This is an optimization exercise on Yosys and OpenROAD, whose aim is small area, not a production implementation.
Where RTL was checked, it was by simulation tests only, not by an equivalence proof against the original.
Some runs may be left out. An edit can pass the tests and still lose a function that they never use.
The RTL of run 2 was laid out without a check of its function.
The flow treats the clock pin as an ideal source, which a real chip does not have.
No activity file was given, so power comes from the tool's default toggle rates.

**Run 1: final layout**

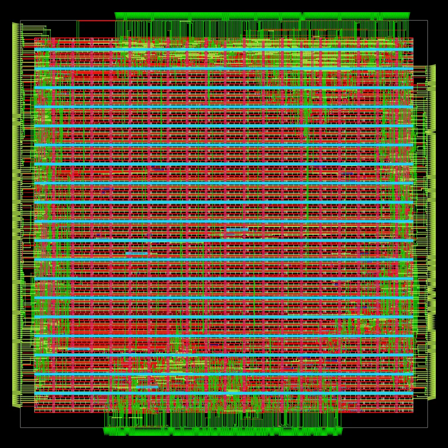
**Run 1: sizing map**

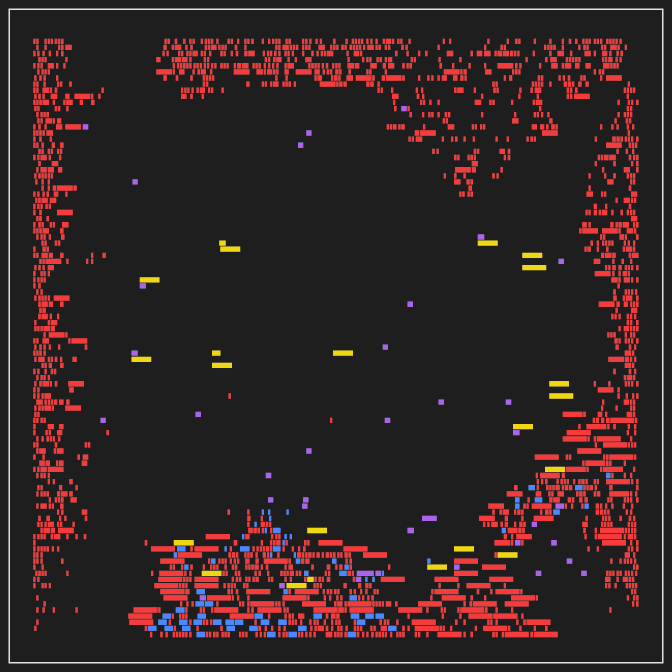
**Run 1: the routed nets**

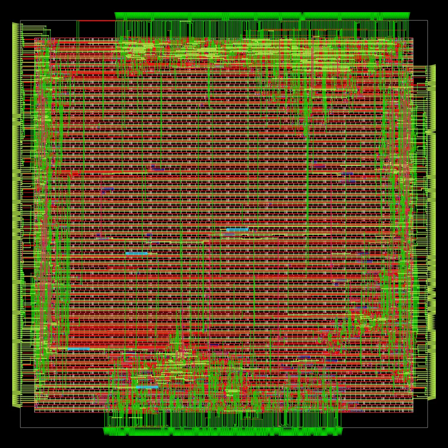
$ cat design/flow/config.mk
export PLATFORM = sky130hd
export DESIGN_NAME = axi_apb_bridge_top
export DESIGN_NICKNAME = axi_apb_bridge_top
export VERILOG_FILES = /design/flow/design.v
export SDC_FILE = /design/flow/constraint.sdc
export NUM_CORES = 4
export LEC_CHECK = 0
export ABC_AREA = 1
export CAP_MARGIN = 20
export CORE_AREA = 10 10 280 280
export DIE_AREA = 0 0 290 290
export SLEW_MARGIN = 20
$ cat design/flow/constraint.sdc
create_clock -name core_clock -period 6.0 [get_ports {s_axi_clk}]
set_input_delay 1.2000 -clock core_clock [delete_from_list [all_inputs] [get_ports {s_axi_clk}]]
set_output_delay 1.2000 -clock core_clock [all_outputs]
set_load 0.01 [all_outputs]
$ cat design/flow/design.v
module axi_apb_bridge_top (
    input         s_axi_clk,
    input         s_axi_aresetn,
    input  [31:0] s_axi_awaddr,
    input         s_axi_awvalid,
    output        s_axi_awready,
    input  [31:0] s_axi_wdata,
    input         s_axi_wvalid,
    input  [3:0]  s_axi_wstrb,
    output        s_axi_wready,
    output [1:0]  s_axi_bresp,
    output        s_axi_bvalid,
    input         s_axi_bready,
    input  [31:0] s_axi_araddr,
    input         s_axi_arvalid,
    output        s_axi_arready,
    output [1:0]  s_axi_rresp,
    output        s_axi_rvalid,
    output [31:0] s_axi_rdata,
    input         s_axi_rready,
    input  [2:0]  s_axi_arprot,
    input  [2:0]  s_axi_awprot,
    output [31:0] m_apb_paddr,
    output [2:0]  m_apb_pprot,
    output [15:0] m_apb_psel,
    output        m_apb_penable,
    output        m_apb_pwrite,
    output [31:0] m_apb_pwdata,
    output [3:0]  m_apb_pstrb,
    input  [15:0] m_apb_pready,
    input  [31:0] m_apb_prdata,
    input  [31:0] m_apb_prdata2,
    input  [31:0] m_apb_prdata3,
    input  [31:0] m_apb_prdata4,
    input  [31:0] m_apb_prdata5,
    input  [31:0] m_apb_prdata6,
    input  [31:0] m_apb_prdata7,
    input  [31:0] m_apb_prdata8,
    input  [31:0] m_apb_prdata9,
    input  [31:0] m_apb_prdata10,
    input  [31:0] m_apb_prdata11,
    input  [31:0] m_apb_prdata12,
    input  [31:0] m_apb_prdata13,
    input  [31:0] m_apb_prdata14,
    input  [31:0] m_apb_prdata15,
    input  [31:0] m_apb_prdata16,
    input  [15:0] m_apb_pslverr
);
localparam [2:0] S_IDLE  = 3'b000;   
localparam [2:0] S_RRESP = 3'b001;   
localparam [2:0] S_WDW   = 3'b010;   
localparam [2:0] S_WAW   = 3'b011;   
localparam [2:0] S_RS    = 3'b100;   
localparam [2:0] S_RA    = 3'b101;   
localparam [2:0] S_WS    = 3'b110;   
localparam [2:0] S_WA    = 3'b111;   
reg  [2:0]  state;
reg         rvalid, bvalid;
reg         resp;            
reg  [4:0]  tcnt;            
reg  [31:0] addr, wdat, rdat;
reg  [2:0]  prot;
reg  [3:0]  strb;
wire st_idle  = state == S_IDLE;
wire st_rresp = state == S_RRESP;
wire st_wdw   = state == S_WDW;
wire st_waw   = state == S_WAW;
wire st_rs    = state == S_RS;
wire st_ra    = state == S_RA;
wire st_ws    = state == S_WS;
wire st_acc   = state[2] & state[0];
wire [15:0] dec;
assign dec[0]  = addr[31:12] == 20'h00000;
assign dec[1]  = addr[31:12] == 20'h00001;
assign dec[2]  = addr[31:13] == 19'h00001;
assign dec[3]  = addr[31:8]  == 24'h000100;
assign dec[4]  = addr[31:8]  == 24'h000101;
assign dec[5]  = addr[31:16] == 16'h0002;
assign dec[6]  = addr[31:6]  == 26'h0400000;
assign dec[7]  = addr[31:6]  == 26'h0400001;
assign dec[8]  = addr[31:28] == 4'h2;
assign dec[9]  = addr[31:12] == 20'h40000;
assign dec[10] = addr[31:12] == 20'h40001;
assign dec[11] = addr[31:12] == 20'h40002;
assign dec[12] = addr[31:15] == 17'h08002;
assign dec[13] = addr[31:2]  == 30'h20000000;
assign dec[14] = addr[31:8]  == 24'h800001;
assign dec[15] = (addr[31:28] == 4'hF) & ~(&addr[27:0]);
wire [15:0] psel  = dec & {16{state[2]}};
wire [15:0] pdone = psel & m_apb_pready;
wire        done  = |pdone;
wire        serr  = |(psel & m_apb_pslverr);
wire        tzero = tcnt == 5'd0;
wire go_idle  = st_idle & (~bvalid | s_axi_bready);
wire go_rresp = st_rresp & s_axi_rready;
wire go_read  = st_ra & done & s_axi_rready;
wire go       = go_idle | go_rresp | go_read;
assign s_axi_arready = go & s_axi_arvalid;
assign s_axi_awready = (go & s_axi_awvalid) | st_waw;
assign s_axi_wready  = ((go_idle | go_rresp) & s_axi_wvalid) | st_wdw;
wire [2:0] dispatch = s_axi_arvalid                 ? S_RS  :
                      s_axi_awvalid & s_axi_wvalid  ? S_WS  :
                      s_axi_awvalid                 ? S_WDW :
                      s_axi_wvalid                  ? S_WAW : S_IDLE;
reg [2:0] state_nxt;
always @* begin
    case (state)
    S_IDLE:  state_nxt = go_idle ? dispatch : S_IDLE;
    S_RRESP: state_nxt = s_axi_rready ? dispatch : S_RRESP;
    S_WDW:   state_nxt = s_axi_wvalid ? S_WS : S_WDW;
    S_WAW:   state_nxt = s_axi_awvalid ? S_WS : S_WAW;
    S_RS:    state_nxt = S_RA;
    S_RA:    state_nxt = done ? (s_axi_rready ? dispatch : S_RRESP) : (tzero ? S_RRESP : S_RA);
    S_WS:    state_nxt = S_WA;
    default: state_nxt = (done | tzero) ? S_IDLE : S_WA;
    endcase
end
wire ld_ar = (go_idle | go_read) & s_axi_arvalid;
wire ld_aw = (go_idle | go_read | st_wdw) & s_axi_wvalid;
always @(posedge s_axi_clk or negedge s_axi_aresetn) begin
    if (!s_axi_aresetn) begin
        state  <= S_IDLE;
        rvalid <= 1'b0;
        bvalid <= 1'b0;
        strb   <= 4'b0;
    end else begin
        state  <= state_nxt;
        rvalid <= (st_ra & (done | tzero)) | (st_rresp & ~s_axi_rready);
        bvalid <= (st_idle & bvalid & ~s_axi_bready) | (state == S_WA & (done | tzero));
        if (ld_aw) strb <= s_axi_wstrb;
    end
end
wire addr_hold = st_rs | st_ws | st_wdw | (state == S_WA) | (st_ra & ~done);
wire wdat_hold = st_waw | st_ws | (state == S_WA);
wire [31:0] rsel =
    ({32{pdone[0]}}  & m_apb_prdata)   | ({32{pdone[1]}}  & m_apb_prdata2)  |
    ({32{pdone[2]}}  & m_apb_prdata3)  | ({32{pdone[3]}}  & m_apb_prdata4)  |
    ({32{pdone[4]}}  & m_apb_prdata5)  | ({32{pdone[5]}}  & m_apb_prdata6)  |
    ({32{pdone[6]}}  & m_apb_prdata7)  | ({32{pdone[7]}}  & m_apb_prdata8)  |
    ({32{pdone[8]}}  & m_apb_prdata9)  | ({32{pdone[9]}}  & m_apb_prdata10) |
    ({32{pdone[10]}} & m_apb_prdata11) | ({32{pdone[11]}} & m_apb_prdata12) |
    ({32{pdone[12]}} & m_apb_prdata13) | ({32{pdone[13]}} & m_apb_prdata14) |
    ({32{pdone[14]}} & m_apb_prdata15) | ({32{pdone[15]}} & m_apb_prdata16) |
    ({32{st_rresp}}  & rdat);
always @(posedge s_axi_clk) begin
    rdat <= rsel;
    if (st_acc) resp <= serr | ~done;
    if (st_idle | (st_acc & done)) tcnt <= 5'd16;
    else if (st_acc & ~tzero)      tcnt <= tcnt - 5'd1;
    if (!addr_hold) addr <= (s_axi_arvalid & ~st_waw) ? s_axi_araddr : s_axi_awaddr;
    if (!wdat_hold) wdat <= s_axi_wdata;
    if (ld_ar)      prot <= s_axi_arprot;
    else if (ld_aw) prot <= s_axi_awprot;
end
assign s_axi_rvalid  = rvalid;
assign s_axi_rdata   = rdat;
assign s_axi_rresp   = {resp, 1'b0};
assign s_axi_bvalid  = bvalid;
assign s_axi_bresp   = {resp, 1'b0};
assign m_apb_psel    = psel;
assign m_apb_penable = st_acc;
assign m_apb_pwrite  = state[1];
assign m_apb_paddr   = addr;
assign m_apb_pwdata  = wdat;
assign m_apb_pstrb   = strb;
assign m_apb_pprot   = prot;
endmodule
$ cat design/flow/flow/run.sh
#!/bin/bash
set -euo pipefail
export BUFFER_PORTS_ARGS="-buffer_cell sky130_fd_sc_hd__buf_1"
bash standard.sh "BUFFER_PORTS_ARGS=$BUFFER_PORTS_ARGS" finish > standard_flow.log 2>&1
$ cat design/flow/standard.sh
#!/bin/bash
# synth_recipe.tcl (not shown) runs the flow's synth.tcl, then flattens the netlist and writes it again
# the make line also repeats each setting of config.mk as NAME=value (left out here)
make -C /OpenROAD-flow-scripts/flow DESIGN_CONFIG=/design/flow/config.mk WORK_HOME=/design/flow/orfs CLKGATE_MAP_FILE= SYNTH_SCRIPT=/design/flow/synth_recipe.tcl "${@:-finish}"
==> notes.md, run 1 <==
The run finished with no timing, DRC or antenna violations. The number of synthesized flops with an enable pin came out at 68. The DRC violation total after the first TritonRoute iteration is between 900 and 1000. The reported max-cap violation count came out at 0. The data arrival at the endpoint of the critical path is roughly 3200 ps.

The total number of placement rows is 98. After synthesis, the share of flip-flops with an asynchronous set or reset is 7.895%. The area taken by multi-input logic gates came out at 4717 µm². CTS built an H-tree with a depth of 4. The count of different cell masters after synthesis is 41. The initial antenna violation count is 9.

Subtracting the final worst setup slack from the clock period gives approximately 4400 ps. The sequential cell area came out at 3008 µm². The placed instance area came out at 12400 µm².

The via count of the first global-routing pass came out at around 13000. The total count of max-transition violations in the final report came out at 0. TritonCTS built the clock tree. After technology mapping, the gate count stands at 1186. The transition time at the pin with the least slew margin is between 1000 and 1500 ps.

The count of cells along the worst register-to-register path came out at 7. The critical register-to-register path startpoint is state[2]. The number of hold buffers added after CTS came out at 0.

The post-cts gate resize count is 0. In the final timing run, aggregate negative setup slack is 0 ps. The core utilization of the finished layout came out at 18.09%.

A synthesized cell averages 7.086 µm². The most common cell in the synthesized netlist is sky130_fd_sc_hd__nand2_1. The slack of the critical path came out at 1649 ps.

The wire length of the first global-routing pass came out at 97700 µm. Summed over all layers, the global routing overflow is 0. The maximum clock path buffer count is 2. After synthesis the cells add up to approximately 8400 µm². The critical path capture point is s_axi_awready.

Counting instances in the post-synthesis netlist gives the leading cell types as sky130_fd_sc_hd__nand2_1 (447), sky130_fd_sc_hd__nor2_1 (109), sky130_fd_sc_hd__nand3_1 (91). The setup-violating endpoint count in the final report came out at 0. The tightest hold path in the finished design has a slack of 478.7 ps. The number of failing hold endpoints at the final stage came out at 0. The post-route antenna net violation count came out at 0. The portion of synthesized cell area occupied by the leading cell type came out at approximately a quarter. The total number of vias is 12341. The final design area excluding fillers came out at 13000 µm².

The post-route DRC violation count is 0. The detailed-placement wirelength estimate is 59420 µm. The part of the Yosys area used for sequential elements is between 30% and 40%. Once the clock tree was built, the setup fixing pass inserted 0 buffers.

The maximum clock skew at final layout came out at 17.07 ps. Once the floorplan was initialized, standard cells occupied 11.70% of the core. Relative to the synthesized area, the layout overhead comes to 54.67%. The routability-driven placement congestion ratio is 0.9744. The data required time at the worst endpoint is 4800 ps.

The area of the core came out at 71850 µm². The setup slack on the worst flop-to-flop path came out at ~2600 ps. The number of filler cells placed in the layout is 8418.

The worst setup path is launched from a flop. The worst register-to-register path ends at rdat[29]. Dividing the detail-routed wire length by the instance count gives 24.93 µm. Counting the buffers created by CTS gives 17. The final layout contains between 2000 and 3000 nets.

The number of buffers inserted by port buffering is 784. Yosys attributes the largest share of cell area to sky130_fd_sc_hd__edfxtp_1 (24%), sky130_fd_sc_hd__nand2_1 (20%), sky130_fd_sc_hd__a221oi_1 (9.0%). Timing would allow up to 229.8 MHz.

The share of post-route cells with drive strength above 1 came out at 6.623%. The prevailing post-synth register cell is sky130_fd_sc_hd__edfxtp_1. For this run, the number of Yosys warnings is 1. The critical path is of the flop to output pin type. The largest voltage drop on the vdd net is 0.1447 mV. In this run the worst setup path begins at state[2]. The root buffer cell chosen for the clock tree is sky130_fd_sc_hd__clkbuf_16.

The headroom to the max-slew limit came out at 27.28%. The final critical-path share of the clock period is 72.52%. 787 I/O pins were placed. Using the TritonRoute via totals, the vias-per-cell ratio works out to 4.232.

The clock latency reported for the late side of the worst-skew pair is 470 ps. In this run the worst hold path is classified as flop to flop. STA classifies the critical path endpoint as an output pin. Summed over all instances, the cell type with the most area after synthesis is sky130_fd_sc_hd__edfxtp_1. The maximum number of pins on one net before global-route repair came out at 33.

CTS saw ~110 sinks. Setup repair after global routing left no endpoint under its margin. Along the worst path, the maximum fanout reaches 22. The flip-flop and latch count after synthesis came out at 114. The first detailed-routing pass ran for 5 iterations.

Clock-pin slew was measured on the worst setup and hold paths at 60 ps. The total leakage power came out at 5.004 nW. The setup slack after placement is 2176 ps.

The power density over the cells is 295.4 nW/µm².
About 'final layout':
width of the die: 290 µm
DIE AREA: 84100 µm²
height of the chip: 290 µm
count of placed standard cells in the final layout, fillers left out: 2916
final WL: 72690 µm

About 'sizing map':
- purple: drive 3 to 4 (cells 37; share 1.9%; most used buf_4)
- yellow: drive 6 and up (cells 22; share 1.1%; most used clkbuf_16)
- blue: drive 2 (cells 71; share 3.6%; most used mux2_2)
- red: drive 1 or less (cells 1833; share 93%; most used buf_1)

About 'the routed nets':
Routed met1 length: 28900 µm
met3 routed WL: 6907 µm
Global Route Usage Sum: 16.34%
met2 wire len: 34290 µm

## run 1: cells by family after synthesis
logic type	share of synthesized area, %
AND/OR/NAND/NOR	36.36
buffers and inverters	8.322
AO/OA/AOI/OAI	14.84
flip-flops	35.79
multiplexers	4.288
XOR/XNOR	0.2085
adder cells (fa/ha/maj)	0.1489
other	0.04462
## run 1: cell usage in the layout, fill, tap and decap left out, drive strengths merged, types with 2 or more instances in the layout
cell      instances
nand4            44
clkinv            7
mux2             32
xor2              2
conb              2
buf             810
nand2           452
diode             3
nand3            95
nor2            115
clkinvlp          2
o21ai             7
a22o             13
a221oi           86
or2               2
dfxtp            37
a21oi             6
edfxtp           68
a211oi           32
dfrtp             9
nor3             11
and3              4
clkbuf           18
inv              97
bufinv            2
a22oi             3
## run 1: stage by stage
step                instances  total power, mW
floorplan                1187            2.055
global placement         2881            2.766
detailed placement       2881            2.777
CTS                      2913            3.919
global route             2913            4.085
finish                   2916            3.840
## run 1: report_power, final
part	switching [mW]	internal [mW]	leakage, nW	total, mW
logic	0.956	0.422	3.66	1.38
registers	0.198	1.17	1.06	1.37
clock network	0.474	0.617	0.283	1.09
total	1.63	2.21	5.00	3.84
## run 1: worst max-delay path, cell delays in order (launching register included)
cell,delay (ps)
sky130_fd_sc_hd__dfrtp_1,590
sky130_fd_sc_hd__inv_2,600
sky130_fd_sc_hd__nor2_1,210
sky130_fd_sc_hd__nand4_1,190
sky130_fd_sc_hd__nand2_1,60
sky130_fd_sc_hd__nor2_1,130
sky130_fd_sc_hd__nand3_2,160
sky130_fd_sc_hd__o21bai_4,260
sky130_fd_sc_hd__nand2_1,140
sky130_fd_sc_hd__nand2_1,80
sky130_fd_sc_hd__nand2_1,80
sky130_fd_sc_hd__buf_1,150
## run 1: worst min path at each step
| stage | from | endpoint | slack, ps | cells past startpoint |
|---|---|---|---|---|
| after global placement | tcnt[0] | tcnt[0] | 450 | 2 |
| after detailed placement | strb[2] | strb[2] | 460 | 2 |
| after CTS | strb[2] | strb[2] | 480 | 2 |
| after global routing | strb[2] | strb[2] | 500 | 2 |
| after floorplan | tcnt[0] | tcnt[0] | 440 | 2 |
| final | strb[2] | strb[2] | 480 | 2 |
## run 1: sequential cells by signal (all words and copies together) (netlist names)
register / cells
addr: 32
rdat: 32
wdat: 32
tcnt: 5
strb: 4
prot: 3
state: 3
bvalid: 1
resp: 1
rvalid: 1
## run 1: cell type report
| cell class | instances | area share [%] |
|---|---|---|
| Antenna cell | 3 | 0.05775 |
| Clock buffer | 18 | 3.302 |
| Clock inverter | 14 | 1.213 |
| Inverter | 94 | 2.714 |
| Multi-Input combinational cell | 913 | 36.29 |
| Sequential cell | 114 | 23.14 |
| Tap cell | 950 | 9.144 |
| Timing Repair Buffer | 810 | 24.14 |
## run 1: layer usage
| metal | global-route usage [%] | vias up | routed length (µm) |
|---|---|---|---|
| met1 | 19.25 | 5717 | 28900 |
| met5 | 0 | - | 55 |
| met3 | 5.305 | 129 | 6907 |
| li1 | - | 5629 | - |
| met4 | 6.117 | 8 | 2536 |
| met2 | 27.24 | 858 | 34290 |
==> inputs of run 2 (changes only) <==
--- a/design/flow/design.v
+++ b/design/flow/design.v
@@ -1,3 +1,9 @@
+module bridge_aoi222 (input a0, input a1, input b0, input b1, input c0, input c1, output y);
+assign y = ~((a0 & a1) | (b0 & b1) | (c0 & c1));
+endmodule
+module bridge_aoi22 (input a0, input a1, input b0, input b1, output y);
+assign y = ~((a0 & a1) | (b0 & b1));
+endmodule
 module axi_apb_bridge_top (
     input         s_axi_clk,
     input         s_axi_aresetn,
@@ -131,26 +137,55 @@
     end
 end
 wire addr_hold = st_rs | st_ws | st_wdw | (state == S_WA) | (st_ra & ~done);
+wire addr_ar = ~addr_hold & s_axi_arvalid & ~st_waw;
+wire addr_aw = ~addr_hold & ~(s_axi_arvalid & ~st_waw);
+wire [31:0] addr_nxt_n;
+wire [31:0] addr_nxt = ~addr_nxt_n;
+wire prot_aw = ld_aw & ~ld_ar;
+wire prot_hold = ~ld_ar & ~ld_aw;
+wire [2:0] prot_nxt_n;
+wire [2:0] prot_nxt = ~prot_nxt_n;
+genvar a;
+generate
+for (a = 0; a < 32; a = a + 1) begin : abit
+    bridge_aoi222 g (addr_ar, s_axi_araddr[a], addr_aw, s_axi_awaddr[a], addr_hold, addr[a], addr_nxt_n[a]);
+end
+for (a = 0; a < 3; a = a + 1) begin : pbit
+    bridge_aoi222 g (ld_ar, s_axi_arprot[a], prot_aw, s_axi_awprot[a], prot_hold, prot[a], prot_nxt_n[a]);
+end
+endgenerate
 wire wdat_hold = st_waw | st_ws | (state == S_WA);
-wire [31:0] rsel =
-    ({32{pdone[0]}}  & m_apb_prdata)   | ({32{pdone[1]}}  & m_apb_prdata2)  |
-    ({32{pdone[2]}}  & m_apb_prdata3)  | ({32{pdone[3]}}  & m_apb_prdata4)  |
-    ({32{pdone[4]}}  & m_apb_prdata5)  | ({32{pdone[5]}}  & m_apb_prdata6)  |
-    ({32{pdone[6]}}  & m_apb_prdata7)  | ({32{pdone[7]}}  & m_apb_prdata8)  |
-    ({32{pdone[8]}}  & m_apb_prdata9)  | ({32{pdone[9]}}  & m_apb_prdata10) |
-    ({32{pdone[10]}} & m_apb_prdata11) | ({32{pdone[11]}} & m_apb_prdata12) |
-    ({32{pdone[12]}} & m_apb_prdata13) | ({32{pdone[13]}} & m_apb_prdata14) |
-    ({32{pdone[14]}} & m_apb_prdata15) | ({32{pdone[15]}} & m_apb_prdata16) |
-    ({32{st_rresp}}  & rdat);
+wire [31:0] prd [0:15];
+assign prd[0]  = m_apb_prdata;   assign prd[1]  = m_apb_prdata2;
+assign prd[2]  = m_apb_prdata3;  assign prd[3]  = m_apb_prdata4;
+assign prd[4]  = m_apb_prdata5;  assign prd[5]  = m_apb_prdata6;
+assign prd[6]  = m_apb_prdata7;  assign prd[7]  = m_apb_prdata8;
+assign prd[8]  = m_apb_prdata9;  assign prd[9]  = m_apb_prdata10;
+assign prd[10] = m_apb_prdata11; assign prd[11] = m_apb_prdata12;
+assign prd[12] = m_apb_prdata13; assign prd[13] = m_apb_prdata14;
+assign prd[14] = m_apb_prdata15; assign prd[15] = m_apb_prdata16;
+wire [31:0] rsel;
+genvar b;
+generate
+for (b = 0; b < 32; b = b + 1) begin : rbit
+    wire [5:0] t;
+    bridge_aoi222 g0 (pdone[0],  prd[0][b],  pdone[1],  prd[1][b],  pdone[2],  prd[2][b],  t[0]);
+    bridge_aoi222 g1 (pdone[3],  prd[3][b],  pdone[4],  prd[4][b],  pdone[5],  prd[5][b],  t[1]);
+    bridge_aoi222 g2 (pdone[6],  prd[6][b],  pdone[7],  prd[7][b],  pdone[8],  prd[8][b],  t[2]);
+    bridge_aoi222 g3 (pdone[9],  prd[9][b],  pdone[10], prd[10][b], pdone[11], prd[11][b], t[3]);
+    bridge_aoi222 g4 (pdone[12], prd[12][b], pdone[13], prd[13][b], pdone[14], prd[14][b], t[4]);
+    bridge_aoi22  g5 (pdone[15], prd[15][b], st_rresp,  rdat[b],    t[5]);
+    assign rsel[b] = ~&t;
+end
+endgenerate
 always @(posedge s_axi_clk) begin
     rdat <= rsel;
     if (st_acc) resp <= serr | ~done;
     if (st_idle | (st_acc & done)) tcnt <= 5'd16;
     else if (st_acc & ~tzero)      tcnt <= tcnt - 5'd1;
-    if (!addr_hold) addr <= (s_axi_arvalid & ~st_waw) ? s_axi_araddr : s_axi_awaddr;
+    addr <= addr_nxt;
     if (!wdat_hold) wdat <= s_axi_wdata;
-    if (ld_ar)      prot <= s_axi_arprot;
-    else if (ld_aw) prot <= s_axi_awprot;
+    prot <= prot_nxt;
 end
 assign s_axi_rvalid  = rvalid;
 assign s_axi_rdata   = rdat;
==> design/flow/flow/run.sh (replaced) <==
#!/bin/bash
# The standard layout (standard.sh) with three changes:
#  - synthesis keeps the small AND-OR-invert modules of rtl/read_data_mux.v as
#    their own modules while mapping (SYNTH_HIERARCHICAL 1), then flattens as usual;
#  - ABC maps with an area-oriented script (flow/area.abc) instead of ORFS's;
#  - the port buffers are the smallest buffer cell (sky130_fd_sc_hd__buf_1).
# Synthesis is otherwise the standard flow's own script (synth_recipe.tcl), so the registers
# and their names are those of the standard synthesis.
set -euo pipefail
here=$(pwd)
{
  echo 'proc abc {args} {'
  echo '  set i [lsearch -exact $args -script]'
  echo '  if {$i >= 0} { lset args [expr {$i + 1}] $::env(MY_ABC_SCRIPT) }'
  echo '  yosys abc {*}$args'
  echo '}'
  cat synth_recipe.tcl
} > my_synth.tcl
export MY_ABC_SCRIPT=$here/flow/area.abc
bash standard.sh SYNTH_SCRIPT=$here/my_synth.tcl SYNTH_HIERARCHICAL=1 \
  "BUFFER_PORTS_ARGS=-buffer_cell sky130_fd_sc_hd__buf_1" finish > standard_flow.log 2>&1
==> design/flow/flow/area.abc (new file) <==
strash; dc2; &get -n; &dch -f; &nf -a -R 1000; &put
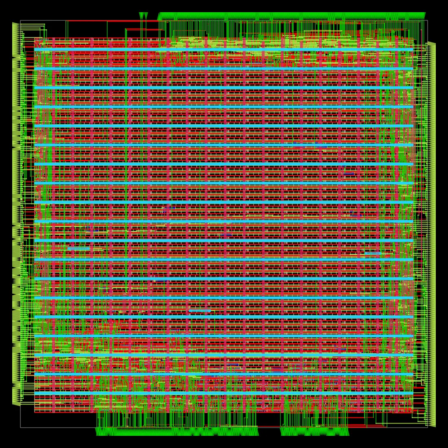
**Above:** run 2 (final layout).
count of standard-cell rows: 98
final WL: 69140 µm
count of placed standard cells in the final layout, fillers left out: 2418
utilization after layout: 15.84%
final design area excluding fillers: 11380 µm²

==> notes.md, run 2 <==
The synthesis-to-finish area growth came out at 75.89%. Counting both buffers and inverters, the worst setup path holds a total of 1. The portion of synthesized cell area occupied by the leading cell type came out at 30.48%. The root buffer cell chosen for the clock tree is sky130_fd_sc_hd__clkbuf_16. The share of the synthesized area in compound gates (AO/OA/AOI/OAI) is 37.30%. The average via count per standard cell came out at about 4.6. The wire length of the first global-routing pass is 91360 µm.

The maximum clock skew at final layout is 11.00 ps. In the final layout, the registers with the most flip-flops are addr: 32 flops, rdat: 32 flops, wdat: 32 flops. The total power after layout is 3.994 mW. The commonest cells after synthesis are sky130_fd_sc_hd__a222oi_1 (197), sky130_fd_sc_hd__dfxtp_1 (72), sky130_fd_sc_hd__clkinv_1 (40), sky130_fd_sc_hd__nand4_1 (40). The final critical-path share of the clock period came out at 90.24%. The synthesized-area fraction occupied by and/or/nand/nor cells came out at about 18%. The worst setup path is of the flop to output pin kind. The transition time at the pin with the least slew margin came out at 1089 ps. The floorplan step defined a core boundary enclosing 71850 µm². At the worst endpoint, the required time is 4800 ps.

The largest stage delay on the critical path is 550 ps. The count of clock tree sinks is between 100 and 150. The largest voltage drop on the vdd net is 0.2270 mV. The area share of fa/ha/maj cells after synthesis came out at 0.1934%. The number of failing hold endpoints at the final stage is 0.

The routability-driven placement congestion ratio is 0.9465. The die height came out at 290 µm. The part of the Yosys area used for sequential elements came out at 41.08%. For this design the top-level I/O count stands at 787.

In this design, the largest share of critical-path delay is due to simple AND/OR/NAND/NOR gates. Leaving out fill and tap cells, the most frequent cell in the layout is sky130_fd_sc_hd__buf_1. The headroom to the max-slew limit came out at a little over a quarter. In this run, CTS created clock tree buffers numbering 17. The highest fanout seen on the critical path is 33. The number of H-tree levels came out at 4.

The floorplan die width is 290 µm. Summing all placed instances gives a cell area of 10760 µm². The number of setup buffers added after CTS came out at 0. The run finished with no timing, DRC or antenna violations. The netlist area before placement is 6470 µm². The largest individual stage delay along the critical path comes from the cell sky130_fd_sc_hd__or4_1. The total congestion overflow after global routing is 0. The effective utilization at floorplan came out at a little under a tenth. The number of hold buffers added after CTS is 0. Among all flip-flop cells after synthesis, the most frequent one is sky130_fd_sc_hd__dfxtp_1. The average wire length per cell after detail routing is 28.60 µm. The share of the synthesized netlist area taken by xor and xnor gates is less than 1%. The via count of the first global-routing pass is 11582. The warning count from the yosys run is 7. The mux contribution to synthesized area is 0.6962%. The total number of vias is approximately 11000. Synthesis inferred 114 register bits. The total count of max-transition violations in the final report is 0. Cells with a size suffix above 1 make up 4.801% of the layout.

The worst path in the final design needs a cycle of 5414 ps, including I/O delays and setup. Once detail routing completed, the nets flagged for antenna violations numbered 0. The average instance area after synthesis came out at 10.34 µm².

The critical path's most frequent cell is sky130_fd_sc_hd__nor4_1. The DRC violation total after the first TritonRoute iteration came out at 1792. The most repeated cell in the gate-level netlist after synthesis is sky130_fd_sc_hd__a222oi_1. In this run the worst hold path is classified as flop to flop. The power density over the cells is approximately 350 nW/µm². The number of synthesized flops with an enable pin came out at 33.

The initial antenna violation count is 26. The data arrival at the endpoint of the critical path is 4210 ps. In the layout the commonest cells are sky130_fd_sc_hd__buf_1 (784), sky130_fd_sc_hd__a222oi_1 (197), sky130_fd_sc_hd__dfxtp_1 (72). Setup repair after global routing left no endpoint under its margin. The clock transition at the registers of the reported paths is 70 ps. Based on the critical path, the design can be clocked at up to 184.7 MHz. After routing, the total negative slack on setup checks comes to 0 ps. TritonCTS built the clock tree. The number of buffers inserted by port buffering is 784. Entering global routing, the biggest net connects 35 pins. The reported max-cap violation count came out at 0. By area, the combinational part of the netlist is dominated by compound AO/OA/AOI/OAI gates. The die outline area is 84100 µm². The maximum clock path buffer count is 2. The count of different cell masters after synthesis is 45. Traced cell by cell, the critical path runs through nand4_1 -> or4_1 -> nor4_1 -> nor3_1 -> and2_2 -> nor4_1 -> nand3_1 -> nand2_1 -> o31ai_1 -> a21oi_1 -> o21ai_0 -> buf_1. The worst setup path is captured at an output pin. STA classifies the critical path startpoint as a flop. The clock latency reported for the late side of the worst-skew pair is 450 ps. The post-synthesis instance total is 626. The total routing resource utilization after global routing came out at 15.33%. The fraction of synthesis flops using an asynchronous set or reset pin came out at 7.895%. Summed over all instances, the cell type with the most area after synthesis is sky130_fd_sc_hd__a222oi_1.

The post-cts gate resize count is 0. The setup-violating endpoint count in the final report came out at 0. The post-route DRC violation count came out at 0. The length of the first detailed-routing pass in iterations is 10. The total leakage power came out at 3.270 nW. In the post-synthesis netlist, the biggest area contributors are sky130_fd_sc_hd__a222oi_1 (30%), sky130_fd_sc_hd__dfxtp_1 (22%), sky130_fd_sc_hd__edfxtp_1 (15%). Detailed placement finished with a half-perimeter wire length of 56570 µm. The net count reported at finish came out at 2103.
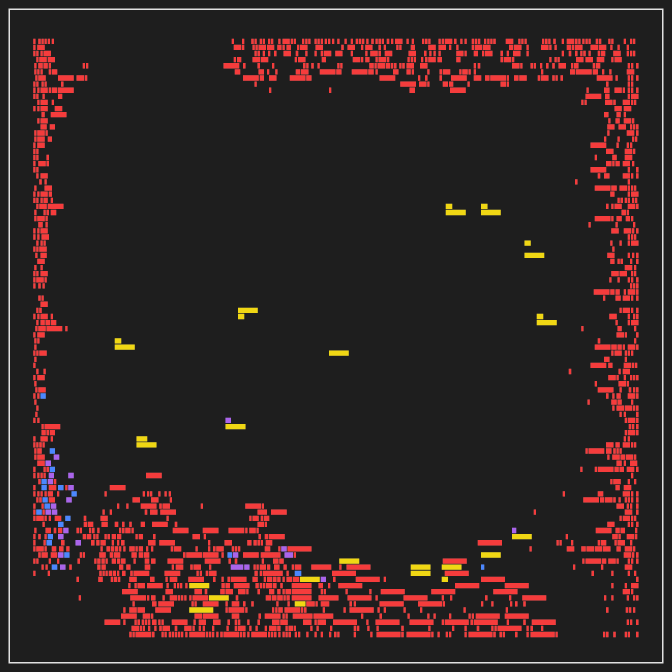
**Above:** run 2 (sizing map).
- yellow: drive 6 and up (cells 28; share 1.9%; most used clkbuf_16)
- red: drive 1 or less (cells 1388; share 95%; most used buf_1)
- blue: drive 2 (cells 19; share 1.3%; most used and2_2)
- purple: drive 3 to 4 (cells 23; share 1.6%; most used buf_4)

run 2: cell types whose count changed after synthesis, sizes merged, moves of 31 or more:
cell | before | now
a222oi | 0 | 197
nor2 | 115 | 33
inv | 94 | 0
nand3 | 95 | 12
dfxtp | 37 | 72
edfxtp | 68 | 33
a211oi | 32 | 1
buf | 52 | 4
a221oi | 86 | 2
clkinv | 0 | 40
nand2 | 452 | 18
run 2: kinds of logic after synthesis:
logic type | count (synthesis)
flip-flops | 114
other | 1
multiplexers | 4
XOR/XNOR | 2
adder cells (fa/ha/maj) | 1
buffers and inverters | 44
AND/OR/NAND/NOR | 202
AO/OA/AOI/OAI | 258
run 2: final timing paths:
path	start	endpoint	slack [ps]	cells past startpoint
worst min register to register	tcnt[4]	tcnt[4]	480	2
worst max register to register	addr[16]	addr[3]	1180	15
min in group asynchronous	s_axi_aresetn	state[0]	690	1
worst max-delay path	addr[16]	s_axi_awready	590	12
worst min-delay path	tcnt[4]	tcnt[4]	480	2
max in group asynchronous	s_axi_aresetn	state[2]	4960	1
run 2: worst register-to-register path: stages (launching register included):
cell and delay, ps:
sky130_fd_sc_hd__dfxtp_1 510, sky130_fd_sc_hd__nand4_1 130, sky130_fd_sc_hd__or4_1 550, sky130_fd_sc_hd__nor4_1 260, sky130_fd_sc_hd__nor3_1 180, sky130_fd_sc_hd__and2_2 530
sky130_fd_sc_hd__nor4_1 390, sky130_fd_sc_hd__nand3_1 360, sky130_fd_sc_hd__nor3_1 360, sky130_fd_sc_hd__nor2_1 80, sky130_fd_sc_hd__nand2_1 80, sky130_fd_sc_hd__buf_4 360
sky130_fd_sc_hd__nor2_2 70, sky130_fd_sc_hd__buf_4 250, sky130_fd_sc_hd__a222oi_1 450, sky130_fd_sc_hd__clkinv_1 130
run 2: where the power goes:
part,leakage [nW],total (mW),switching (mW),internal (mW)
Combinational,1.96,1.53,1.01,0.524
Sequential,1.02,1.38,0.272,1.11
Clock,0.292,1.08,0.457,0.626
run 2: cell type report:
type                       count  area [µm²]
antenna                       10       25.02
clock buffer                  21       481.7
clock inverter                11       110.1
fill                        8282       60470
inverter                      40       150.1
multi-input combinational    469        3681
sequential                   114        2658
tap                          950        1189
timing repair buffer         803        3085
run 2: per-stage QoR:
step	hold WS [ps]	utilization, %	setup WS, ps	cells
CTS	477.9	15.80	569.9	2408
global route	497.9	15.82	313.4	2413
global placement	456.3	14.98	1187	2376
detailed placement	464.8	14.98	1104	2376
finish	476.3	15.84	585.8	2418
floorplan	444.3	-	562.7	627
run 2: per-module statistics from Yosys (local to each module, per instance):
| module | copies in the design | cells |
|---|---|---|
| bridge_aoi22 | 32 | 1 |
| bridge_aoi222 | 195 | 1 |
| axi_apb_bridge_top | 1 | 399 |
run 2: routing by layer:
metal	share of wire, %	up-vias	wire (µm)	global-route usage [%]
met3	12	179	8408	6.485
met2	50	1008	34420	26.98
li1	-	4641	-	-
met4	4.6	6	3202	7.227
met5	0.054	-	37	0
met1	33	5296	23070	15.46
==> inputs of run 3 (changes only) <==
--- a/design/flow/design.v
+++ b/design/flow/design.v
@@ -75,24 +75,39 @@
 wire st_ra    = state == S_RA;
 wire st_ws    = state == S_WS;
 wire st_acc   = state[2] & state[0];
-wire [15:0] dec;
-assign dec[0]  = addr[31:12] == 20'h00000;
-assign dec[1]  = addr[31:12] == 20'h00001;
-assign dec[2]  = addr[31:13] == 19'h00001;
-assign dec[3]  = addr[31:8]  == 24'h000100;
-assign dec[4]  = addr[31:8]  == 24'h000101;
-assign dec[5]  = addr[31:16] == 16'h0002;
-assign dec[6]  = addr[31:6]  == 26'h0400000;
-assign dec[7]  = addr[31:6]  == 26'h0400001;
-assign dec[8]  = addr[31:28] == 4'h2;
-assign dec[9]  = addr[31:12] == 20'h40000;
-assign dec[10] = addr[31:12] == 20'h40001;
-assign dec[11] = addr[31:12] == 20'h40002;
-assign dec[12] = addr[31:15] == 17'h08002;
-assign dec[13] = addr[31:2]  == 30'h20000000;
-assign dec[14] = addr[31:8]  == 24'h800001;
-assign dec[15] = (addr[31:28] == 4'hF) & ~(&addr[27:0]);
-wire [15:0] psel  = dec & {16{state[2]}};
+wire [31:0] ad = addr;
+wire t0 = state[2] & (ad[31:28] == 4'h0);
+wire t1 = state[2] & (ad[31:28] == 4'h1);
+wire t2 = state[2] & (ad[31:28] == 4'h2);
+wire t4 = state[2] & (ad[31:28] == 4'h4);
+wire t8 = state[2] & (ad[31:28] == 4'h8);
+wire tf = state[2] & (ad[31:28] == 4'hF);
+wire z27_18 = ~|ad[27:18];
+wire z27_17 = z27_18 & ~ad[17];
+wire z27_16 = z27_17 & ~ad[16];
+wire z27_14 = z27_16 & ~|ad[15:14];
+wire z27_13 = z27_14 & ~ad[13];
+wire z27_12 = z27_13 & ~ad[12];
+wire z27_9  = z27_12 & ~|ad[11:9];
+wire z27_7  = z27_9 & ~|ad[8:7];
+wire z27_2  = z27_7 & ~|ad[6:2];
+wire [15:0] psel;
+assign psel[0]  = t0 & z27_12;                           
+assign psel[1]  = t0 & z27_13 & ad[12];                   
+assign psel[2]  = t0 & z27_14 & ad[13];                   
+assign psel[3]  = t0 & z27_17 & ad[16] & ~|ad[15:8];       
+assign psel[4]  = t0 & z27_17 & ad[16] & ~|ad[15:9] & ad[8];  
+assign psel[5]  = t0 & z27_18 & ad[17] & ~ad[16];          
+assign psel[6]  = t1 & z27_7 & ~ad[6];                    
+assign psel[7]  = t1 & z27_7 & ad[6];                     
+assign psel[8]  = t2;                                    
+assign psel[9]  = t4 & z27_12;                           
+assign psel[10] = t4 & z27_13 & ad[12];                   
+assign psel[11] = t4 & z27_14 & ad[13] & ~ad[12];          
+assign psel[12] = t4 & z27_17 & ad[16] & ~ad[15];          
+assign psel[13] = t8 & z27_2;                            
+assign psel[14] = t8 & z27_9 & ad[8];                     
+assign psel[15] = tf & ~&ad[27:0];                        
 wire [15:0] pdone = psel & m_apb_pready;
 wire        done  = |pdone;
 wire        serr  = |(psel & m_apb_pslverr);
--- a/design/flow/flow/run.sh
+++ b/design/flow/flow/run.sh
@@ -3,7 +3,9 @@
 #  - synthesis keeps the small AND-OR-invert modules of rtl/read_data_mux.v as
 #    their own modules while mapping (SYNTH_HIERARCHICAL 1), then flattens as usual;
 #  - ABC maps with an area-oriented script (flow/area.abc) instead of ORFS's;
-#  - the port buffers are the smallest buffer cell (sky130_fd_sc_hd__buf_1).
+#  - the port buffers are the smallest buffer cell (sky130_fd_sc_hd__buf_1);
+#  - clock tree synthesis builds its tree of sky130_fd_sc_hd__clkbuf_8 only and
+#    adds no dummy loads.
 # Synthesis is otherwise the standard flow's own script (synth_recipe.tcl), so the registers
 # and their names are those of the standard synthesis.
 set -euo pipefail
@@ -17,5 +19,6 @@
   cat synth_recipe.tcl
 } > my_synth.tcl
 export MY_ABC_SCRIPT=$here/flow/area.abc
+export CTS_ARGS="-sink_clustering_enable -repair_clock_nets -dont_use_dummy_load -buf_list sky130_fd_sc_hd__clkbuf_8"
 bash standard.sh SYNTH_SCRIPT=$here/my_synth.tcl SYNTH_HIERARCHICAL=1 \
   "BUFFER_PORTS_ARGS=-buffer_cell sky130_fd_sc_hd__buf_1" finish > standard_flow.log 2>&1
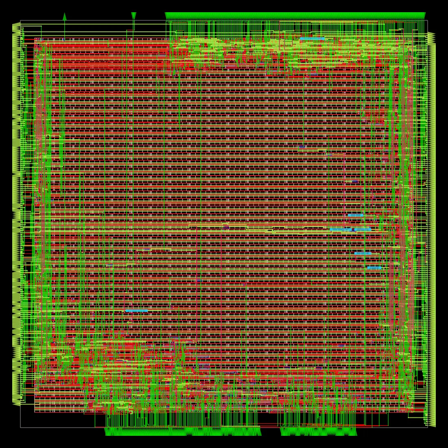
**Above:** run 3 (the routed nets).
routed length per placed instance: 30.08 µm
Global Route Usage Sum: 15.88%
met2 wire len: 34560 µm

==> notes.md, run 3 <==
The transition time at the pin with the least slew margin is 918.4 ps. Leaving out fill and tap cells, the most frequent cell in the layout is sky130_fd_sc_hd__buf_1. The setup-violating endpoint count in the final report came out at 0. From synthesis to final layout, the design area changed by 71.77%.

The part of the Yosys area used for sequential elements came out at a little over two fifths. The data required time at the worst endpoint came out at 4800 ps. In the layout the commonest cells are sky130_fd_sc_hd__buf_1 (784), sky130_fd_sc_hd__a222oi_1 (197), sky130_fd_sc_hd__dfxtp_1 (72). In this run the number of H-tree levels came out at 4. The total number of placement rows came out at 98. The synthesized-area fraction occupied by and/or/nand/nor cells came out at 15.96%. On the critical path the largest part of the delay comes from simple AND/OR/NAND/NOR gates.

The maximum clock skew at final layout came out at about 47 ps. The effective utilization at floorplan is 8.846%. The netlist area before placement came out at 6356 µm².

Clock tree synthesis found a total of roughly 110 sinks. The portion of synthesized cell area occupied by the leading cell type came out at 31.02%. Before CTS, the worst setup slack after placement is 710.7 ps. The largest individual stage delay along the critical path comes from the cell sky130_fd_sc_hd__nor4b_2. In the final layout, the registers with the most flip-flops are addr: 32 flops, rdat: 32 flops, wdat: 32 flops. The die is roughly 290 µm tall. After synthesis, the cell types taking the most area are sky130_fd_sc_hd__a222oi_1 (31%), sky130_fd_sc_hd__dfxtp_1 (23%), sky130_fd_sc_hd__edfxtp_1 (16%). Counting instances in the post-synthesis netlist gives the leading cell types as sky130_fd_sc_hd__a222oi_1 (197), sky130_fd_sc_hd__dfxtp_1 (72), sky130_fd_sc_hd__clkinv_1 (43).

After synthesis, the netlist uses 37 different library cells. The number of buffers and inverters on the critical path is 1. The largest single stage delay on the critical path is 790 ps. After clock tree synthesis, the flow added hold-fix buffers numbering 0. The maximum number of pins on one net before global-route repair is 34. The area share of fa/ha/maj cells after synthesis is 0.1969%. The clock buffer count from CTS came out at 17.

The HPWL after detailed placement is 58810 µm. The setup slack on the worst flop-to-flop path came out at 1020 ps. Yosys mapped a number of flops with a built-in enable equal to 33. The net count reported at finish came out at 2086. The DRC violation total after the first TritonRoute iteration is 1785. The final critical-path share of the clock period came out at 94.63%. On the final layout, the worst hold slack is a little under 500 ps. Summed over all layers, the global routing overflow is 0.

The number of cells in the design after placement is between 2000 and 2500. In the final layout, the share of cells above drive strength 1 is 4.278%. The via count of the first global-routing pass is 11031. The total leakage power is 3.108 nW.

In this run the worst hold path is classified as flop to flop. The worst path meets setup with 321.9 ps of slack. The number of setup buffers added after CTS is 0. Counting the fill cells in the layout gives 8346. STA classifies the critical path startpoint as a flop. Counting along the longest clock path gives a buffer depth of 2. The clock transition at the registers of the reported paths came out at roughly 60 ps. The final period demand of the worst path came out at 5678 ps.

The I/O pin count came out at 787. The area taken by multi-input logic gates is 3551 µm². From left edge to right edge, the die measures a little under 300 µm. The routability-driven placement congestion ratio came out at ~0.94. The post-route antenna net violation count is 0. The flip-flop and latch count after synthesis is 114. The floorplan step defined a core boundary enclosing 71850 µm². The power density over the cells came out at 316.9 nW/µm². The post-route DRC violation count came out at 0.

The placed instance area is 10670 µm². The reported max-cap violation count came out at 0. The most numerous cell type found on the critical path is sky130_fd_sc_hd__or4_1. The first detailed-routing pass ran for 10 iterations.

IR analysis of the VDD net gives a maximum drop of between 0.2 and 0.25 mV. The total count of max-transition violations in the final report came out at 0. The worst setup path is captured at an output pin. Setup repair after global routing left no endpoint under its margin.

Timing would allow up to 176.1 MHz. The initial antenna violation count is 26. The warning count from the yosys run is 7. The worst pin sits at a relative slew slack of around 39%. The post-synthesis instance total came out at 607.

The clock latency reported for the late side of the worst-skew pair is 530 ps. In the post-synthesis netlist, the cell with the most instances is sky130_fd_sc_hd__a222oi_1. The critical path in this run is classified as flop to output pin. The highest fanout seen on the critical path came out at 16.

In this run the clock root is driven by a sky130_fd_sc_hd__clkbuf_8. The share of the synthesized netlist area taken by xor and xnor gates came out at 0.2756%. The sequential cell area is between 2000 and 3000 µm². The prevailing post-synth register cell is sky130_fd_sc_hd__dfxtp_1.

Walking the worst path, the cells encountered are nor3b_1 -> nand2_1 -> nor4b_1 -> and2_2 -> or4_1 -> or4_1 -> nor4_1 -> nor4b_2 -> o21bai_1 -> and2_0 -> buf_1. At the worst endpoint, the arrival time is 4480 ps. The post-cts gate resize count came out at 0. The setup TNS is 0 ps. After synthesis, the share of flip-flops with an asynchronous set or reset is 7.895%.

The die outline area came out at 84100 µm². The run finished with no timing, DRC or antenna violations. The average instance area after synthesis came out at 10.47 µm². TritonCTS built the clock tree. The combinational family with the most area after synthesis is compound AO/OA/AOI/OAI gates. The average via count per standard cell came out at 4.545. Summing the areas of all compound-gate instances in the mapped netlist gives 37.85% of the synthesized area. Of all cell types, the one taking the most synthesized area is sky130_fd_sc_hd__a222oi_1.

The total wire length after detailed routing came out at 71690 µm. The design draws between 3 and 4 mW. The first global-routing pass estimated around 93000 µm of wire. The number of failing hold endpoints at the final stage came out at 0. Measured against the total synthesized area, the mux share comes to less than 1%.

The total number of vias is 10831. The number of buffers inserted by port buffering came out at 784.
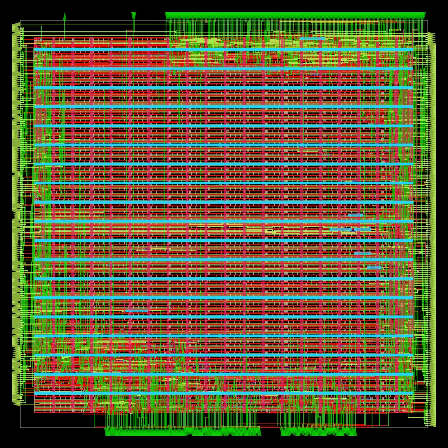
**Above:** run 3 (final layout).
utilization after layout: 15.19%
count of placed standard cells in the final layout, fillers left out: 2383
final design area excluding fillers: 10920 µm²

run 3: final cells by class:
| class | count | share of cell area [%] |
|---|---|---|
| flip-flops and latches | 114 | 24.34 |
| clock buffers | 17 | 2.143 |
| repair buffers | 806 | 28.47 |
| multi-input cells | 446 | 32.52 |
| diodes | 7 | 0.1604 |
| well taps | 950 | 10.89 |
| inverters | 43 | 1.478 |
run 3: routing by layer:
layer  up-vias  track usage [%]  wire, µm
met3       152            7.946      9687
li1       4540                -         -
met1      5132            16.12     24190
met2       993            27.21     34560
met5         -                0        80
met4        14            6.823      3172
run 3: report_power, final:
part / switching, mW / internal [mW]
logic: 0.994 / 0.500
registers: 0.253 / 1.10
clock network: 0.363 / 0.249
run 3: worst register-to-register path, delay by kind of cell, from the launching register on:
| kind | cells | cell delay, ps |
|---|---|---|
| AND/OR/NAND/NOR | 10 | 3010 |
| buffers and inverters | 3 | 740 |
| flip-flops | 1 | 600 |
| AO/OA/AOI/OAI | 2 | 550 |
run 3: path summary, 6_finish.rpt:
check / start / end / depth (start not counted)
max reg2reg: state[2] / addr[24] / 15
min: tcnt[4] / tcnt[4] / 2
min in group asynchronous: s_axi_aresetn / strb[0] / 1
max: state[2] / s_axi_arready / 11
max in group asynchronous: s_axi_aresetn / rvalid / 1
min reg2reg: tcnt[4] / tcnt[4] / 2
run 3: cell families after synthesis:
group | count (synthesis)
AOI/OAI and AO/OA | 261
other | 1
adders and majority gates | 1
muxes | 4
xor gates and xnor gates | 2
DFF | 114
and+or+nand+nor | 176
buffers and inverters | 48
run 3: Yosys stat by module, one instance, submodules excluded:
module / cells inside / area (µm²) / times used / flops+latches
axi_apb_bridge_top: 380 / 4164 / 1 / 114
bridge_aoi222: 1 / 10.01 / 195 / 0
bridge_aoi22: 1 / 7.507 / 32 / 0
==> inputs of run 4 (changes only) <==
--- a/design/flow/design.v
+++ b/design/flow/design.v
@@ -110,7 +110,6 @@
 assign psel[15] = tf & ~&ad[27:0];                        
 wire [15:0] pdone = psel & m_apb_pready;
 wire        done  = |pdone;
-wire        serr  = |(psel & m_apb_pslverr);
 wire        tzero = tcnt == 5'd0;
 wire go_idle  = st_idle & (~bvalid | s_axi_bready);
 wire go_rresp = st_rresp & s_axi_rready;
@@ -193,11 +192,19 @@
     assign rsel[b] = ~&t;
 end
 endgenerate
+wire [5:0] et;
+bridge_aoi222 e0 (psel[0],  m_apb_pslverr[0],  psel[1],  m_apb_pslverr[1],  psel[2],  m_apb_pslverr[2],  et[0]);
+bridge_aoi222 e1 (psel[3],  m_apb_pslverr[3],  psel[4],  m_apb_pslverr[4],  psel[5],  m_apb_pslverr[5],  et[1]);
+bridge_aoi222 e2 (psel[6],  m_apb_pslverr[6],  psel[7],  m_apb_pslverr[7],  psel[8],  m_apb_pslverr[8],  et[2]);
+bridge_aoi222 e3 (psel[9],  m_apb_pslverr[9],  psel[10], m_apb_pslverr[10], psel[11], m_apb_pslverr[11], et[3]);
+bridge_aoi222 e4 (psel[12], m_apb_pslverr[12], psel[13], m_apb_pslverr[13], psel[14], m_apb_pslverr[14], et[4]);
+assign et[5] = ~((psel[15] & m_apb_pslverr[15]) | ~done);
+wire resp_nxt = ~&et;
 always @(posedge s_axi_clk) begin
     rdat <= rsel;
-    if (st_acc) resp <= serr | ~done;
-    if (st_idle | (st_acc & done)) tcnt <= 5'd16;
-    else if (st_acc & ~tzero)      tcnt <= tcnt - 5'd1;
+    if (st_acc) resp <= resp_nxt;
+    if (st_idle | (st_acc & done)) tcnt <= 5'b01011;
+    else if (st_acc & ~tzero)      tcnt <= {tcnt[3:0], ~(tcnt[4] ^ tcnt[2])};
     addr <= addr_nxt;
     if (!wdat_hold) wdat <= s_axi_wdata;
     prot <= prot_nxt;
--- a/design/flow/flow/run.sh
+++ b/design/flow/flow/run.sh
@@ -1,5 +1,5 @@
 #!/bin/bash
-# The standard layout (standard.sh) with three changes:
+# The standard layout (standard.sh) with four changes:
 #  - synthesis keeps the small AND-OR-invert modules of rtl/read_data_mux.v as
 #    their own modules while mapping (SYNTH_HIERARCHICAL 1), then flattens as usual;
 #  - ABC maps with an area-oriented script (flow/area.abc) instead of ORFS's;
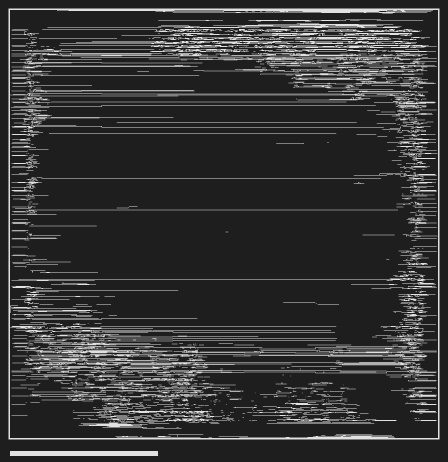
**Above:** run 4 (M1 wires).
Scale bar: 100 µm.
- longest straight run: 254 µm
- nets with wire on the layer: 1897
- wire length on this layer: 29.6 mm

==> notes.md, run 4 <==
The run finished with no timing, DRC or antenna violations. The flip-flop and latch count after synthesis came out at approximately 110. At the end of the flow, the number of nets in the layout was 2085. By area the synthesized netlist is led by sky130_fd_sc_hd__a222oi_1 (32%), sky130_fd_sc_hd__dfxtp_1 (23%), sky130_fd_sc_hd__edfxtp_1 (16%). The maximum clock path buffer count is 2.

The cell sitting at the root of the clock tree is a sky130_fd_sc_hd__clkbuf_8. The setup-violating endpoint count in the final report came out at 0. At the worst endpoint, the arrival time is 4150 ps. The count of different cell masters after synthesis came out at 33. The number of hold buffers added after CTS is 0. Walking the worst path, the cells encountered are or4_1 -> or4_1 -> nor4_1 -> nand4b_1 -> nor2_1 -> and2_2 -> nor4_1 -> nand4b_1 -> nor4_1 -> buf_4 -> nand3b_1 -> nand3_1 -> nand2_1 -> nand2_1 -> buf_1. In the post-synthesis netlist, the cell with the most instances is sky130_fd_sc_hd__a222oi_1. The cell that appears most often on the critical path is sky130_fd_sc_hd__nor4_1. The worst setup path is launched from a flop. The DRC violation total after the first TritonRoute iteration came out at 1843. In this run the tightest slew margin relative to its limit is 35.34%. In the final layout, the registers with the most flip-flops are addr: 32 flops, rdat: 32 flops, wdat: 32 flops. The warning count from the yosys run came out at 7.

At the pin with the least slew margin, the transition time is 969.8 ps. TritonCTS built the clock tree. The I/O pin count is 787. The length of the first detailed-routing pass in iterations came out at 10. The setup slack on the worst flop-to-flop path came out at approximately 1500 ps. The final critical path takes up 89.24% of the cycle.

sky130_fd_sc_hd__a222oi_1 takes more of the synthesized area than any other cell. The slowest cell on the critical path is sky130_fd_sc_hd__or4_1. The core utilization of the finished layout is 15.16%. The data required time at the worst endpoint is 4800 ps. The clock buffer count from CTS came out at 17.

Of all flip-flops after synthesis, the portion carrying an async set or reset was 7.895%. The total area inside the core boundary comes to around 72000 µm². In this run the static leakage power is between 3 and 4 nW.

The total congestion overflow after global routing is 0. The post-cts gate resize count is 0. The path with the worst hold slack has its endpoint at tcnt[0].

The largest voltage drop on the vdd net came out at 0.1536 mV. Sequential elements use 41.98% of the synthesized area. The routability-driven placement congestion ratio came out at 0.9295. The count of cells along the worst register-to-register path is 16. The maximum number of pins on one net before global-route repair came out at 35. The number of failing hold endpoints at the final stage came out at 0. Among all flip-flop cells after synthesis, the most frequent one is sky130_fd_sc_hd__dfxtp_1. The worst hold path passes through 2 cells. The average via count per standard cell came out at 4.626. The synthesis-to-finish area growth is 72.07%. Once the floorplan was initialized, standard cells occupied 8.809% of the core. The post-route antenna net violation count is 0. The maximum clock skew at final layout is 44.39 ps. The number of synthesized flops with an enable pin is 33. The maximum frequency from static timing analysis came out at ~190 MHz. Buffers added to address setup during post-CTS repair amount to 0.

The number of buffers inserted by port buffering is 784. The share of post-route cells with drive strength above 1 is 4.208%. In this run the worst path has a maximum fanout of 6.

Setup repair after global routing left no endpoint under its margin. The power density over the cells came out at ~300 nW/µm². The total count of max-transition violations in the final report is 0. The floorplan step set the die width to 290 µm. The detailed-placement wirelength estimate is around 59000 µm. The via count of the first global-routing pass is 11345. The top cell types in the final layout, fill and taps aside, are sky130_fd_sc_hd__buf_1 (784), sky130_fd_sc_hd__a222oi_1 (200), sky130_fd_sc_hd__dfxtp_1 (72). The sort of element at the end of the critical path is an output pin. The total number of vias came out at 11028. In the routed design, unresolved DRC markers number 0. The reported max-cap violation count came out at 0.

The critical path runs through a total of 15 cells. In this run the most critical hold path is launched from tcnt[0]. The worst register-to-register path ends at prot[2].

The total wire length after detailed routing came out at 74950 µm. Of the post-synthesis cell area, the dominant cell type holds 31.63%. The total number of placement rows is 98. The number of H-tree levels came out at 4. The initial antenna violation count is 17. In this run the mean area of a mapped cell was 10.45 µm².

The type of the setup path with the least slack is flop to output pin. The floorplan step defined a die boundary enclosing 84100 µm². The largest stage delay on the critical path came out at 610 ps. The clock reaches the later pin of the worst-skew pair after approximately 530 ps. The final period demand of the worst path is 5355 ps. The min-delay analysis places its worst path in the category flop to flop. The first global-routing pass estimated 97700 µm of wire.

The cell family contributing the most delay on the critical path is simple AND/OR/NAND/NOR gates. The die height came out at between 200 and 300 µm. The count of clock tree sinks came out at 114.

The total routing resource utilization after global routing is 16.61%. In this run the cell area of the synthesized design comes to between 6000 and 7000 µm². The startpoint identified for the worst register-to-register timing path is addr[15].

In the synthesized netlist, the cells that appear most often are sky130_fd_sc_hd__a222oi_1 (200), sky130_fd_sc_hd__dfxtp_1 (72), sky130_fd_sc_hd__clkinv_1 (40), sky130_fd_sc_hd__nand4_1 (40), sky130_fd_sc_hd__and3_1 (35). The post-synthesis instance total came out at 606. The library cell used most frequently in the layout, excluding fill and tap cells, is sky130_fd_sc_hd__buf_1.

The count of buffering cells on the critical path with inverters included is 2. The clock transition at the registers of the reported paths came out at 70 ps. The average wire length per cell after detail routing came out at between 30 and 40 µm. In the final timing run, aggregate negative setup slack is 0 ps.
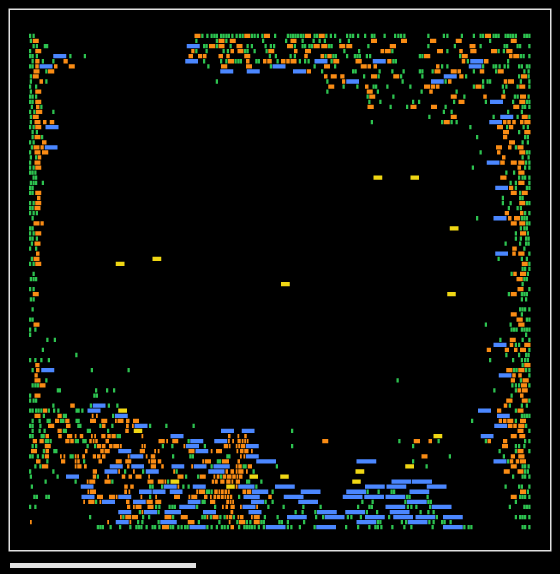
**Above:** run 4 (cells coloured by class).
Scale bar: 100 µm.
- green: other buffers and delay cells (cells 807; share of their area 32%)
- yellow: cells driving clock nets (cells 17; share of their area 2.4%)
- blue: flip-flops (cells 114; share of their area 27%)
- orange: all other logic (cells 488; share of their area 38%)

[run 4: cell types whose count changed after synthesis, moves of 3 or more]
| cell | delta |
|---|---|
| sky130_fd_sc_hd__nand2_1 | +8 |
| sky130_fd_sc_hd__nand3b_1 | +4 |
| sky130_fd_sc_hd__o21ai_0 | -4 |
| sky130_fd_sc_hd__a222oi_1 | +3 |
| sky130_fd_sc_hd__clkinv_1 | -3 |
[run 4: cells by family (layout without fill, tap and decap cells)]
logic type / Yosys count / count (layout) / share of synthesized area (%)
compound gates: 253 / 253 / 37.26
buf+inv: 45 / 864 / 2.965
flops: 114 / 114 / 41.98
mux: 4 / 4 / 0.7116
other cells: 1 / 10 / 0.05924
simple gates: 189 / 189 / 17.02
[run 4: cell type report]
type,instances,area [µm²]
well taps,950,1189
diodes,8,20.02
flip-flops and latches,114,2658
inverters,40,150.1
fillers,8356,60960
repair buffers,807,3115
multi-input cells,448,3526
clock buffers,17,234.0
[run 4: report_power, final]
part | internal [mW] | switching, mW | leakage [nW]
logic | 0.446 | 0.878 | 1.98
registers | 1.09 | 0.248 | 1.03
clock network | 0.249 | 0.360 | 0.122
total | 1.78 | 1.49 | 3.13
[run 4: worst max path at each step]
stage | start | end | slack [ps]
global placement | addr[15] | s_axi_arready | 1390
CTS | addr[15] | s_axi_awready | 710
finish | addr[15] | s_axi_awready | 650
global route | addr[15] | s_axi_awready | 350
detailed placement | addr[15] | s_axi_awready | 1310
floorplan | addr[15] | addr[0] | 340
[run 4: metrics by stage]
stage          setup WS, ps  hold slack, ps  area [µm²]  std cells  total power [mW]
2_1_floorplan         340.8           426.3        6334        607             1.901
3_3_place_gp           1392           444.5       10640       2359             2.658
3_5_place_dp           1314           449.7       10640       2359             2.670
4_1_cts               710.3           460.1       10870       2376             3.334
5_1_grt               354.4           488.2       10880       2378             3.493
6_report              645.4           463.6       10890       2384             3.269
[run 4: Yosys stat by module (local to each module, per instance)]
module              area [µm²]  copies in the design
axi_apb_bridge_top        4088                     1
bridge_aoi222            10.01                   200
bridge_aoi22             7.507                    32
[run 4: per-layer routing]
layer	vias to the layer above	track usage, %	part of all wire [%]
li1	4538	-	-
met1	5338	19.89	40
met2	1010	26.27	45
met3	130	6.736	12
met5	-	0	0.12
met4	12	6.205	3.0
[run 4: worst min-delay path: stages (launching register included)]
cell,delay (ps)
sky130_fd_sc_hd__dfxtp_1,330
sky130_fd_sc_hd__nand2_1,60
sky130_fd_sc_hd__nand2_1,40
==> inputs of run 5 (changes only) <==
--- a/design/flow/flow/run.sh
+++ b/design/flow/flow/run.sh
@@ -5,7 +5,8 @@
 #  - ABC maps with an area-oriented script (flow/area.abc) instead of ORFS's;
 #  - the port buffers are the smallest buffer cell (sky130_fd_sc_hd__buf_1);
 #  - clock tree synthesis builds its tree of sky130_fd_sc_hd__clkbuf_8 only and
-#    adds no dummy loads.
+#    adds no dummy loads; after it, flow/post_cts.tcl makes each clock buffer
+#    sky130_fd_sc_hd__clkbuf_4 where the clock-pin slew stays low.
 # Synthesis is otherwise the standard flow's own script (synth_recipe.tcl), so the registers
 # and their names are those of the standard synthesis.
 set -euo pipefail
@@ -19,6 +20,7 @@
   cat synth_recipe.tcl
 } > my_synth.tcl
 export MY_ABC_SCRIPT=$here/flow/area.abc
+export POST_CTS_TCL=$here/flow/post_cts.tcl
 export CTS_ARGS="-sink_clustering_enable -repair_clock_nets -dont_use_dummy_load -buf_list sky130_fd_sc_hd__clkbuf_8"
 bash standard.sh SYNTH_SCRIPT=$here/my_synth.tcl SYNTH_HIERARCHICAL=1 \
   "BUFFER_PORTS_ARGS=-buffer_cell sky130_fd_sc_hd__buf_1" finish > standard_flow.log 2>&1
==> design/flow/flow/post_cts.tcl (new file) <==
set limit 0.100
proc max_clk_slew {pins} {
  set mx 0
  foreach p $pins {
    set s [get_property $p slew_max]
    if {$s > $mx} { set mx $s }
  }
  return $mx
}
estimate_parasitics -placement
set all_clk [get_pins -hierarchical */CLK]
set m0 [max_clk_slew $all_clk]
puts "post_cts: max clock-pin slew before: $m0"
set bufs {}
foreach inst [[ord::get_db_block] getInsts] {
  if {[[$inst getMaster] getName] eq "sky130_fd_sc_hd__clkbuf_8"} { lappend bufs [$inst getName] }
}
set n 0
foreach b $bufs {
  set out [get_pins -of_objects [get_cells $b] -filter "direction==output"]
  set sinks [get_pins -of_objects [get_nets -of_objects $out] -filter "direction==input"]
  set clk_sinks {}
  foreach p $sinks { if {[get_property $p lib_pin_name] eq "CLK"} { lappend clk_sinks $p } }
  if {[llength $clk_sinks] == 0} continue
  replace_cell [get_cells $b] sky130_fd_sc_hd__clkbuf_4
  estimate_parasitics -placement
  if {[max_clk_slew $clk_sinks] > $limit || [max_clk_slew $all_clk] > $m0 + 0.001} {
    replace_cell [get_cells $b] sky130_fd_sc_hd__clkbuf_8
    estimate_parasitics -placement
  } else {
    incr n
  }
}
puts "post_cts: $n of [llength $bufs] clock buffers made clkbuf_4; max clock-pin slew after: [max_clk_slew $all_clk]"
detailed_placement
check_placement -verbose
--- a/design/flow/config.mk
+++ b/design/flow/config.mk
@@ -9,4 +9,5 @@
 export CAP_MARGIN = 20
 export CORE_AREA = 10 10 280 280
 export DIE_AREA = 0 0 290 290
+export PLACE_DENSITY = 0.85
 export SLEW_MARGIN = 20
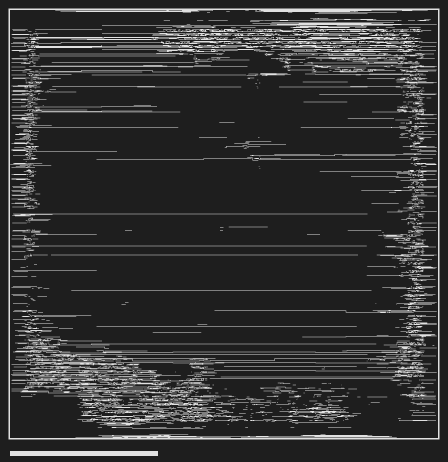
**Above:** run 5 (M1 wires).
Scale bar: 100 µm.
- main direction: horizontal
- share of all routed wire: 34%
- longest straight run: 241 µm
- nets with wire on the layer: 1883
- wire length on this layer: 25.5 mm

==> notes.md, run 5 <==
The area of the core came out at 71850 µm². The headroom to the max-slew limit came out at between 30% and 40%. The worst setup path is of the flop to output pin kind. The number of buffers inserted by port buffering is 784.

In this run the most critical hold path is launched from tcnt[1]. The minimum hold slack came out at about 480 ps. The total congestion overflow after global routing is 0. The number of cells in the design after placement came out at around 2400. The initial antenna violation count is 35. The congestion estimate from routability-driven global placement came to 0.9974. The power density over the cells is 299.0 nW/µm².

The flow ran to the end and the layout has no timing, DRC or antenna violations. The number of failing hold endpoints at the final stage came to 0. The die height is 290 µm. The initial utilization of the core area, before any placement, comes to 8.809%.

The most common cell after layout, fill and taps aside is sky130_fd_sc_hd__buf_1. For the worst-skew pair, the clock arrives at the later sink with an insertion delay of 500 ps. The transition time at the pin with the least slew margin is 945.3 ps. For this run, the leading register cell type out of synthesis is sky130_fd_sc_hd__dfxtp_1. During I/O placement, the number of pins put on the boundary was 787. The initialized floorplan defines 98 standard-cell rows. The cell taking the most area after synthesis is sky130_fd_sc_hd__a222oi_1. The tightest min-delay check is of the flop to flop type. The final critical-path share of the clock period is around 87%. The highest fanout seen on the critical path is 6. The count of different cell masters after synthesis is 33.

The flip-flop and latch count after synthesis is approximately 110. STA classifies the critical path startpoint as a flop. The count of cells in the finished layout, fillers not included, comes to 2387. Tracing the worst setup path back leads to its startpoint at addr[15]. The via count of the first global-routing pass is 11589. The detailed-placement wirelength estimate came out at 61170 µm.

In the post-synthesis netlist, the cell with the most instances is sky130_fd_sc_hd__a222oi_1. The final period demand of the worst path came out at between 5000 and 6000 ps. The setup slack on the worst flop-to-flop path came out at 1480 ps. The share of post-route cells with drive strength above 1 came out at 4.073%.

Sorting the synthesized cells by area gives the leading types as sky130_fd_sc_hd__a222oi_1 (32%), sky130_fd_sc_hd__dfxtp_1 (23%), sky130_fd_sc_hd__edfxtp_1 (16%). In the layout the commonest cells are sky130_fd_sc_hd__buf_1 (784), sky130_fd_sc_hd__a222oi_1 (200), sky130_fd_sc_hd__dfxtp_1 (72). For the worst setup path, the data arrival time is between 4000 and 5000 ps. The worst reg2reg path endpoint is addr[28].

The core utilization of the finished layout is 15.11%. The average instance in the mapped netlist occupies 10.45 µm². Timing would allow up to 191.8 MHz. The TritonCTS clock tree is yes. The fraction of synthesis flops using an asynchronous set or reset pin is 7.895%. The number of filler cells placed in the layout is 8260. The final layout contains 2083 nets. The wire length of the first global-routing pass came out at slightly below 100000 µm. The total routing resource utilization after global routing came out at 16.68%. For hold timing, the worst endpoint is tcnt[2].

Setup repair after global routing left no endpoint under its margin. The worst register-to-register path begins at addr[15]. In the routed layout, each cell is associated on average with a via count of 4.670.

The slack of the critical path is 786.6 ps. The part of the Yosys area used for sequential elements came out at 41.98%. After detailed routing, the number of remaining DRC violations is 0.

Setup total negative slack on the finished layout was measured at 0 ps. After detailed routing, the total wire length is approximately 75000 µm. The reported max-cap violation count is 0. The total leakage power is about 3.1 nW.

At the worst endpoint, the required time is 4800 ps. The length of the first detailed-routing pass in iterations came out at 13. The sort of element at the end of the critical path is an output pin. The share of synthesized area in the top cell type comes to 31.63%.

The largest registers in the layout are addr: 32 flops, rdat: 32 flops, wdat: 32 flops. The hold path depth came out at 2. The setup slack after placement is 1372 ps. The setup-violating endpoint count in the final report is 0.

The netlist area before placement is approximately 6300 µm². The synthesis-to-finish area growth is 71.52%. The total number of vias came out at 11148. The warning count from the yosys run came out at 7. By count the netlist is led by sky130_fd_sc_hd__a222oi_1 (200), sky130_fd_sc_hd__dfxtp_1 (72), sky130_fd_sc_hd__clkinv_1 (40), sky130_fd_sc_hd__nand4_1 (40), sky130_fd_sc_hd__and3_1 (35).

Dividing the detail-routed wire length by the instance count gives about 31 µm. The number of synthesized flops with an enable pin is 33. Clock skew on the completed layout was measured at 47.17 ps. The post-route antenna net violation count came out at 0. Clock-pin slew was measured on the worst setup and hold paths at 90 ps. The count of cells along the worst register-to-register path came out at 16. The count of clock tree sinks is 114. The total count of max-transition violations in the final report is 0. Entering global routing, the biggest net connects 35 pins.

The post-synthesis instance total is 606. The floorplan die width is 290 µm. The die outline area came out at 84100 µm².

The largest voltage drop on the vdd net is roughly 0.18 mV. For this block, the initial DRC count from the detailed router was 2037.
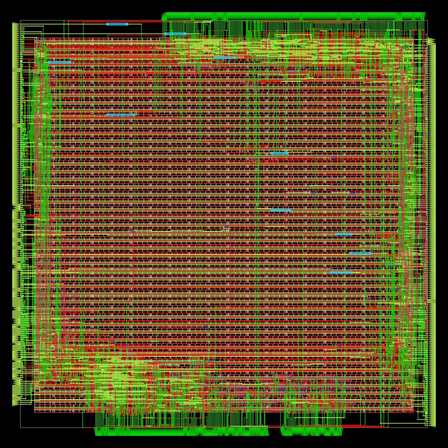
**Above:** run 5 (the routed nets).
Routed met1 length: 25540 µm
met2 wire len: 34170 µm

## run 5: worst max-delay path by stage
stage	to	slack, ps	depth (start not counted)
6_report	s_axi_awready	790	15
5_1_grt	s_axi_awready	390	15
3_5_place_dp	s_axi_awready	1370	15
3_3_place_gp	addr[0]	1420	16
2_1_floorplan	addr[0]	340	15
## run 5: modules after synthesis (local to each module, per instance)
| module | copies in the design | cell area, µm² | flip-flops and latches | cells |
|---|---|---|---|---|
| bridge_aoi22 | 32 | 7.507 | 0 | 1 |
| axi_apb_bridge_top | 1 | 4088 | 114 | 374 |
| bridge_aoi222 | 200 | 10.01 | 0 | 1 |
## run 5: stage by stage
stage                     power, mW  instance area, µm²
after global placement        2.644               10620
final                         3.246               10860
after global routing          3.461               10840
after floorplan               1.901                6334
after detailed placement      2.683               10630
## run 5: power breakdown
group	internal (mW)	switching, mW	leakage [nW]
Clock	0.208	0.357	0.107
Combinational	0.444	0.883	1.97
Sequential	1.09	0.267	1.03
Total	1.74	1.51	3.10
## run 5: cells by family (layout without fill, tap and decap cells)
| group | Yosys count | in the layout | synth area share [%] |
|---|---|---|---|
| buf+inv | 45 | 862 | 2.965 |
| mux | 4 | 4 | 0.7116 |
| simple gates | 189 | 189 | 17.02 |
| compound gates | 253 | 253 | 37.26 |
| flops | 114 | 114 | 41.98 |
| other cells | 1 | 15 | 0.05924 |
## run 5: metal layers
layer	vias up	share of wire, %	routed length (µm)	global-route usage (%)
li1	4544	-	-	-
met1	5218	34	25540	17.40
met2	1137	45	34170	26.75
met3	229	14	10890	8.387
met4	20	5.9	4422	9.875
met5	-	0.18	136	0
## run 5: critical path: stages, from the launching register on
cell and delay, ps:
sky130_fd_sc_hd__dfxtp_1 390, sky130_fd_sc_hd__or4_1 600, sky130_fd_sc_hd__or4_1 500, sky130_fd_sc_hd__nor4_1 400, sky130_fd_sc_hd__nand4b_1 200, sky130_fd_sc_hd__nor2_1 250, sky130_fd_sc_hd__and2_2 200, sky130_fd_sc_hd__nor4_1 50
sky130_fd_sc_hd__nand4b_1 90, sky130_fd_sc_hd__nor4_1 60, sky130_fd_sc_hd__buf_4 160, sky130_fd_sc_hd__nand3b_1 170, sky130_fd_sc_hd__nand3_1 140, sky130_fd_sc_hd__nand2_1 70, sky130_fd_sc_hd__nand2_1 70, sky130_fd_sc_hd__buf_1 160
## run 5: layout make-up
type | count | area, µm² | share of cell area, %
Timing Repair Buffer | 805 | 3100 | 28.56
Multi-Input combinational cell | 448 | 3531 | 32.52
Clock buffer | 17 | 196.4 | 1.809
Inverter | 40 | 150.1 | 1.383
Sequential cell | 114 | 2658 | 24.48
Antenna cell | 13 | 32.53 | 0.2996
Tap cell | 950 | 1189 | 10.95
==> inputs of run 6 (changes only) <==
--- a/design/flow/config.mk
+++ b/design/flow/config.mk
@@ -9,5 +9,4 @@
 export CAP_MARGIN = 20
 export CORE_AREA = 10 10 280 280
 export DIE_AREA = 0 0 290 290
-export PLACE_DENSITY = 0.85
 export SLEW_MARGIN = 20
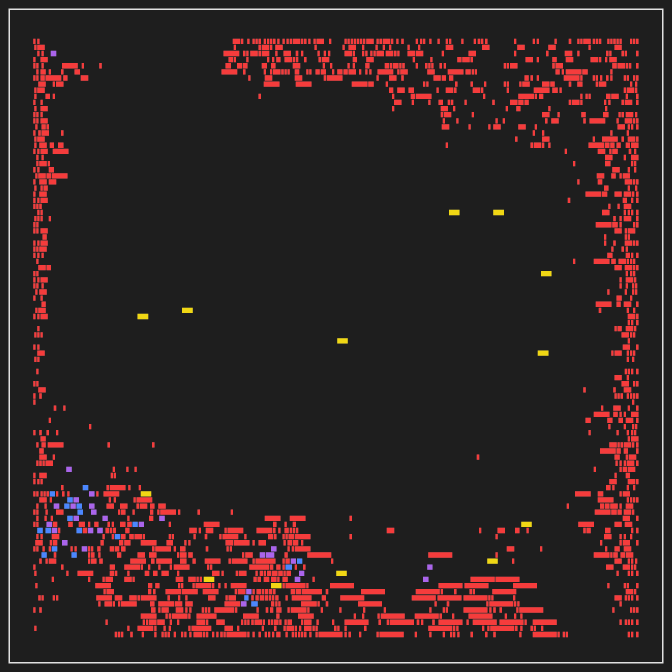
**Above:** run 6 (sizing map).
- blue: drive 2 (cells 19; share 1.3%; most used and2_2)
- red: drive 1 or less (cells 1366; share 96%; most used buf_1)
- purple: drive 3 to 4 (cells 28; share 2.0%; most used buf_4)
- yellow: drive 6 and up (cells 13; share 0.91%; most used clkbuf_8)

==> notes.md, run 6 <==
The flow ran to the end and the layout has no timing, DRC or antenna violations. Detailed placement ended at an HPWL of 59360 µm. The maximum clock skew at final layout came out at 41.25 ps. The cell area that synthesis handed to floorplanning was about 6300 µm².

The total leakage power is 3.115 nW. The maximum number of pins on one net before global-route repair is 35. The endpoint identified for the worst register-to-register timing path is prot[2].

The routability-driven placement congestion ratio is ~0.93. The data required time at the worst endpoint is ~4800 ps. The critical register-to-register path startpoint is addr[15]. Row generation in the floorplan step produced 98 rows. Of the cells placed in the final design, the portion with a size suffix greater than 1 is ~4.2%.

The average wire length per cell after detail routing is 31.41 µm. The portion of synthesized cell area occupied by the leading cell type is a little under a third. Measured in cells, the most critical reg-to-reg path has a length of 16. The fraction of synthesis flops using an asynchronous set or reset pin is 7.895%. The library cell used most frequently in the layout, excluding fill and tap cells, is sky130_fd_sc_hd__buf_1.

Yosys printed 7 warnings. The transition time at the pin with the least slew margin came out at 949.0 ps. The number of failing hold endpoints at the final stage is 0. The total congestion overflow after global routing is 0.

The path type of the worst min-delay path is flop to flop. From synthesis to final layout, the design area changed by 71.60%. Setup repair after global routing left no endpoint under its margin. The die outline area came out at about 84000 µm². The startpoint identified for the worst hold timing path is tcnt[0].

The post-route antenna net violation count is 0. For this run, the top clock speed supported by timing is 186.8 MHz. The DRC violation total after the first TritonRoute iteration is 1774. The floorplan die width came out at 290 µm. For the final routed database, the setup TNS stands at 0 ps. The data arrival at the endpoint of the critical path is roughly 4200 ps.

The initial antenna violation count is 17. The library cells used most frequently in the layout, excluding fill and tap cells, are sky130_fd_sc_hd__buf_1 (784), sky130_fd_sc_hd__a222oi_1 (200), sky130_fd_sc_hd__dfxtp_1 (72). Yosys mapped a number of flops with a built-in enable equal to 33. The sort of element at the end of the critical path is an output pin. Across the run, the number of max-cap violations was 0.

The share of the Yosys chip area taken by registers is 41.98%. The die is about 290 µm tall. Yosys instantiated no cell more often than sky130_fd_sc_hd__a222oi_1. After detailed routing, the total wire length is about 75000 µm. The total count of max-transition violations in the final report is 0. The flip-flop and latch count after synthesis came out at 114.

For hold timing, the worst endpoint is tcnt[0]. The prevailing post-synth register cell is sky130_fd_sc_hd__dfxtp_1. The net count reported at finish is 2085. The highest fanout seen on the critical path is 6. The average via count per standard cell came out at 4.645. The final period demand of the worst path came out at approximately 5400 ps.

The setup-violating endpoint count in the final report came out at 0. The final critical path takes up 89.25% of the cycle. In the final layout, the registers with the most flip-flops are addr: 32 flops, rdat: 32 flops, wdat: 32 flops. The setup slack on the worst flop-to-flop path is roughly 1500 ps. The total number of vias came out at 11064. TritonCTS built the clock tree. IR analysis of the VDD net gives a maximum drop of 0.1534 mV. Summed over all instances, the cell type with the most area after synthesis is sky130_fd_sc_hd__a222oi_1. The effective utilization at floorplan is under 10%. Fill cells in the final layout number 8362.

The post-route DRC violation count came out at 0. The hold path depth came out at 2.
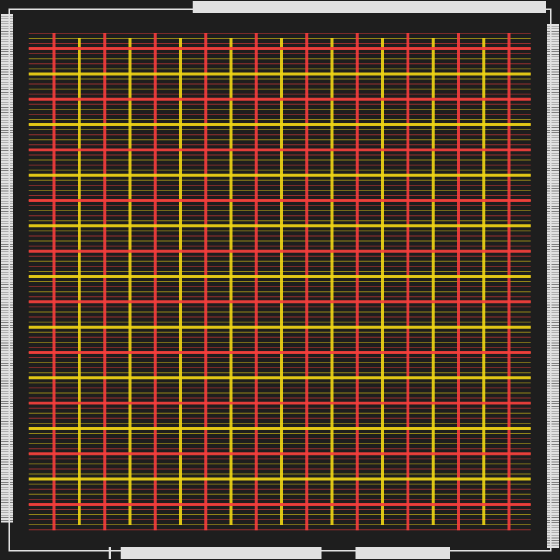
**Above:** run 6 (power grid).
Pins as bars on the die edge.
- red: VSS
- yellow: VDD
- signal pins: 787
- met5 straps: 19
- met1 rails: 99
- rows: 98
- met4 straps: 19

run 6: cell counts after synthesis:
No cell type changed its count.
run 6: stage by stage:
stage	power (mW)	hold slack (ps)	instances	setup WS [ps]	instance area, µm²
after floorplan	1.901	426.3	607	340.8	6334
after global placement	2.658	444.5	2359	1392	10640
after detailed placement	2.670	449.7	2359	1314	10640
after global routing	3.458	494.1	2378	322.3	10850
final	3.236	462.3	2382	645.3	10860
run 6: power breakdown:
part / switching (mW) / internal, mW
Combinational: 0.877 / 0.446
Sequential: 0.248 / 1.09
Clock: 0.356 / 0.222
run 6: kinds of logic after synthesis:
logic type | Yosys count | share of synthesized area [%]
DFF | 114 | 41.98
buffers and inverters | 45 | 2.965
other | 1 | 0.05924
muxes | 4 | 0.7116
AOI/OAI and AO/OA | 253 | 37.26
and+or+nand+nor | 189 | 17.02
run 6: worst max-delay path, stage by stage (launching register included):
cell	delay, ps
sky130_fd_sc_hd__dfxtp_1	370
sky130_fd_sc_hd__or4_1	600
sky130_fd_sc_hd__or4_1	480
sky130_fd_sc_hd__nor4_1	450
sky130_fd_sc_hd__nand4b_1	190
sky130_fd_sc_hd__nor2_1	330
sky130_fd_sc_hd__and2_2	220
sky130_fd_sc_hd__nor4_1	50
sky130_fd_sc_hd__nand4b_1	90
sky130_fd_sc_hd__nor4_1	50
sky130_fd_sc_hd__buf_4	160
sky130_fd_sc_hd__nand3b_1	190
sky130_fd_sc_hd__nand3_1	160
sky130_fd_sc_hd__nand2_1	70
sky130_fd_sc_hd__nand2_1	70
sky130_fd_sc_hd__buf_1	170
run 6: modules after synthesis, one instance, submodules excluded:
| module | flip-flops and latches | cells |
|---|---|---|
| axi_apb_bridge_top | 114 | 374 |
| bridge_aoi222 | 0 | 1 |
| bridge_aoi22 | 0 | 1 |
run 6: layer usage:
layer | wire length (µm) | GRT usage [%] | vias to the layer above
met1 | 29440 | 19.88 | 5335
met5 | 89 | 0 | -
met3 | 9470 | 6.720 | 140
li1 | - | - | 4539
met2 | 33560 | 26.27 | 1038
met4 | 2262 | 6.205 | 12
run 6: final cells by class:
class / instances / area [µm²] / share of cell area, %
inverters: 40 / 150.1 / 1.382
flip-flops and latches: 114 / 2658 / 24.47
diodes: 6 / 15.01 / 0.1382
clock buffers: 17 / 209.0 / 1.924
repair buffers: 807 / 3115 / 28.68
multi-input cells: 448 / 3526 / 32.46
well taps: 950 / 1189 / 10.94
run 6: how the worst max path moves through the flow:
stage	startpoint	to	slack, ps
final	addr[15]	s_axi_awready	650
after global routing	addr[15]	s_axi_awready	320
after detailed placement	addr[15]	s_axi_awready	1310
after global placement	addr[15]	s_axi_arready	1390
after floorplan	addr[15]	addr[0]	340
==> inputs of run 7 (changes only) <==
==> design/flow/flow/area.abc (replaced) <==
strash; &get -n; &deepsyn -I 4 -J 50; &put; dc2; &get -n; &dch -f; &nf -a -R 1000; &put
--- a/design/flow/config.mk
+++ b/design/flow/config.mk
@@ -9,4 +9,5 @@
 export CAP_MARGIN = 20
 export CORE_AREA = 10 10 280 280
 export DIE_AREA = 0 0 290 290
+export PLACE_DENSITY = 0.85
 export SLEW_MARGIN = 20
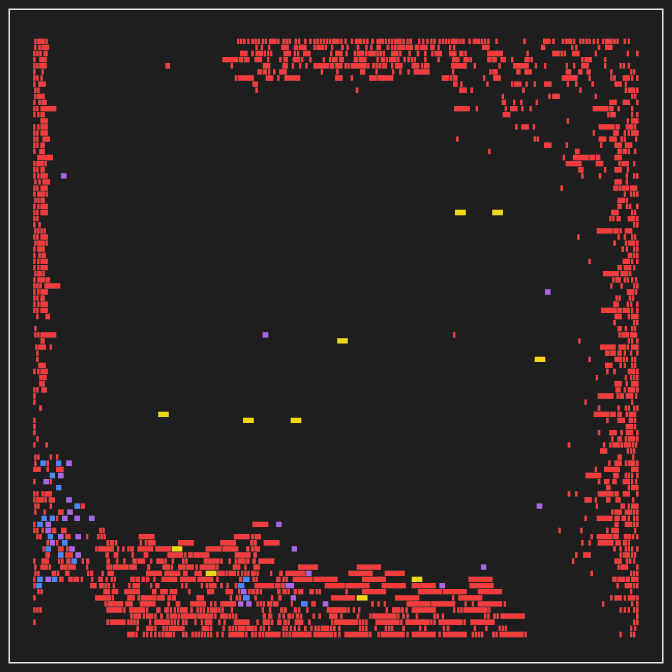
**Above:** run 7 (sizing map).
- red: drive 1 or less (cells 1356; share 96%; most used buf_1)
- blue: drive 2 (cells 20; share 1.4%; most used and2_2)
- yellow: drive 6 and up (cells 11; share 0.78%; most used clkbuf_8)
- purple: drive 3 to 4 (cells 31; share 2.2%; most used buf_4)

==> notes.md, run 7 <==
The total number of placement rows came out at 98. The total count of max-transition violations in the final report is 0. The die height came out at 290 µm. Sorting the synthesized cells by how often they occur yields sky130_fd_sc_hd__a222oi_1 (200), sky130_fd_sc_hd__dfxtp_1 (72), sky130_fd_sc_hd__clkinv_1 (41), sky130_fd_sc_hd__nand4_1 (41), sky130_fd_sc_hd__and3_1 (39). The total leakage power came out at 3.154 nW. The switching component of the power came out at 1.435 mW. The number of synthesized flops with an enable pin is 33.

The count of cells along the worst register-to-register path is 16. The combinational share of power came out at 41.0%. The post-synthesis instance total is 597. The count of clock tree sinks is 114. After detailed routing, the number of remaining DRC violations is 0. Between clock sinks in the finished design, the worst skew comes to 33.06 ps. The die covers between 80000 and 90000 µm².

The length of the first detailed-routing pass in iterations is 9. The via count of the first global-routing pass is 11539. The biggest area contributor in the post-synthesis netlist is sky130_fd_sc_hd__a222oi_1. The hold path depth is 2. The largest registers in the layout are addr: 32 flops, rdat: 32 flops, wdat: 32 flops. The count of different cell masters after synthesis came out at 35. The initial antenna violation count came to 37. The total congestion overflow after global routing came out at 0.

The proportion of power drawn by flip-flops and latches came out at 41.0%. The average via count per standard cell came out at 4.628. The setup TNS is 0 ps.

At the later pin of the worst-skew pair, clock insertion delay measures 500 ps. Ranked by total cell area, the synthesized netlist is headed by sky130_fd_sc_hd__a222oi_1 (32%), sky130_fd_sc_hd__dfxtp_1 (23%), sky130_fd_sc_hd__edfxtp_1 (16%). The synthesized design devotes to its leading area cell type a little under a third of total area. The combinational family with the most area after synthesis is compound AO/OA/AOI/OAI gates.

The fraction of synthesis flops using an asynchronous set or reset pin is roughly 7.9%. The I/O pin count came out at 787. The synthesized netlist devotes 38.11% of its cell area to compound gates. The final design area excluding fillers came out at 10870 µm². The number of standard cells in the layout, taps in and fillers out is between 2000 and 2500. The TritonCTS clock tree is yes.

The maximum number of pins on one net before global-route repair came out at 34. The placed instance area came out at roughly 11000 µm². The total routing resource utilization after global routing came out at 16.92%. Once detail routing completed, the nets flagged for antenna violations numbered 0.

The largest voltage drop on the vdd net is approximately 0.15 mV. The type of the setup path with the least slack is flop to output pin. The share of the synthesized netlist area taken by xor and xnor gates came out at 0%. The worst setup path is captured at an output pin. The synthesized netlist occupies a cell area of ~6300 µm². Input and output buffers added on the ports amount to 784. The most common cell after layout, fill and taps aside is sky130_fd_sc_hd__buf_1. The average wire length per cell after detail routing is 31.80 µm. The headroom to the max-slew limit came out at 42.14%.

The average instance area after synthesis is 10.57 µm². The most repeated cell in the gate-level netlist after synthesis is sky130_fd_sc_hd__a222oi_1. In this run, the number of DRC markers left after iteration 0 of detailed routing was 2137. The final layout contains 2077 nets.

The part of the Yosys area used for sequential elements is 42.12%. The maximum frequency from static timing analysis came out at 175.8 MHz. In the synthesized netlist the dominant register cell turns out to be sky130_fd_sc_hd__dfxtp_1. The routability-driven placement congestion ratio came out at 0.9744. The flow ran to the end and the layout has no timing, DRC or antenna violations.

The synthesized-area fraction occupied by and/or/nand/nor cells came out at 15.96%. The highest fanout seen on the critical path came out at 14. The mux contribution to synthesized area is less than 1%.

The area of the core came out at 71850 µm². Leaving out fill and tap cells, the most frequent cells in the layout are sky130_fd_sc_hd__buf_1 (784), sky130_fd_sc_hd__a222oi_1 (200), sky130_fd_sc_hd__dfxtp_1 (72). At the pin with the least slew margin, the transition time is roughly 860 ps.

STA classifies the critical path startpoint as a flop. The layout has roughly 8300 filler cells. Setup violations remaining at the end of the flow were counted as 0.

The area share of fa/ha/maj cells after synthesis came out at 0%. The clock share of power came out at 18.0%. The warning count from the yosys run is 7. The first global-routing pass estimated 98570 µm of wire. The worst hold path belongs to the class flop to flop. Clock-pin slew was measured on the worst setup and hold paths at 100 ps. The number of failing hold endpoints at the final stage came out at 0. The tool flagged a number of max-cap violations equal to 0. The initial utilization of the core area, before any placement, comes to under 10%. The internal portion of total power is 1.687 mW. The data required time at the worst endpoint is 4800 ps. The number of cells in the design after placement came out at around 2400. The final route contains 11038 vias. After detailed routing, the total wire length is around 76000 µm. The final critical-path share of the clock period is 94.78%. The smallest clock period supported by the final layout is computed as 5687 ps.

At the worst endpoint, the arrival time is 4490 ps. Setup repair after global routing left no endpoint under its margin. Measured along the x axis, the die boundary spans 290 µm. The detailed-placement wirelength estimate came out at 62430 µm.
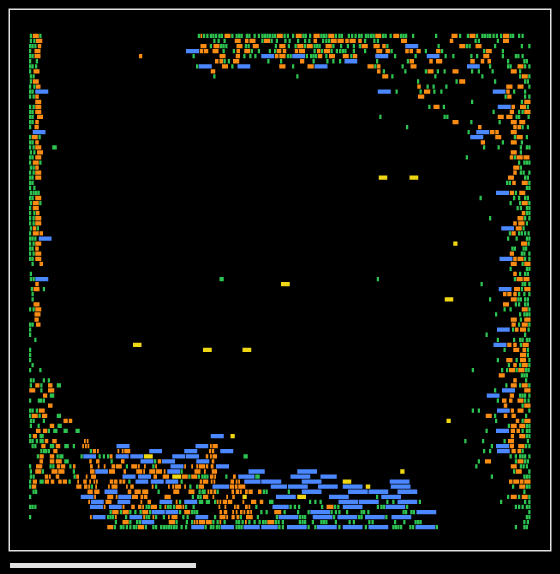
**Above:** run 7 (cells coloured by class).
Scale bar: 100 µm.
- green: other buffers and delay cells (cells 808; share of their area 32%)
- blue: flip-flops (cells 114; share of their area 28%)
- yellow: cells driving clock nets (cells 17; share of their area 2.0%)
- orange: all other logic (cells 479; share of their area 38%)

run 7: cell count changes in the layout (fill, tap and decap cells not counted), moves of 4 or more:
cell	delta
sky130_fd_sc_hd__nor3_1	+4
sky130_fd_sc_hd__or3_1	-4
sky130_fd_sc_hd__diode_2	+11
sky130_fd_sc_hd__nand3b_1	-5
sky130_fd_sc_hd__nor4_1	-5
sky130_fd_sc_hd__nand2_1	-11
run 7: stage by stage:
| stage | total power, mW | utilization [%] | hold WS, ps | setup WS (ps) |
|---|---|---|---|---|
| after floorplan | 1.811 | - | 433.5 | 141.2 |
| after global placement | 2.539 | 14.79 | 453.4 | 873.8 |
| after detailed placement | 2.574 | 14.79 | 463.6 | 867.8 |
| after global routing | 3.341 | 15.10 | 472.8 | 13.03 |
| final | 3.122 | 15.13 | 447.7 | 313.3 |
run 7: path summary, 6_finish.rpt:
check / startpoint / to / slack (ps)
setup / recovery: state[2] / s_axi_arready / 310
hold / removal: tcnt[0] / tcnt[1] / 450
setup reg to reg: state[2] / addr[17] / 1340
hold reg to reg: tcnt[0] / tcnt[1] / 450
max in group asynchronous: s_axi_aresetn / rvalid / 4940
min in group asynchronous: s_axi_aresetn / strb[3] / 650
run 7: per-module statistics from Yosys, one instance, submodules excluded:
module | cells inside | flops+latches | cell area [µm²] | copies in the design
bridge_aoi22 | 1 | 0 | 7.507 | 32
bridge_aoi222 | 1 | 0 | 10.01 | 200
axi_apb_bridge_top | 365 | 114 | 4068 | 1
run 7: cells by family after synthesis:
group                  Yosys count
AO/OA/AOI/OAI                  259
buffers and inverters           46
flip-flops                     114
multiplexers                     4
other                            1
AND/OR/NAND/NOR                173
run 7: layout make-up:
cell class / count / area (µm²) / area share, %
Tap cell: 950 / 1189 / 10.94
Multi-Input combinational cell: 438 / 3507 / 32.27
Antenna cell: 17 / 42.54 / 0.3914
Timing Repair Buffer: 808 / 3123 / 28.73
Inverter: 41 / 153.9 / 1.416
Sequential cell: 114 / 2658 / 24.45
Clock buffer: 17 / 196.4 / 1.807
run 7: worst max-delay path, stage by stage, from the launching register on:
cell and delay, ps:
sky130_fd_sc_hd__dfrtp_1 370, sky130_fd_sc_hd__buf_4 200, sky130_fd_sc_hd__nor3b_1 190, sky130_fd_sc_hd__and3_1 260
sky130_fd_sc_hd__and3_1 250, sky130_fd_sc_hd__and2_2 230, sky130_fd_sc_hd__or4_1 510, sky130_fd_sc_hd__or4_1 390
sky130_fd_sc_hd__or4_1 590, sky130_fd_sc_hd__nand3_1 230, sky130_fd_sc_hd__clkinv_1 110, sky130_fd_sc_hd__a22oi_1 240
sky130_fd_sc_hd__nand2_1 110, sky130_fd_sc_hd__and2_0 180, sky130_fd_sc_hd__buf_1 140
run 7: power by group through the flow:
stage | clock [mW] | sequential, mW | combinational (mW)
floorplan | 0 | 1.33 | 0.479
global placement | 0 | 1.25 | 1.28
detailed placement | 0 | 1.28 | 1.29
global route | 0.637 | 1.31 | 1.40
finish | 0.562 | 1.28 | 1.28
run 7: layer usage:
metal,track usage [%],share of wire (%),up-vias
met3,9.567,14,187
li1,-,-,4532
met2,27.26,46,1033
met4,9.081,5.0,14
met5,0,0.11,-
met1,17.24,34,5272
==> inputs of run 8 (changes only) <==
--- a/design/flow/flow/run.sh
+++ b/design/flow/flow/run.sh
@@ -5,8 +5,8 @@
 #  - ABC maps with an area-oriented script (flow/area.abc) instead of ORFS's;
 #  - the port buffers are the smallest buffer cell (sky130_fd_sc_hd__buf_1);
 #  - clock tree synthesis builds its tree of sky130_fd_sc_hd__clkbuf_8 only and
-#    adds no dummy loads; after it, flow/post_cts.tcl makes each clock buffer
-#    sky130_fd_sc_hd__clkbuf_4 where the clock-pin slew stays low.
+#    adds no dummy loads; after it, flow/post_cts.tcl downsizes clock buffers
+#    and logic cells where slews, capacitances and timing keep their margins.
 # Synthesis is otherwise the standard flow's own script (synth_recipe.tcl), so the registers
 # and their names are those of the standard synthesis.
 set -euo pipefail
==> design/flow/flow/post_cts.tcl (replaced) <==
# After clock tree synthesis, recover area by downsizing:
#  2. each other logic cell to the smallest drive strength of its own cell
#     family that keeps every slew and capacitance at least 20% under the
#     library's limits (as ORFS's repair aims) and the setup slack >= 0.3 ns
#     (or no worse than before, where already closer than that).
set clk_limit 0.100
proc max_clk_slew {pins} {
  set mx 0
  foreach p $pins {
    set s [get_property $p slew_max]
    if {$s > $mx} { set mx $s }
  }
  return $mx
}
proc drc_ok {} {

  expr {[sta::max_slew_check_slack_limit] >= [lindex $::lim 0] && [sta::max_capacitance_check_slack_limit] >= [lindex $::lim 1]
        && [sta::worst_slack_cmd max] >= [lindex $::lim 2] && [sta::worst_slack_cmd min] >= [lindex $::lim 3]}
}
proc min2 {a b} { expr {$a < $b ? $a : $b} }
estimate_parasitics -placement
set all_clk [get_pins -hierarchical */CLK]
set m0 [max_clk_slew $all_clk]
puts "post_cts: max clock-pin slew before: $m0; area before: [rsz::design_area]"
set n 0; set nb 0
foreach inst [[ord::get_db_block] getInsts] {
  if {[[$inst getMaster] getName] ne "sky130_fd_sc_hd__clkbuf_8"} continue
  incr nb
  set b [$inst getName]
  set out [get_pins -of_objects [get_cells $b] -filter "direction==output"]
  set clk_sinks {}
  foreach p [get_pins -of_objects [get_nets -of_objects $out] -filter "direction==input"] {
    if {[get_property $p lib_pin_name] eq "CLK"} { lappend clk_sinks $p }
  }
  if {[llength $clk_sinks] == 0} continue
  replace_cell [get_cells $b] sky130_fd_sc_hd__clkbuf_4
  estimate_parasitics -placement
  if {[max_clk_slew $clk_sinks] > $clk_limit || [max_clk_slew $all_clk] > $m0 + 0.001} {
    replace_cell [get_cells $b] sky130_fd_sc_hd__clkbuf_8
    estimate_parasitics -placement
  } else {
    incr n
  }
}
puts "post_cts: $n of $nb clock buffers made clkbuf_4"
set m1 [max_clk_slew $all_clk]
set nd 0
puts "post_cts: slew [sta::max_slew_check_slack_limit] cap [sta::max_capacitance_check_slack_limit] wns [sta::worst_slack_cmd max] whs [sta::worst_slack_cmd min]"
set ::lim [list [min2 0.2 [sta::max_slew_check_slack_limit]] [min2 0.2 [sta::max_capacitance_check_slack_limit]] \
  [min2 0.3e-9 [sta::worst_slack_cmd max]] [min2 0.05e-9 [sta::worst_slack_cmd min]]]
if {1} {
  foreach inst [[ord::get_db_block] getInsts] {
    set name [[$inst getMaster] getName]
    if {![regexp {^sky130_fd_sc_hd__(.+)_([0-9]+)$} $name -> fam sz]} continue
    if {[regexp {^(df|edf|sdf|dl|clkbuf|clkinv|conb|tap|fill|decap|diode|lpflow|probe)} $fam]} continue
    if {[$inst isFixed]} continue
    set sizes {}
    foreach lc [get_lib_cells sky130_fd_sc_hd__${fam}_*] {
      set ln [get_name $lc]
      if {[regexp "^sky130_fd_sc_hd__${fam}_(\[0-9\]+)\$" $ln -> s] && $s < $sz} { lappend sizes $s }
    }
    set cur $name
    foreach s [lsort -integer $sizes] {
      set cand sky130_fd_sc_hd__${fam}_$s
      replace_cell [get_cells [$inst getName]] $cand
      estimate_parasitics -placement
      if {[drc_ok] && [max_clk_slew $all_clk] <= $m1 + 0.001} { set cur $cand; incr nd; break }
      replace_cell [get_cells [$inst getName]] $name
      estimate_parasitics -placement
    }
  }
}
puts "post_cts: $nd logic cells downsized; max clock-pin slew [max_clk_slew $all_clk]; area after: [rsz::design_area]"
detailed_placement
check_placement -verbose
--- a/design/flow/config.mk
+++ b/design/flow/config.mk
@@ -9,5 +9,6 @@
 export CAP_MARGIN = 20
 export CORE_AREA = 10 10 280 280
 export DIE_AREA = 0 0 290 290
+export GPL_TIMING_DRIVEN = 0
 export PLACE_DENSITY = 0.85
 export SLEW_MARGIN = 20
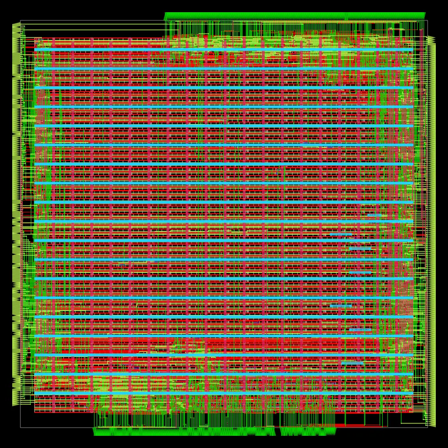
**Above:** run 8 (final layout).
utilization after layout: 15.20%
IO Pins: 787
count of placed standard cells in the final layout, fillers left out: 2389
final design area excluding fillers: 10920 µm²
final WL: 81940 µm

==> notes.md, run 8 <==
The flow ran to the end and the layout has no timing, DRC or antenna violations. In this run the critical register-to-register path is launched from addr[25]. The fraction of synthesis flops using an asynchronous set or reset pin is 7.895%. The minimum hold slack is 478.1 ps. Measured against its own limit, the worst slew margin works out to 34.11%. Leaving out fill and tap cells, the most frequent cells in the layout are sky130_fd_sc_hd__buf_1 (789), sky130_fd_sc_hd__a222oi_1 (200), sky130_fd_sc_hd__dfxtp_1 (69). The number of failing hold endpoints at the final stage came out at 0.

The area of the core is 71850 µm². The net count reported at finish is 2072. Clock skew on the completed layout was measured at 26.40 ps.

The most repeated cell in the gate-level netlist after synthesis is sky130_fd_sc_hd__a222oi_1. The count of different cell masters after synthesis is 35. After detailed routing, the number of remaining DRC violations is 0. The maximum number of pins on one net before global-route repair is 34. The length of the first detailed-routing pass in iterations is 12. The die outline area is 84100 µm². The die height came out at 290 µm.

In this run the worst setup path terminates at s_axi_awready. In this run the critical register-to-register path is captured at addr[18]. The switching component of the power is approximately 1.5 mW. The total congestion overflow after global routing is 0. The warning count from the yosys run is 7. The switching power share of the total is 46.89%. The number of synthesized flops with an enable pin came out at 33.

Dividing the detail-routed via count by the number of cells gives 4.781. The share of post-route cells with drive strength above 1 is 4.459%. STA classifies the critical path startpoint as a flop. The count of cells along the worst register-to-register path came out at 15. Across the run, the number of max-cap violations was 0. The total number of vias came out at 11423. The total routing resource utilization after global routing came out at 17.58%.

The data required time at the worst endpoint is 4800 ps. The cell count after synthesis came out at around 600. Summed over all cells, the static leakage comes to 3.116 nW. Static timing analysis puts the maximum clock frequency at 174.3 MHz. The floorplan die width is 290 µm. By area the synthesized netlist is led by sky130_fd_sc_hd__a222oi_1 (32%), sky130_fd_sc_hd__dfxtp_1 (23%), sky130_fd_sc_hd__edfxtp_1 (16%).

The internal power of the cells totals 1.698 mW. The highest fanout seen on the critical path is 14. The setup-violating endpoint count in the final report came out at 0. The proportion of power drawn by flip-flops and latches came out at 43.2%. TritonCTS built the clock tree. In this run the register-to-register setup slack is around 1300 ps. For this run, the leading register cell type out of synthesis is sky130_fd_sc_hd__dfxtp_1. The average instance area after synthesis is 10.57 µm². After floorplanning, the core was divided into 98 placement rows.

The detailed-placement wirelength estimate came out at 60430 µm. The routability-driven placement congestion ratio is 0.9510. Compared with the post-synthesis result, the final layout area differs by 73.07%.

The placed instance area is 10670 µm². Setup repair after global routing left no endpoint under its margin. The flip-flop and latch count after synthesis came out at 114. The largest registers in the layout are addr: 32 flops, rdat: 32 flops, wdat: 32 flops. The detail route stage leaves a number of antenna-violating nets equal to 0. The count of clock tree sinks is 114. The clock transition at the registers of the reported paths is 100 ps. For the finished layout, the period the worst path requires is between 5000 and 6000 ps. IR analysis of the VDD net gives a maximum drop of roughly 0.15 mV. The initial antenna violation count is 48. By count the netlist is led by sky130_fd_sc_hd__a222oi_1 (200), sky130_fd_sc_hd__dfxtp_1 (72), sky130_fd_sc_hd__clkinv_1 (41), sky130_fd_sc_hd__nand4_1 (41), sky130_fd_sc_hd__and3_1 (39). The type of the setup path with the least slack is flop to output pin. The setup slack after placement came out at 321.5 ps. The combinational share of power is roughly two fifths. The power density over the cells came out at 292.7 nW/µm². The via count of the first global-routing pass was between 10000 and 15000. The netlist area before placement came out at approximately 6300 µm². The portion of synthesized cell area occupied by the leading cell type is 31.73%. The final critical-path share of the clock period came out at 95.61%. The clock latency reported for the late side of the worst-skew pair came out at 510 ps. The wire length of the first global-routing pass came out at 101000 µm. Once the floorplan was initialized, standard cells occupied 8.781% of the core.

The library cell used most frequently in the layout, excluding fill and tap cells, is sky130_fd_sc_hd__buf_1. For this run, the register share of the synthesized area comes to a little over two fifths. The DRC violation total after the first TritonRoute iteration came out at between 2000 and 2500.

The count of buffers added on input and output ports is between 700 and 800. The path type of the worst min-delay path is flop to flop. The data arrival at the endpoint of the critical path is 4540 ps. The total count of max-transition violations in the final report came out at 0. The clock share of power came out at 18.6%.

The transition time at the pin with the least slew margin came out at 974.6 ps. The cell taking the most area after synthesis is sky130_fd_sc_hd__a222oi_1. The sort of element at the end of the critical path is an output pin. Across all setup checks in the final design, the least slack found is 263.2 ps. In this run the worst setup path begins at state[2].
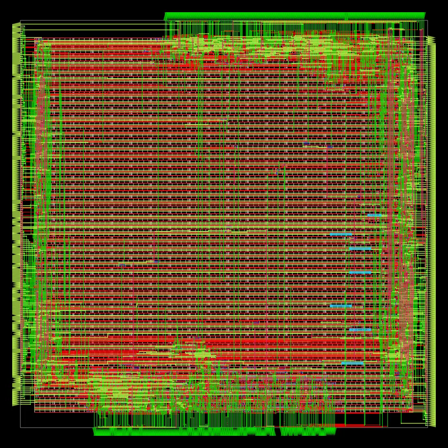
**Above:** run 8 (the routed nets).
routed length per placed instance: 34.30 µm
highest layer used for signal routing: met5
Routed met1 length: 28720 µm

## run 8: changes by cell type in the layout (fill, tap and decap cells not counted), moves of 3 or more
cell,previous run,this run
sky130_fd_sc_hd__and2_2,12,7
sky130_fd_sc_hd__and2_4,0,10
sky130_fd_sc_hd__and3_2,4,0
sky130_fd_sc_hd__and3_4,0,5
sky130_fd_sc_hd__buf_1,784,789
sky130_fd_sc_hd__buf_2,0,6
sky130_fd_sc_hd__buf_4,24,2
sky130_fd_sc_hd__dfxtp_1,72,69
sky130_fd_sc_hd__dfxtp_2,0,3
sky130_fd_sc_hd__diode_2,17,26
## run 8: area by class of cell
type                       count  area (µm²)
antenna                       26       65.06
buffer                         5       18.77
clock buffer                  17       209.0
fill                        8255       60930
inverter                      41       153.9
multi-input combinational    443        3627
sequential                   114        2665
tap                          950        1189
timing repair buffer         793        2993
## run 8: cells by family (layout without fill, tap and decap cells)
logic type / count (synthesis) / after routing / share of synthesized area, %
AO/OA/AOI/OAI: 259 / 259 / 38.11
flip-flops: 114 / 114 / 42.12
buffers and inverters: 46 / 856 / 3.034
multiplexers: 4 / 4 / 0.7138
other: 1 / 28 / 0.05943
AND/OR/NAND/NOR: 173 / 178 / 15.96
## run 8: per-stage QoR
| stage | power (mW) | instances | setup TNS, ps |
|---|---|---|---|
| floorplan | 1.811 | 598 | 0 |
| global placement | 2.519 | 2332 | -116590 |
| detailed placement | 2.630 | 2337 | 0 |
| global route | 3.383 | 2378 | 0 |
| finish | 3.197 | 2389 | 0 |
## run 8: routing by layer
metal  vias up  part of all wire [%]  global-route usage [%]
li1       4540                     -                       -
met1      5429                    35                   18.27
met2      1197                    43                   26.14
met3       243                    15                   10.53
met4        14                   6.4                   12.30
met5         -                  0.11                       0
## run 8: power groups by stage
stage          registers (mW)  clock network (mW)  logic [mW]
2_1_floorplan            1.33                   0       0.479
3_3_place_gp             1.35                   0        1.17
3_5_place_dp             1.36                   0        1.26
5_1_grt                  1.39               0.671        1.32
6_report                 1.38               0.594        1.22
## run 8: per-module statistics from Yosys, one instance, submodules excluded
module | copies in the design | cell area [µm²]
axi_apb_bridge_top | 1 | 4068
bridge_aoi22 | 32 | 7.507
bridge_aoi222 | 200 | 10.01
## run 8: worst min path at each step
stage | from | to | slack [ps] | cells after the start
2_1_floorplan | tcnt[0] | tcnt[1] | 430 | 2
3_3_place_gp | tcnt[0] | tcnt[1] | 440 | 2
3_5_place_dp | tcnt[0] | tcnt[1] | 450 | 2
5_1_grt | strb[3] | strb[3] | 510 | 1
6_report | tcnt[0] | tcnt[1] | 480 | 2
## run 8: worst max-delay path: stages (launching register included)
cell and delay [ps]:
sky130_fd_sc_hd__dfrtp_4 600, sky130_fd_sc_hd__nor3b_1 210, sky130_fd_sc_hd__and3_1 290, sky130_fd_sc_hd__and3_4 280, sky130_fd_sc_hd__and2_4 190, sky130_fd_sc_hd__or4_1 500, sky130_fd_sc_hd__or4_1 400, sky130_fd_sc_hd__or4_4 510
sky130_fd_sc_hd__nand3_1 220, sky130_fd_sc_hd__clkinv_1 120, sky130_fd_sc_hd__a22oi_1 250, sky130_fd_sc_hd__nand2_1 130, sky130_fd_sc_hd__nand2_1 100, sky130_fd_sc_hd__o21ai_0 80, sky130_fd_sc_hd__buf_1 150
==> inputs of run 9 (changes only) <==
--- a/design/flow/config.mk
+++ b/design/flow/config.mk
@@ -9,6 +9,5 @@
 export CAP_MARGIN = 20
 export CORE_AREA = 10 10 280 280
 export DIE_AREA = 0 0 290 290
-export GPL_TIMING_DRIVEN = 0
 export PLACE_DENSITY = 0.85
 export SLEW_MARGIN = 20
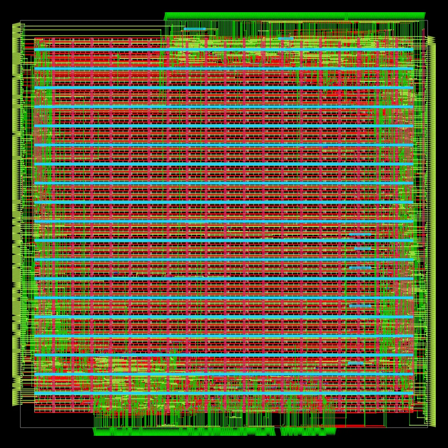
**Above:** run 9 (final layout).
final WL: 75880 µm
final design area excluding fillers: 10780 µm²
utilization after layout: 15.00%

==> notes.md, run 9 <==
The largest voltage drop on the vdd net is 0.1476 mV. The sequential cell area came out at 2658 µm². The die covers roughly 84000 µm². The worst register-to-register path has a setup slack of 1010 ps. The I/O pin count is 787.

After synthesis, the largest family of logic cells by area is compound AO/OA/AOI/OAI gates. Setup total negative slack on the finished layout was measured at 0 ps. The final critical-path share of the clock period came out at 94.58%. Once the floorplan was initialized, standard cells occupied 8.781% of the core. In this run the tightest slew margin relative to its limit is around a fifth. The setup-violating endpoint count in the final report is 0. The wire length of the first global-routing pass came out at slightly below 100000 µm. The number of buffers inserted by port buffering came out at 784.

The die height came out at 290 µm. The detail route stage leaves a number of antenna-violating nets equal to 0. Data arrives at the worst endpoint at 4470 ps. The final period demand of the worst path came out at 5675 ps. The share of post-route cells with drive strength above 1 came out at 2.891%. The flip-flop and latch count after synthesis is 114.

By count the netlist is led by sky130_fd_sc_hd__a222oi_1 (200), sky130_fd_sc_hd__dfxtp_1 (72), sky130_fd_sc_hd__clkinv_1 (41), sky130_fd_sc_hd__nand4_1 (41), sky130_fd_sc_hd__and3_1 (39). In the synthesized netlist the async set-or-reset flop fraction comes to 7.895%. Global routing finished with a remaining overflow of 0. In the final layout, the registers with the most flip-flops are addr: 32 flops, rdat: 32 flops, wdat: 32 flops.

The number of filler cells placed in the layout came out at 8308. The clock transition at the registers of the reported paths is 100 ps. sky130_fd_sc_hd__a222oi_1 takes more of the synthesized area than any other cell.

The total power after layout came out at 3.102 mW. The synthesized-area fraction occupied by and/or/nand/nor cells is between 15 and 20%. Derived from the worst setup path, the maximum achievable clock frequency is 176.2 MHz. The slowest cell on the critical path is sky130_fd_sc_hd__or4_1. The most repeated cell in the gate-level netlist after synthesis is sky130_fd_sc_hd__a222oi_1. The clock latency reported for the late side of the worst-skew pair is 500 ps. Setup repair after global routing left no endpoint under its margin. The number of failing hold endpoints at the final stage is 0. The synthesis-to-finish area growth is 70.83%.

The detailed-placement wirelength estimate came out at 62430 µm. The net count reported at finish is 2077. The count of different cell masters after synthesis came out at 35. The share of the synthesized netlist area taken by xor and xnor gates is 0%. The library cells used most frequently in the layout, excluding fill and tap cells, are sky130_fd_sc_hd__buf_1 (785), sky130_fd_sc_hd__a222oi_1 (200), sky130_fd_sc_hd__dfxtp_1 (72). The transition time at the pin with the least slew margin is between 1000 and 1500 ps. The part of the Yosys area used for sequential elements came out at 42.12%.

Dividing total power by cell area gives a power density of 287.8 nW/µm². After synthesis, the cell types taking the most area are sky130_fd_sc_hd__a222oi_1 (32%), sky130_fd_sc_hd__dfxtp_1 (23%), sky130_fd_sc_hd__edfxtp_1 (16%). The floorplan has approximately 100 rows. The highest fanout seen on the critical path came out at 14. In the synthesized netlist the dominant register cell turns out to be sky130_fd_sc_hd__dfxtp_1. The path type of the worst min-delay path is flop to flop. In the routed design, unresolved DRC markers number 0. STA classifies the critical path startpoint as a flop. The first routing iteration left 1985 violations. The reported max-cap violation count came out at 0. Among the stages of the critical path, the cell type that occurs most often is sky130_fd_sc_hd__or4_1. Yosys mapped a number of flops with a built-in enable equal to 33. The data required time at the worst endpoint came out at 4800 ps. The sort of element at the end of the critical path is an output pin.

The average via count per standard cell came out at 4.657. The portion of synthesized cell area occupied by the leading cell type is 31.73%. The area of the core is 71850 µm². In the final layout, the multi-input gates occupy 3466 µm².

The area share of fa/ha/maj cells after synthesis is 0%. The initial antenna violation count is 37. The type of the setup path with the least slack is flop to output pin. Entering global routing, the biggest net connects 34 pins.

Walking the worst path, the cells encountered are buf_2 -> nor3b_1 -> and3_1 -> and3_1 -> and2_0 -> or4_1 -> or4_1 -> or4_1 -> nand3_1 -> clkinv_1 -> a22oi_1 -> nand2_1 -> nand2_1 -> o21ai_0 -> buf_1. In the synthesized netlist, mux cells make up 0.7139% of the area. The post-synthesis instance total came out at ~600. The total count of max-transition violations in the final report was 0. The largest single stage delay on the critical path is 590 ps.

The synthesized netlist occupies a cell area of 6310 µm². The maximum clock skew at final layout came out at 33.77 ps. For this design, the sink count on the clock tree is between 100 and 150. The warning count from the yosys run is 7. The synthesized netlist devotes 38.11% of its cell area to compound gates. The routability-driven placement congestion ratio is ~0.97.

TritonCTS built the clock tree. The average instance area after synthesis came out at 10.57 µm². The run finished with no timing, DRC or antenna violations.

The floorplan die width came out at 290 µm. The most common cell after layout, fill and taps aside is sky130_fd_sc_hd__buf_1. Across all layers, the routed design uses 11112 vias. The via count of the first global-routing pass was approximately 12000. The length of the first detailed-routing pass in iterations is 9. For this design the static power due to leakage is between 3 and 4 nW.
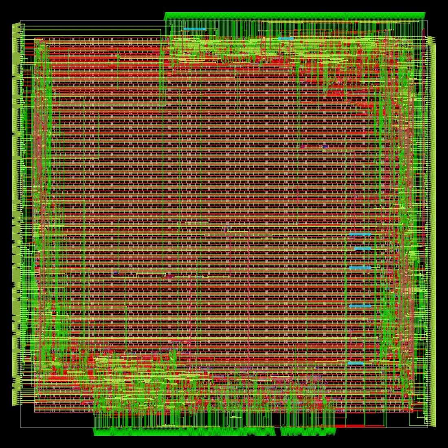
**Above:** run 9 (the routed nets).
routed length per placed instance: 31.80 µm
Routed met1 length: 25570 µm
Global Route Usage Sum: 16.93%

run 9: cells by family (layout without fill, tap and decap cells):
family | after synthesis | after routing
compound gates | 259 | 259
buf+inv | 46 | 866
flops | 114 | 114
mux | 4 | 4
other cells | 1 | 20
simple gates | 173 | 173
run 9: final timing paths:
kind                          startpoint  cells after the start             to
setup reg to reg                state[2]                     16       addr[29]
hold / removal                   tcnt[0]                      2        tcnt[1]
hold reg to reg                  tcnt[0]                      2        tcnt[1]
max in group asynchronous  s_axi_aresetn                      1         rvalid
setup / recovery                state[2]                     15  s_axi_awready
min in group asynchronous  s_axi_aresetn                      1        strb[3]
run 9: per-stage QoR:
| stage | hold WS [ps] | instance area (µm²) | setup slack (ps) | std cells |
|---|---|---|---|---|
| after floorplan | 433.5 | 6314 | 141.2 | 598 |
| after global placement | 453.4 | 10630 | 873.8 | 2351 |
| after global routing | 472.8 | 10760 | 11.39 | 2377 |
| final | 451.8 | 10780 | 325.2 | 2386 |
| after detailed placement | 463.6 | 10630 | 867.8 | 2351 |
run 9: metal layers:
layer,share of wire (%),vias up,routed length [µm],track usage (%)
met2,46,1077,35070,27.25
met4,5.1,14,3840,9.169
met1,34,5306,25570,17.22
met5,0.11,-,83,0
met3,15,183,11320,9.590
li1,-,4532,-,-
run 9: cell type report:
class	count	area share, %
diodes	18	0.4179
well taps	950	11.03
flip-flops and latches	114	24.65
clock buffers	17	1.822
repair buffers	808	28.50
inverters	41	1.428
multi-input cells	438	32.15
run 9: critical path, delay by kind of cell, from the launching register on:
family                 cells  cell delay, ps
AOI/OAI and AO/OA          2             310
buffers and inverters      3             460
DFF                        1             360
and+or+nand+nor           10            2850
run 9: modules after synthesis (local to each module, per instance):
module | area (µm²) | cells
bridge_aoi22 | 7.507 | 1
axi_apb_bridge_top | 4068 | 365
bridge_aoi222 | 10.01 | 1
run 9: report_power, final:
| group | leakage, nW | internal [mW] | total [mW] | switching (mW) |
|---|---|---|---|---|
| Sequential | 1.05 | 1.05 | 1.28 | 0.230 |
| Clock | 0.107 | 0.208 | 0.563 | 0.355 |
| Combinational | 1.97 | 0.417 | 1.26 | 0.845 |
==> inputs of run 10 (changes only) <==
--- a/design/flow/config.mk
+++ b/design/flow/config.mk
@@ -9,5 +9,5 @@
 export CAP_MARGIN = 20
 export CORE_AREA = 10 10 280 280
 export DIE_AREA = 0 0 290 290
-export PLACE_DENSITY = 0.85
+export PLACE_DENSITY = 0.95
 export SLEW_MARGIN = 20
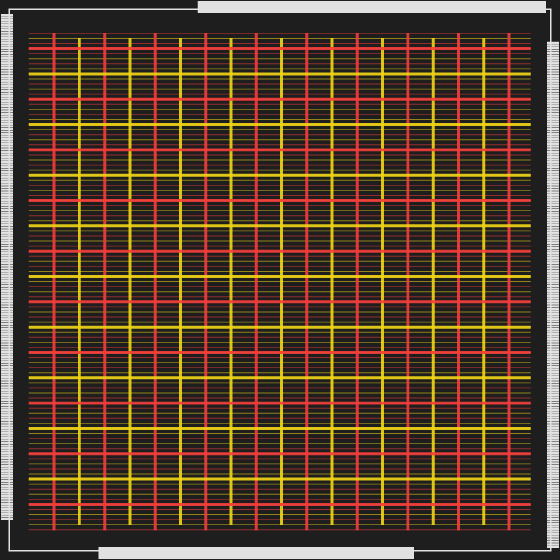
**Above:** run 10 (power grid).
Pins as bars on the die edge.
- yellow: VDD
- red: VSS
- rows: 98
- met5 straps: 19
- met1 rails: 99
- signal pins: 787

==> notes.md, run 10 <==
The wire length of the first global-routing pass is 94750 µm. The library cells used most frequently in the layout, excluding fill and tap cells, are sky130_fd_sc_hd__buf_1 (786), sky130_fd_sc_hd__a222oi_1 (200), sky130_fd_sc_hd__dfxtp_1 (72). The total number of vias is 11156. The number of synthesized flops with an enable pin is 33. Across the run, the number of max-cap violations was 0. After layout, the worst setup slack is 358.5 ps.

The largest total area in the synthesized netlist belongs to sky130_fd_sc_hd__a222oi_1. The length of the first detailed-routing pass in iterations came out at 9. The transition time at the pin with the least slew margin is 1201 ps. The initial utilization of the core area, before any placement, comes to under 10%. The worst register-to-register path begins at state[2]. The count of cells along the worst register-to-register path came out at 16. The flip-flop and latch count after synthesis came out at 114. In the final routed layout, each cell accounts on average for 30.46 µm.

In the detailed route, the total length drawn on met2 is about 33000 µm. Final hold analysis gives a worst-case slack of 457.2 ps. The fraction of synthesis flops using an asynchronous set or reset pin is 7.895%. The setup slack after placement came out at 829.3 ps. The detailed-placement wirelength estimate is ~60000 µm.

The TritonCTS clock tree is yes. The startpoint class of the critical path is a flop. The floorplan die width came out at just under 300 µm.

Summed over all nets, wire length on met3 after detailed routing comes to 8731 µm. The routability-driven placement congestion ratio came out at 0.9871. Entering global routing, the biggest net connects 34 pins.

The power density over the cells is between 200 and 300 nW/µm². Sorting the synthesized cells by how often they occur yields sky130_fd_sc_hd__a222oi_1 (200), sky130_fd_sc_hd__dfxtp_1 (72), sky130_fd_sc_hd__clkinv_1 (41), sky130_fd_sc_hd__nand4_1 (41), sky130_fd_sc_hd__and3_1 (39). The number of failing hold endpoints at the final stage is 0.

The synthesized netlist contains 35 unique library cells. The most repeated cell in the gate-level netlist after synthesis is sky130_fd_sc_hd__a222oi_1. The die outline area came out at 84100 µm². The clock reaches the later pin of the worst-skew pair after 500 ps.

The worst pin sits at a relative slew slack of 19.95%. The cell area that synthesis handed to floorplanning was between 6000 and 7000 µm². The timing startpoint of the critical path is state[2]. The number of buffers inserted by port buffering came out at 784. Leaving out fill and tap cells, the most frequent cell in the layout is sky130_fd_sc_hd__buf_1. The worst setup path is captured at an output pin.

The type of the setup path with the least slack is flop to output pin. The largest voltage drop on the vdd net came out at around 0.15 mV. The routed length on met1 is 26250 µm. The detailed router finished its first iteration with 2022 violations.

The maximum clock skew at final layout is between 30 and 40 ps. The setup-violating endpoint count in the final report came out at 0. The part of the Yosys area used for sequential elements is approximately 42%. Counting tap cells, the placed design contains a total of 2351 instances. The critical path capture point is s_axi_awready.

The synthesis-to-finish area growth is 70.69%. The setup TNS came out at 0 ps. The data required time at the worst endpoint is approximately 4800 ps. The flow ran to the end and the layout has no timing, DRC or antenna violations.

The total number of placement rows is 98. The share of post-route cells with drive strength above 1 came out at 2.891%. In this run the remaining antenna-violating nets after routing total 0. The average instance area after synthesis came out at approximately 11 µm². The total overflow left after global routing is 0. The warning count from the yosys run came out at 7. In this run the top signal layer used is met5. The die height came out at 290 µm. After technology mapping, the gate count stands at 597.

Setup repair after global routing left no endpoint under its margin. In the synthesized netlist the dominant register cell turns out to be sky130_fd_sc_hd__dfxtp_1. The via count of the first global-routing pass is ~12000. The post-route DRC violation count is 0. The clock transition at the registers of the reported paths is between 100 and 150 ps.

The total count of max-transition violations in the final report is 0. The maximum frequency from static timing analysis came out at 177.3 MHz. The portion of synthesized cell area occupied by the leading cell type came out at between 30% and 40%.

The highest fanout seen on the critical path is 14. The core region is 71850 µm². Data arrives at the worst endpoint at 4440 ps.

In this run the critical register-to-register path is captured at addr[26]. The path type of the worst min-delay path is flop to flop. The count of clock tree sinks came out at 114. The largest registers in the layout are addr: 32 flops, rdat: 32 flops, wdat: 32 flops. Ranked by total cell area, the synthesized netlist is headed by sky130_fd_sc_hd__a222oi_1 (32%), sky130_fd_sc_hd__dfxtp_1 (23%), sky130_fd_sc_hd__edfxtp_1 (16%). The final critical-path share of the clock period came out at 94.02%. The setup slack on the worst flop-to-flop path is 1100 ps.

The final period demand of the worst path came out at between 5000 and 6000 ps. The total routing resource utilization after global routing came out at 16.04%. The initial antenna violation count came to 32. The net count reported at finish came out at 2077. The total leakage power came out at 3.122 nW.

The I/O pin count is 787. Dividing the detail-routed via count by the number of cells gives 4.685.
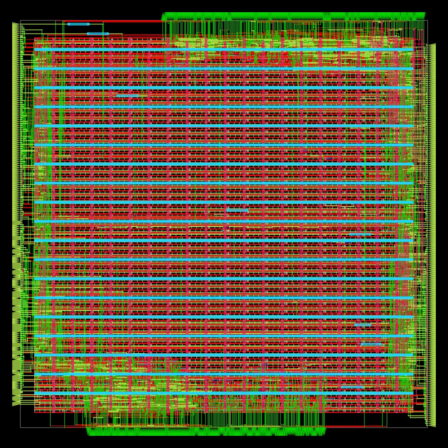
**Above:** run 10 (final layout).
count of placed standard cells in the final layout, fillers left out: 2381
utilization after layout: 14.99%
final WL: 72540 µm
final design area excluding fillers: 10770 µm²

run 10: cells by family after synthesis:
logic type	after synthesis	share of synthesized area, %
AND/OR/NAND/NOR	173	15.96
multiplexers	4	0.7138
other	1	0.05943
flip-flops	114	42.12
AO/OA/AOI/OAI	259	38.11
buffers and inverters	46	3.034
run 10: metrics by stage:
step / power [mW] / instance area [µm²]
after detailed placement: 2.524 / 10630
after global routing: 3.265 / 10770
final: 3.063 / 10770
after global placement: 2.485 / 10630
after floorplan: 1.811 / 6314
run 10: final cells by class:
cell class	count	area, µm²
inverter	41	153.9
tap	950	1189
antenna	13	32.53
multi-input combinational	438	3470
timing repair buffer	808	3065
sequential	114	2658
clock buffer	17	202.7
fill	8327	61080
run 10: critical path, cell delays in order (launching register included):
cell and delay [ps]:
sky130_fd_sc_hd__dfrtp_1 380, sky130_fd_sc_hd__buf_2 210, sky130_fd_sc_hd__nor3b_1 210, sky130_fd_sc_hd__and3_1 270, sky130_fd_sc_hd__and3_1 240, sky130_fd_sc_hd__and2_0 200, sky130_fd_sc_hd__or4_1 510, sky130_fd_sc_hd__or4_1 420
sky130_fd_sc_hd__or4_4 500, sky130_fd_sc_hd__nand3_1 160, sky130_fd_sc_hd__clkinv_1 110, sky130_fd_sc_hd__a22oi_1 250, sky130_fd_sc_hd__nand2_1 130, sky130_fd_sc_hd__nand2_1 100, sky130_fd_sc_hd__o21ai_0 90, sky130_fd_sc_hd__buf_1 150
run 10: layer usage:
layer	vias to the layer above	GRT usage (%)
met1	5221	17.50
met5	-	0
li1	4525	-
met3	227	6.264
met4	16	10.05
met2	1167	25.85
run 10: report_power, final:
part	leakage [nW]	switching, mW	internal, mW	total, mW
sequential	1.05	0.226	1.05	1.27
combinational	1.97	0.810	0.418	1.23
clock	0.109	0.345	0.215	0.560
run 10: worst min path at each step:
stage	depth (start not counted)	endpoint	slack, ps	startpoint
after floorplan	2	tcnt[1]	430	tcnt[0]
after global placement	2	tcnt[1]	450	tcnt[0]
after detailed placement	2	prot[2]	470	prot[2]
after global routing	2	tcnt[1]	510	tcnt[0]
final	2	tcnt[1]	460	tcnt[0]
run 10: per-module statistics from Yosys (local to each module, per instance):
module / cells / times used / area (µm²) / flip-flops and latches
axi_apb_bridge_top: 365 / 1 / 4068 / 114
bridge_aoi22: 1 / 32 / 7.507 / 0
bridge_aoi222: 1 / 200 / 10.01 / 0
==> inputs of run 11 (changes only) <==
--- a/design/flow/flow/post_cts.tcl
+++ b/design/flow/flow/post_cts.tcl
@@ -3,7 +3,7 @@
 #     family that keeps every slew and capacitance at least 20% under the
 #     library's limits (as ORFS's repair aims) and the setup slack >= 0.3 ns
 #     (or no worse than before, where already closer than that).
-set clk_limit 0.100
+set clk_limit 0.110
 proc max_clk_slew {pins} {
   set mx 0
   foreach p $pins {
--- a/design/flow/config.mk
+++ b/design/flow/config.mk
@@ -9,5 +9,5 @@
 export CAP_MARGIN = 20
 export CORE_AREA = 10 10 280 280
 export DIE_AREA = 0 0 290 290
-export PLACE_DENSITY = 0.95
+export PLACE_DENSITY = 0.85
 export SLEW_MARGIN = 20
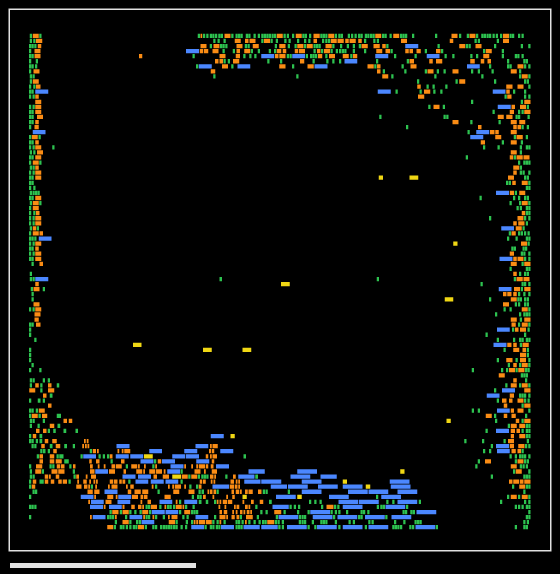
**Above:** run 11 (cells coloured by class).
Scale bar: 100 µm.
- blue: flip-flops (cells 114; share of their area 28%)
- yellow: cells driving clock nets (cells 17; share of their area 1.9%)
- orange: all other logic (cells 479; share of their area 38%)
- green: other buffers and delay cells (cells 808; share of their area 32%)

==> notes.md, run 11 <==
The maximum number of pins on one net before global-route repair is 34. The transition time at the pin with the least slew margin came out at 1200 ps. The routability-driven placement congestion ratio came out at 0.9744. The routed layout has 11123 vias. The number of filler cells placed in the layout is roughly 8300. The number of synthesized flops with an enable pin is 33. Among all flip-flop cells after synthesis, the most frequent one is sky130_fd_sc_hd__dfxtp_1.

The fraction of synthesis flops using an asynchronous set or reset pin came out at 7.895%. The total routing resource utilization after global routing is 16.92%. By count the netlist is led by sky130_fd_sc_hd__a222oi_1 (200), sky130_fd_sc_hd__dfxtp_1 (72), sky130_fd_sc_hd__clkinv_1 (41), sky130_fd_sc_hd__nand4_1 (41), sky130_fd_sc_hd__and3_1 (39). The floorplan step defined a die boundary enclosing roughly 84000 µm². The I/O pin count came out at 787. The data arrival at the endpoint of the critical path came out at 4470 ps.

The floorplan step set the die width to between 200 and 300 µm. Timing would allow up to 176.5 MHz. The flow ran to the end and the layout has no timing, DRC or antenna violations.

The power density over the cells came out at ~290 nW/µm². The average wire length per cell after detail routing came out at 31.80 µm. The clock drives 114 sinks. The core region is 71850 µm². The first global-routing pass estimated 98510 µm of wire.

The setup check on the worst reg-to-reg path leaves a slack of 1000 ps. Setup repair after global routing left no endpoint under its margin. The top cell types in the final layout, fill and taps aside, are sky130_fd_sc_hd__buf_1 (785), sky130_fd_sc_hd__a222oi_1 (200), sky130_fd_sc_hd__dfxtp_1 (72).

The initial antenna violation count came out at 37. The post-route antenna net violation count is 0. The synthesis-to-finish area growth came out at 70.53%. The first routing iteration left 1990 violations. The net count reported at finish is 2077.

The final critical-path share of the clock period came out at 94.45%. The finished cells cover about 11000 µm². The final period demand of the worst path came out at roughly 5700 ps. The headroom to the max-slew limit is 20.03%. The setup TNS is 0 ps. After detailed routing, the total wire length is 75870 µm. Yosys mapped the design onto 35 distinct sky130hd cell types.

The most common cell after layout, fill and taps aside is sky130_fd_sc_hd__buf_1. At the worst endpoint, the required time is 4800 ps. The total number of placement rows came out at between 90 and 100.

Summed over all instances, the cell type with the most area after synthesis is sky130_fd_sc_hd__a222oi_1. The worst setup path is of the flop to output pin kind. The largest registers in the layout are addr: 32 flops, rdat: 32 flops, wdat: 32 flops. The tool flagged a number of max-cap violations equal to 0. The warning count from the yosys run is 7. Setup violations remaining at the end of the flow were counted as 0. The length of the first detailed-routing pass in iterations is 10. Sequential elements use 42.12% of the synthesized area. The via count of the first global-routing pass is about 12000. The number of failing hold endpoints at the final stage is 0.

Ranked by total cell area, the synthesized netlist is headed by sky130_fd_sc_hd__a222oi_1 (32%), sky130_fd_sc_hd__dfxtp_1 (23%), sky130_fd_sc_hd__edfxtp_1 (16%). From bottom edge to top edge, the die measures between 200 and 300 µm. The portion of synthesized cell area occupied by the leading cell type is 31.73%. The total congestion overflow after global routing is 0.

The number of buffers inserted by port buffering is 784. The total count of max-transition violations in the final report is 0. The detailed-placement wirelength estimate is 62430 µm. The largest voltage drop on the vdd net is 0.1476 mV.

The effective utilization at floorplan came out at 8.781%. Clock-pin slew was measured on the worst setup and hold paths at 100 ps. In this run the cell area of the synthesized design comes to 6310 µm². The post-synthesis instance total is 597. The path type of the worst min-delay path is flop to flop. For this run, design rule violations remaining after detail routing come to 0. TritonCTS built the clock tree.

STA classifies the critical path endpoint as an output pin. The clock latency reported for the late side of the worst-skew pair is 490 ps. The startpoint class of the critical path is a flop. In this run the cell area measured after placement is 10630 µm². Among all cell types in the netlist, the one instantiated most often is sky130_fd_sc_hd__a222oi_1. The synthesized design contains 114 register bits. The total leakage power is about 3.1 nW. The average instance area after synthesis came out at 10.57 µm². The highest fanout seen on the critical path came out at 14. The maximum clock skew at final layout came out at approximately 30 ps.

The average via count per standard cell came out at roughly 4.7. The share of post-route cells with drive strength above 1 is between 2 and 3%.
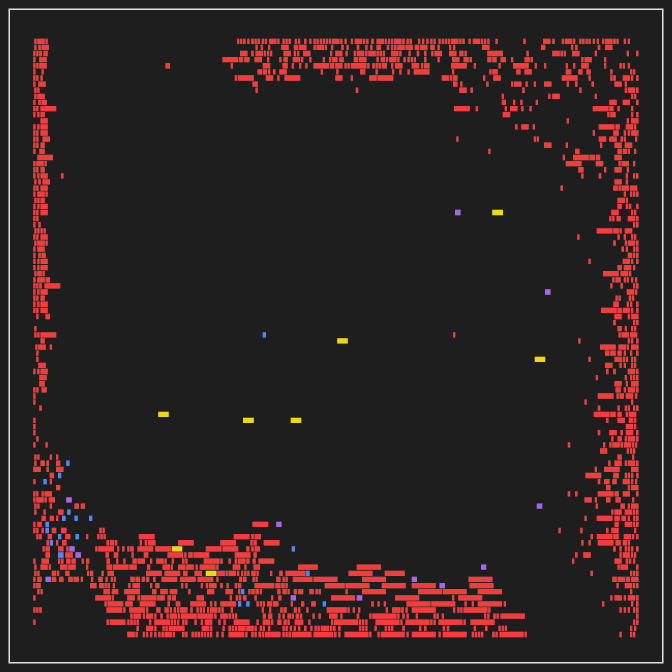
**Above:** run 11 (sizing map).
- blue: drive 2 (cells 20; share 1.4%; most used buf_2)
- red: drive 1 or less (cells 1377; share 97%; most used buf_1)
- yellow: drive 6 and up (cells 8; share 0.56%; most used clkbuf_8)
- purple: drive 3 to 4 (cells 13; share 0.92%; most used clkbuf_4)

==> run 11: cell count changes in the layout (fill, tap and decap cells not counted), sizes merged <==
cell   change
diode      +5
==> run 11: routing by layer <==
layer | vias up | wire length (µm) | global-route usage [%] | share of wire (%)
met5 | - | 83 | 0 | 0.11
met4 | 14 | 3872 | 9.169 | 5.1
met3 | 185 | 11440 | 9.590 | 15
met2 | 1136 | 35120 | 27.25 | 46
met1 | 5254 | 25350 | 17.21 | 33
li1 | 4534 | - | - | -
==> run 11: metrics by stage <==
stage | hold WS (ps) | power (mW) | worst slack, ps | cells | utilization [%]
3_3_place_gp | 453.4 | 2.539 | 873.8 | 2351 | 14.79
2_1_floorplan | 433.5 | 1.811 | 141.2 | 598 | -
5_1_grt | 472.8 | 3.292 | 19.93 | 2377 | 14.94
3_5_place_dp | 463.6 | 2.574 | 867.8 | 2351 | 14.79
6_report | 451.9 | 3.078 | 333.3 | 2386 | 14.98
==> run 11: critical path: stages (launching register included) <==
cell	delay, ps
sky130_fd_sc_hd__dfrtp_1	360
sky130_fd_sc_hd__buf_2	210
sky130_fd_sc_hd__nor3b_1	210
sky130_fd_sc_hd__and3_1	260
sky130_fd_sc_hd__and3_1	260
sky130_fd_sc_hd__and2_0	210
sky130_fd_sc_hd__or4_1	520
sky130_fd_sc_hd__or4_1	390
sky130_fd_sc_hd__or4_1	590
sky130_fd_sc_hd__nand3_1	210
sky130_fd_sc_hd__clkinv_1	100
sky130_fd_sc_hd__a22oi_1	230
sky130_fd_sc_hd__nand2_1	110
sky130_fd_sc_hd__nand2_1	90
sky130_fd_sc_hd__o21ai_0	80
sky130_fd_sc_hd__buf_1	150
==> run 11: cell type report <==
| cell class | instances | area (µm²) | area share [%] |
|---|---|---|---|
| antenna | 18 | 45.04 | 0.4186 |
| clock buffer | 17 | 177.7 | 1.651 |
| inverter | 41 | 153.9 | 1.430 |
| multi-input combinational | 438 | 3466 | 32.21 |
| sequential | 114 | 2658 | 24.70 |
| tap | 950 | 1189 | 11.05 |
| timing repair buffer | 808 | 3072 | 28.55 |
==> run 11: cells by family after synthesis <==
logic type,after synthesis,share of synthesized area (%)
flip-flops,114,42.12
multiplexers,4,0.7138
AO/OA/AOI/OAI,259,38.11
other,1,0.05943
AND/OR/NAND/NOR,173,15.96
buffers and inverters,46,3.034
==> run 11: path summary, 6_finish.rpt <==
check,to,start,depth (start not counted)
worst max-delay path,s_axi_awready,state[2],15
worst min-delay path,tcnt[1],tcnt[0],2
worst max register to register,addr[29],state[2],16
worst min register to register,tcnt[1],tcnt[0],2
max in group asynchronous,state[2],s_axi_aresetn,1
min in group asynchronous,strb[1],s_axi_aresetn,1
==> run 11: report_power, final <==
| part | total (mW) | switching, mW | internal [mW] | leakage, nW |
|---|---|---|---|---|
| clock | 0.538 | 0.351 | 0.187 | 0.0990 |
| sequential | 1.28 | 0.229 | 1.05 | 1.05 |
| combinational | 1.26 | 0.845 | 0.417 | 1.97 |
==> run 11: Yosys stat by module, one instance, submodules excluded <==
module / cells inside / flip-flops and latches
axi_apb_bridge_top: 365 / 114
bridge_aoi222: 1 / 0
bridge_aoi22: 1 / 0

-- port drivers added, routing unchanged --
How much do the figures lean on ideal ports? The routed layouts below were timed once more, with nothing changed but the port constraints.
Step 1 assumes that a clkbuf_16 drives the clock port and a buf_2 every other input.
Step 2 times the ports against the registers' clock, not the clock port: input delays grow and output delays shrink by t, the midpoint of the rising clock arrivals with the driver on.
Three values: ideal ports, drivers, drivers and shift; two values: the first two.
| run | t, ns | slack for setup (ns) | worst setup path after step 2 | worst data-port slew with drivers (ns) | cell pins on the clock port's net |
|---|---|---|---|---|---|
| run 1 | 0.509 | 1.649 / 1.600 / 2.109 | register to output | 0.13 | 1 |
| run 2 | 0.495 | 0.586 / 0.538 / 1.033 | register to output | 0.28 | 1 |
| run 3 | 0.549 | 0.322 / 0.275 / 0.588 | input to output | 0.27 | 1 |
| run 4 | 0.542 | 0.645 / 0.603 / 1.145 | register to output | 0.28 | 1 |
| run 5 | 0.524 | 0.787 / 0.740 / 1.263 | register to output | 0.25 | 1 |
| run 6 | 0.537 | 0.645 / 0.603 / 1.140 | register to output | 0.28 | 1 |
| run 7 | 0.531 | 0.313 / 0.267 / 0.798 | register to output | 0.26 | 1 |
| run 8 | 0.543 | 0.263 / 0.215 / 0.502 | input to output | 0.33 | 1 |
| run 9 | 0.530 | 0.325 / 0.278 / 0.808 | register to output | 0.26 | 1 |
| run 10 | 0.534 | 0.359 / 0.310 / 0.792 | input to output | 0.27 | 1 |
| run 11 | 0.526 | 0.333 / 0.286 / 0.813 | register to output | 0.26 | 1 |
After both steps every run listed still meets setup and hold.
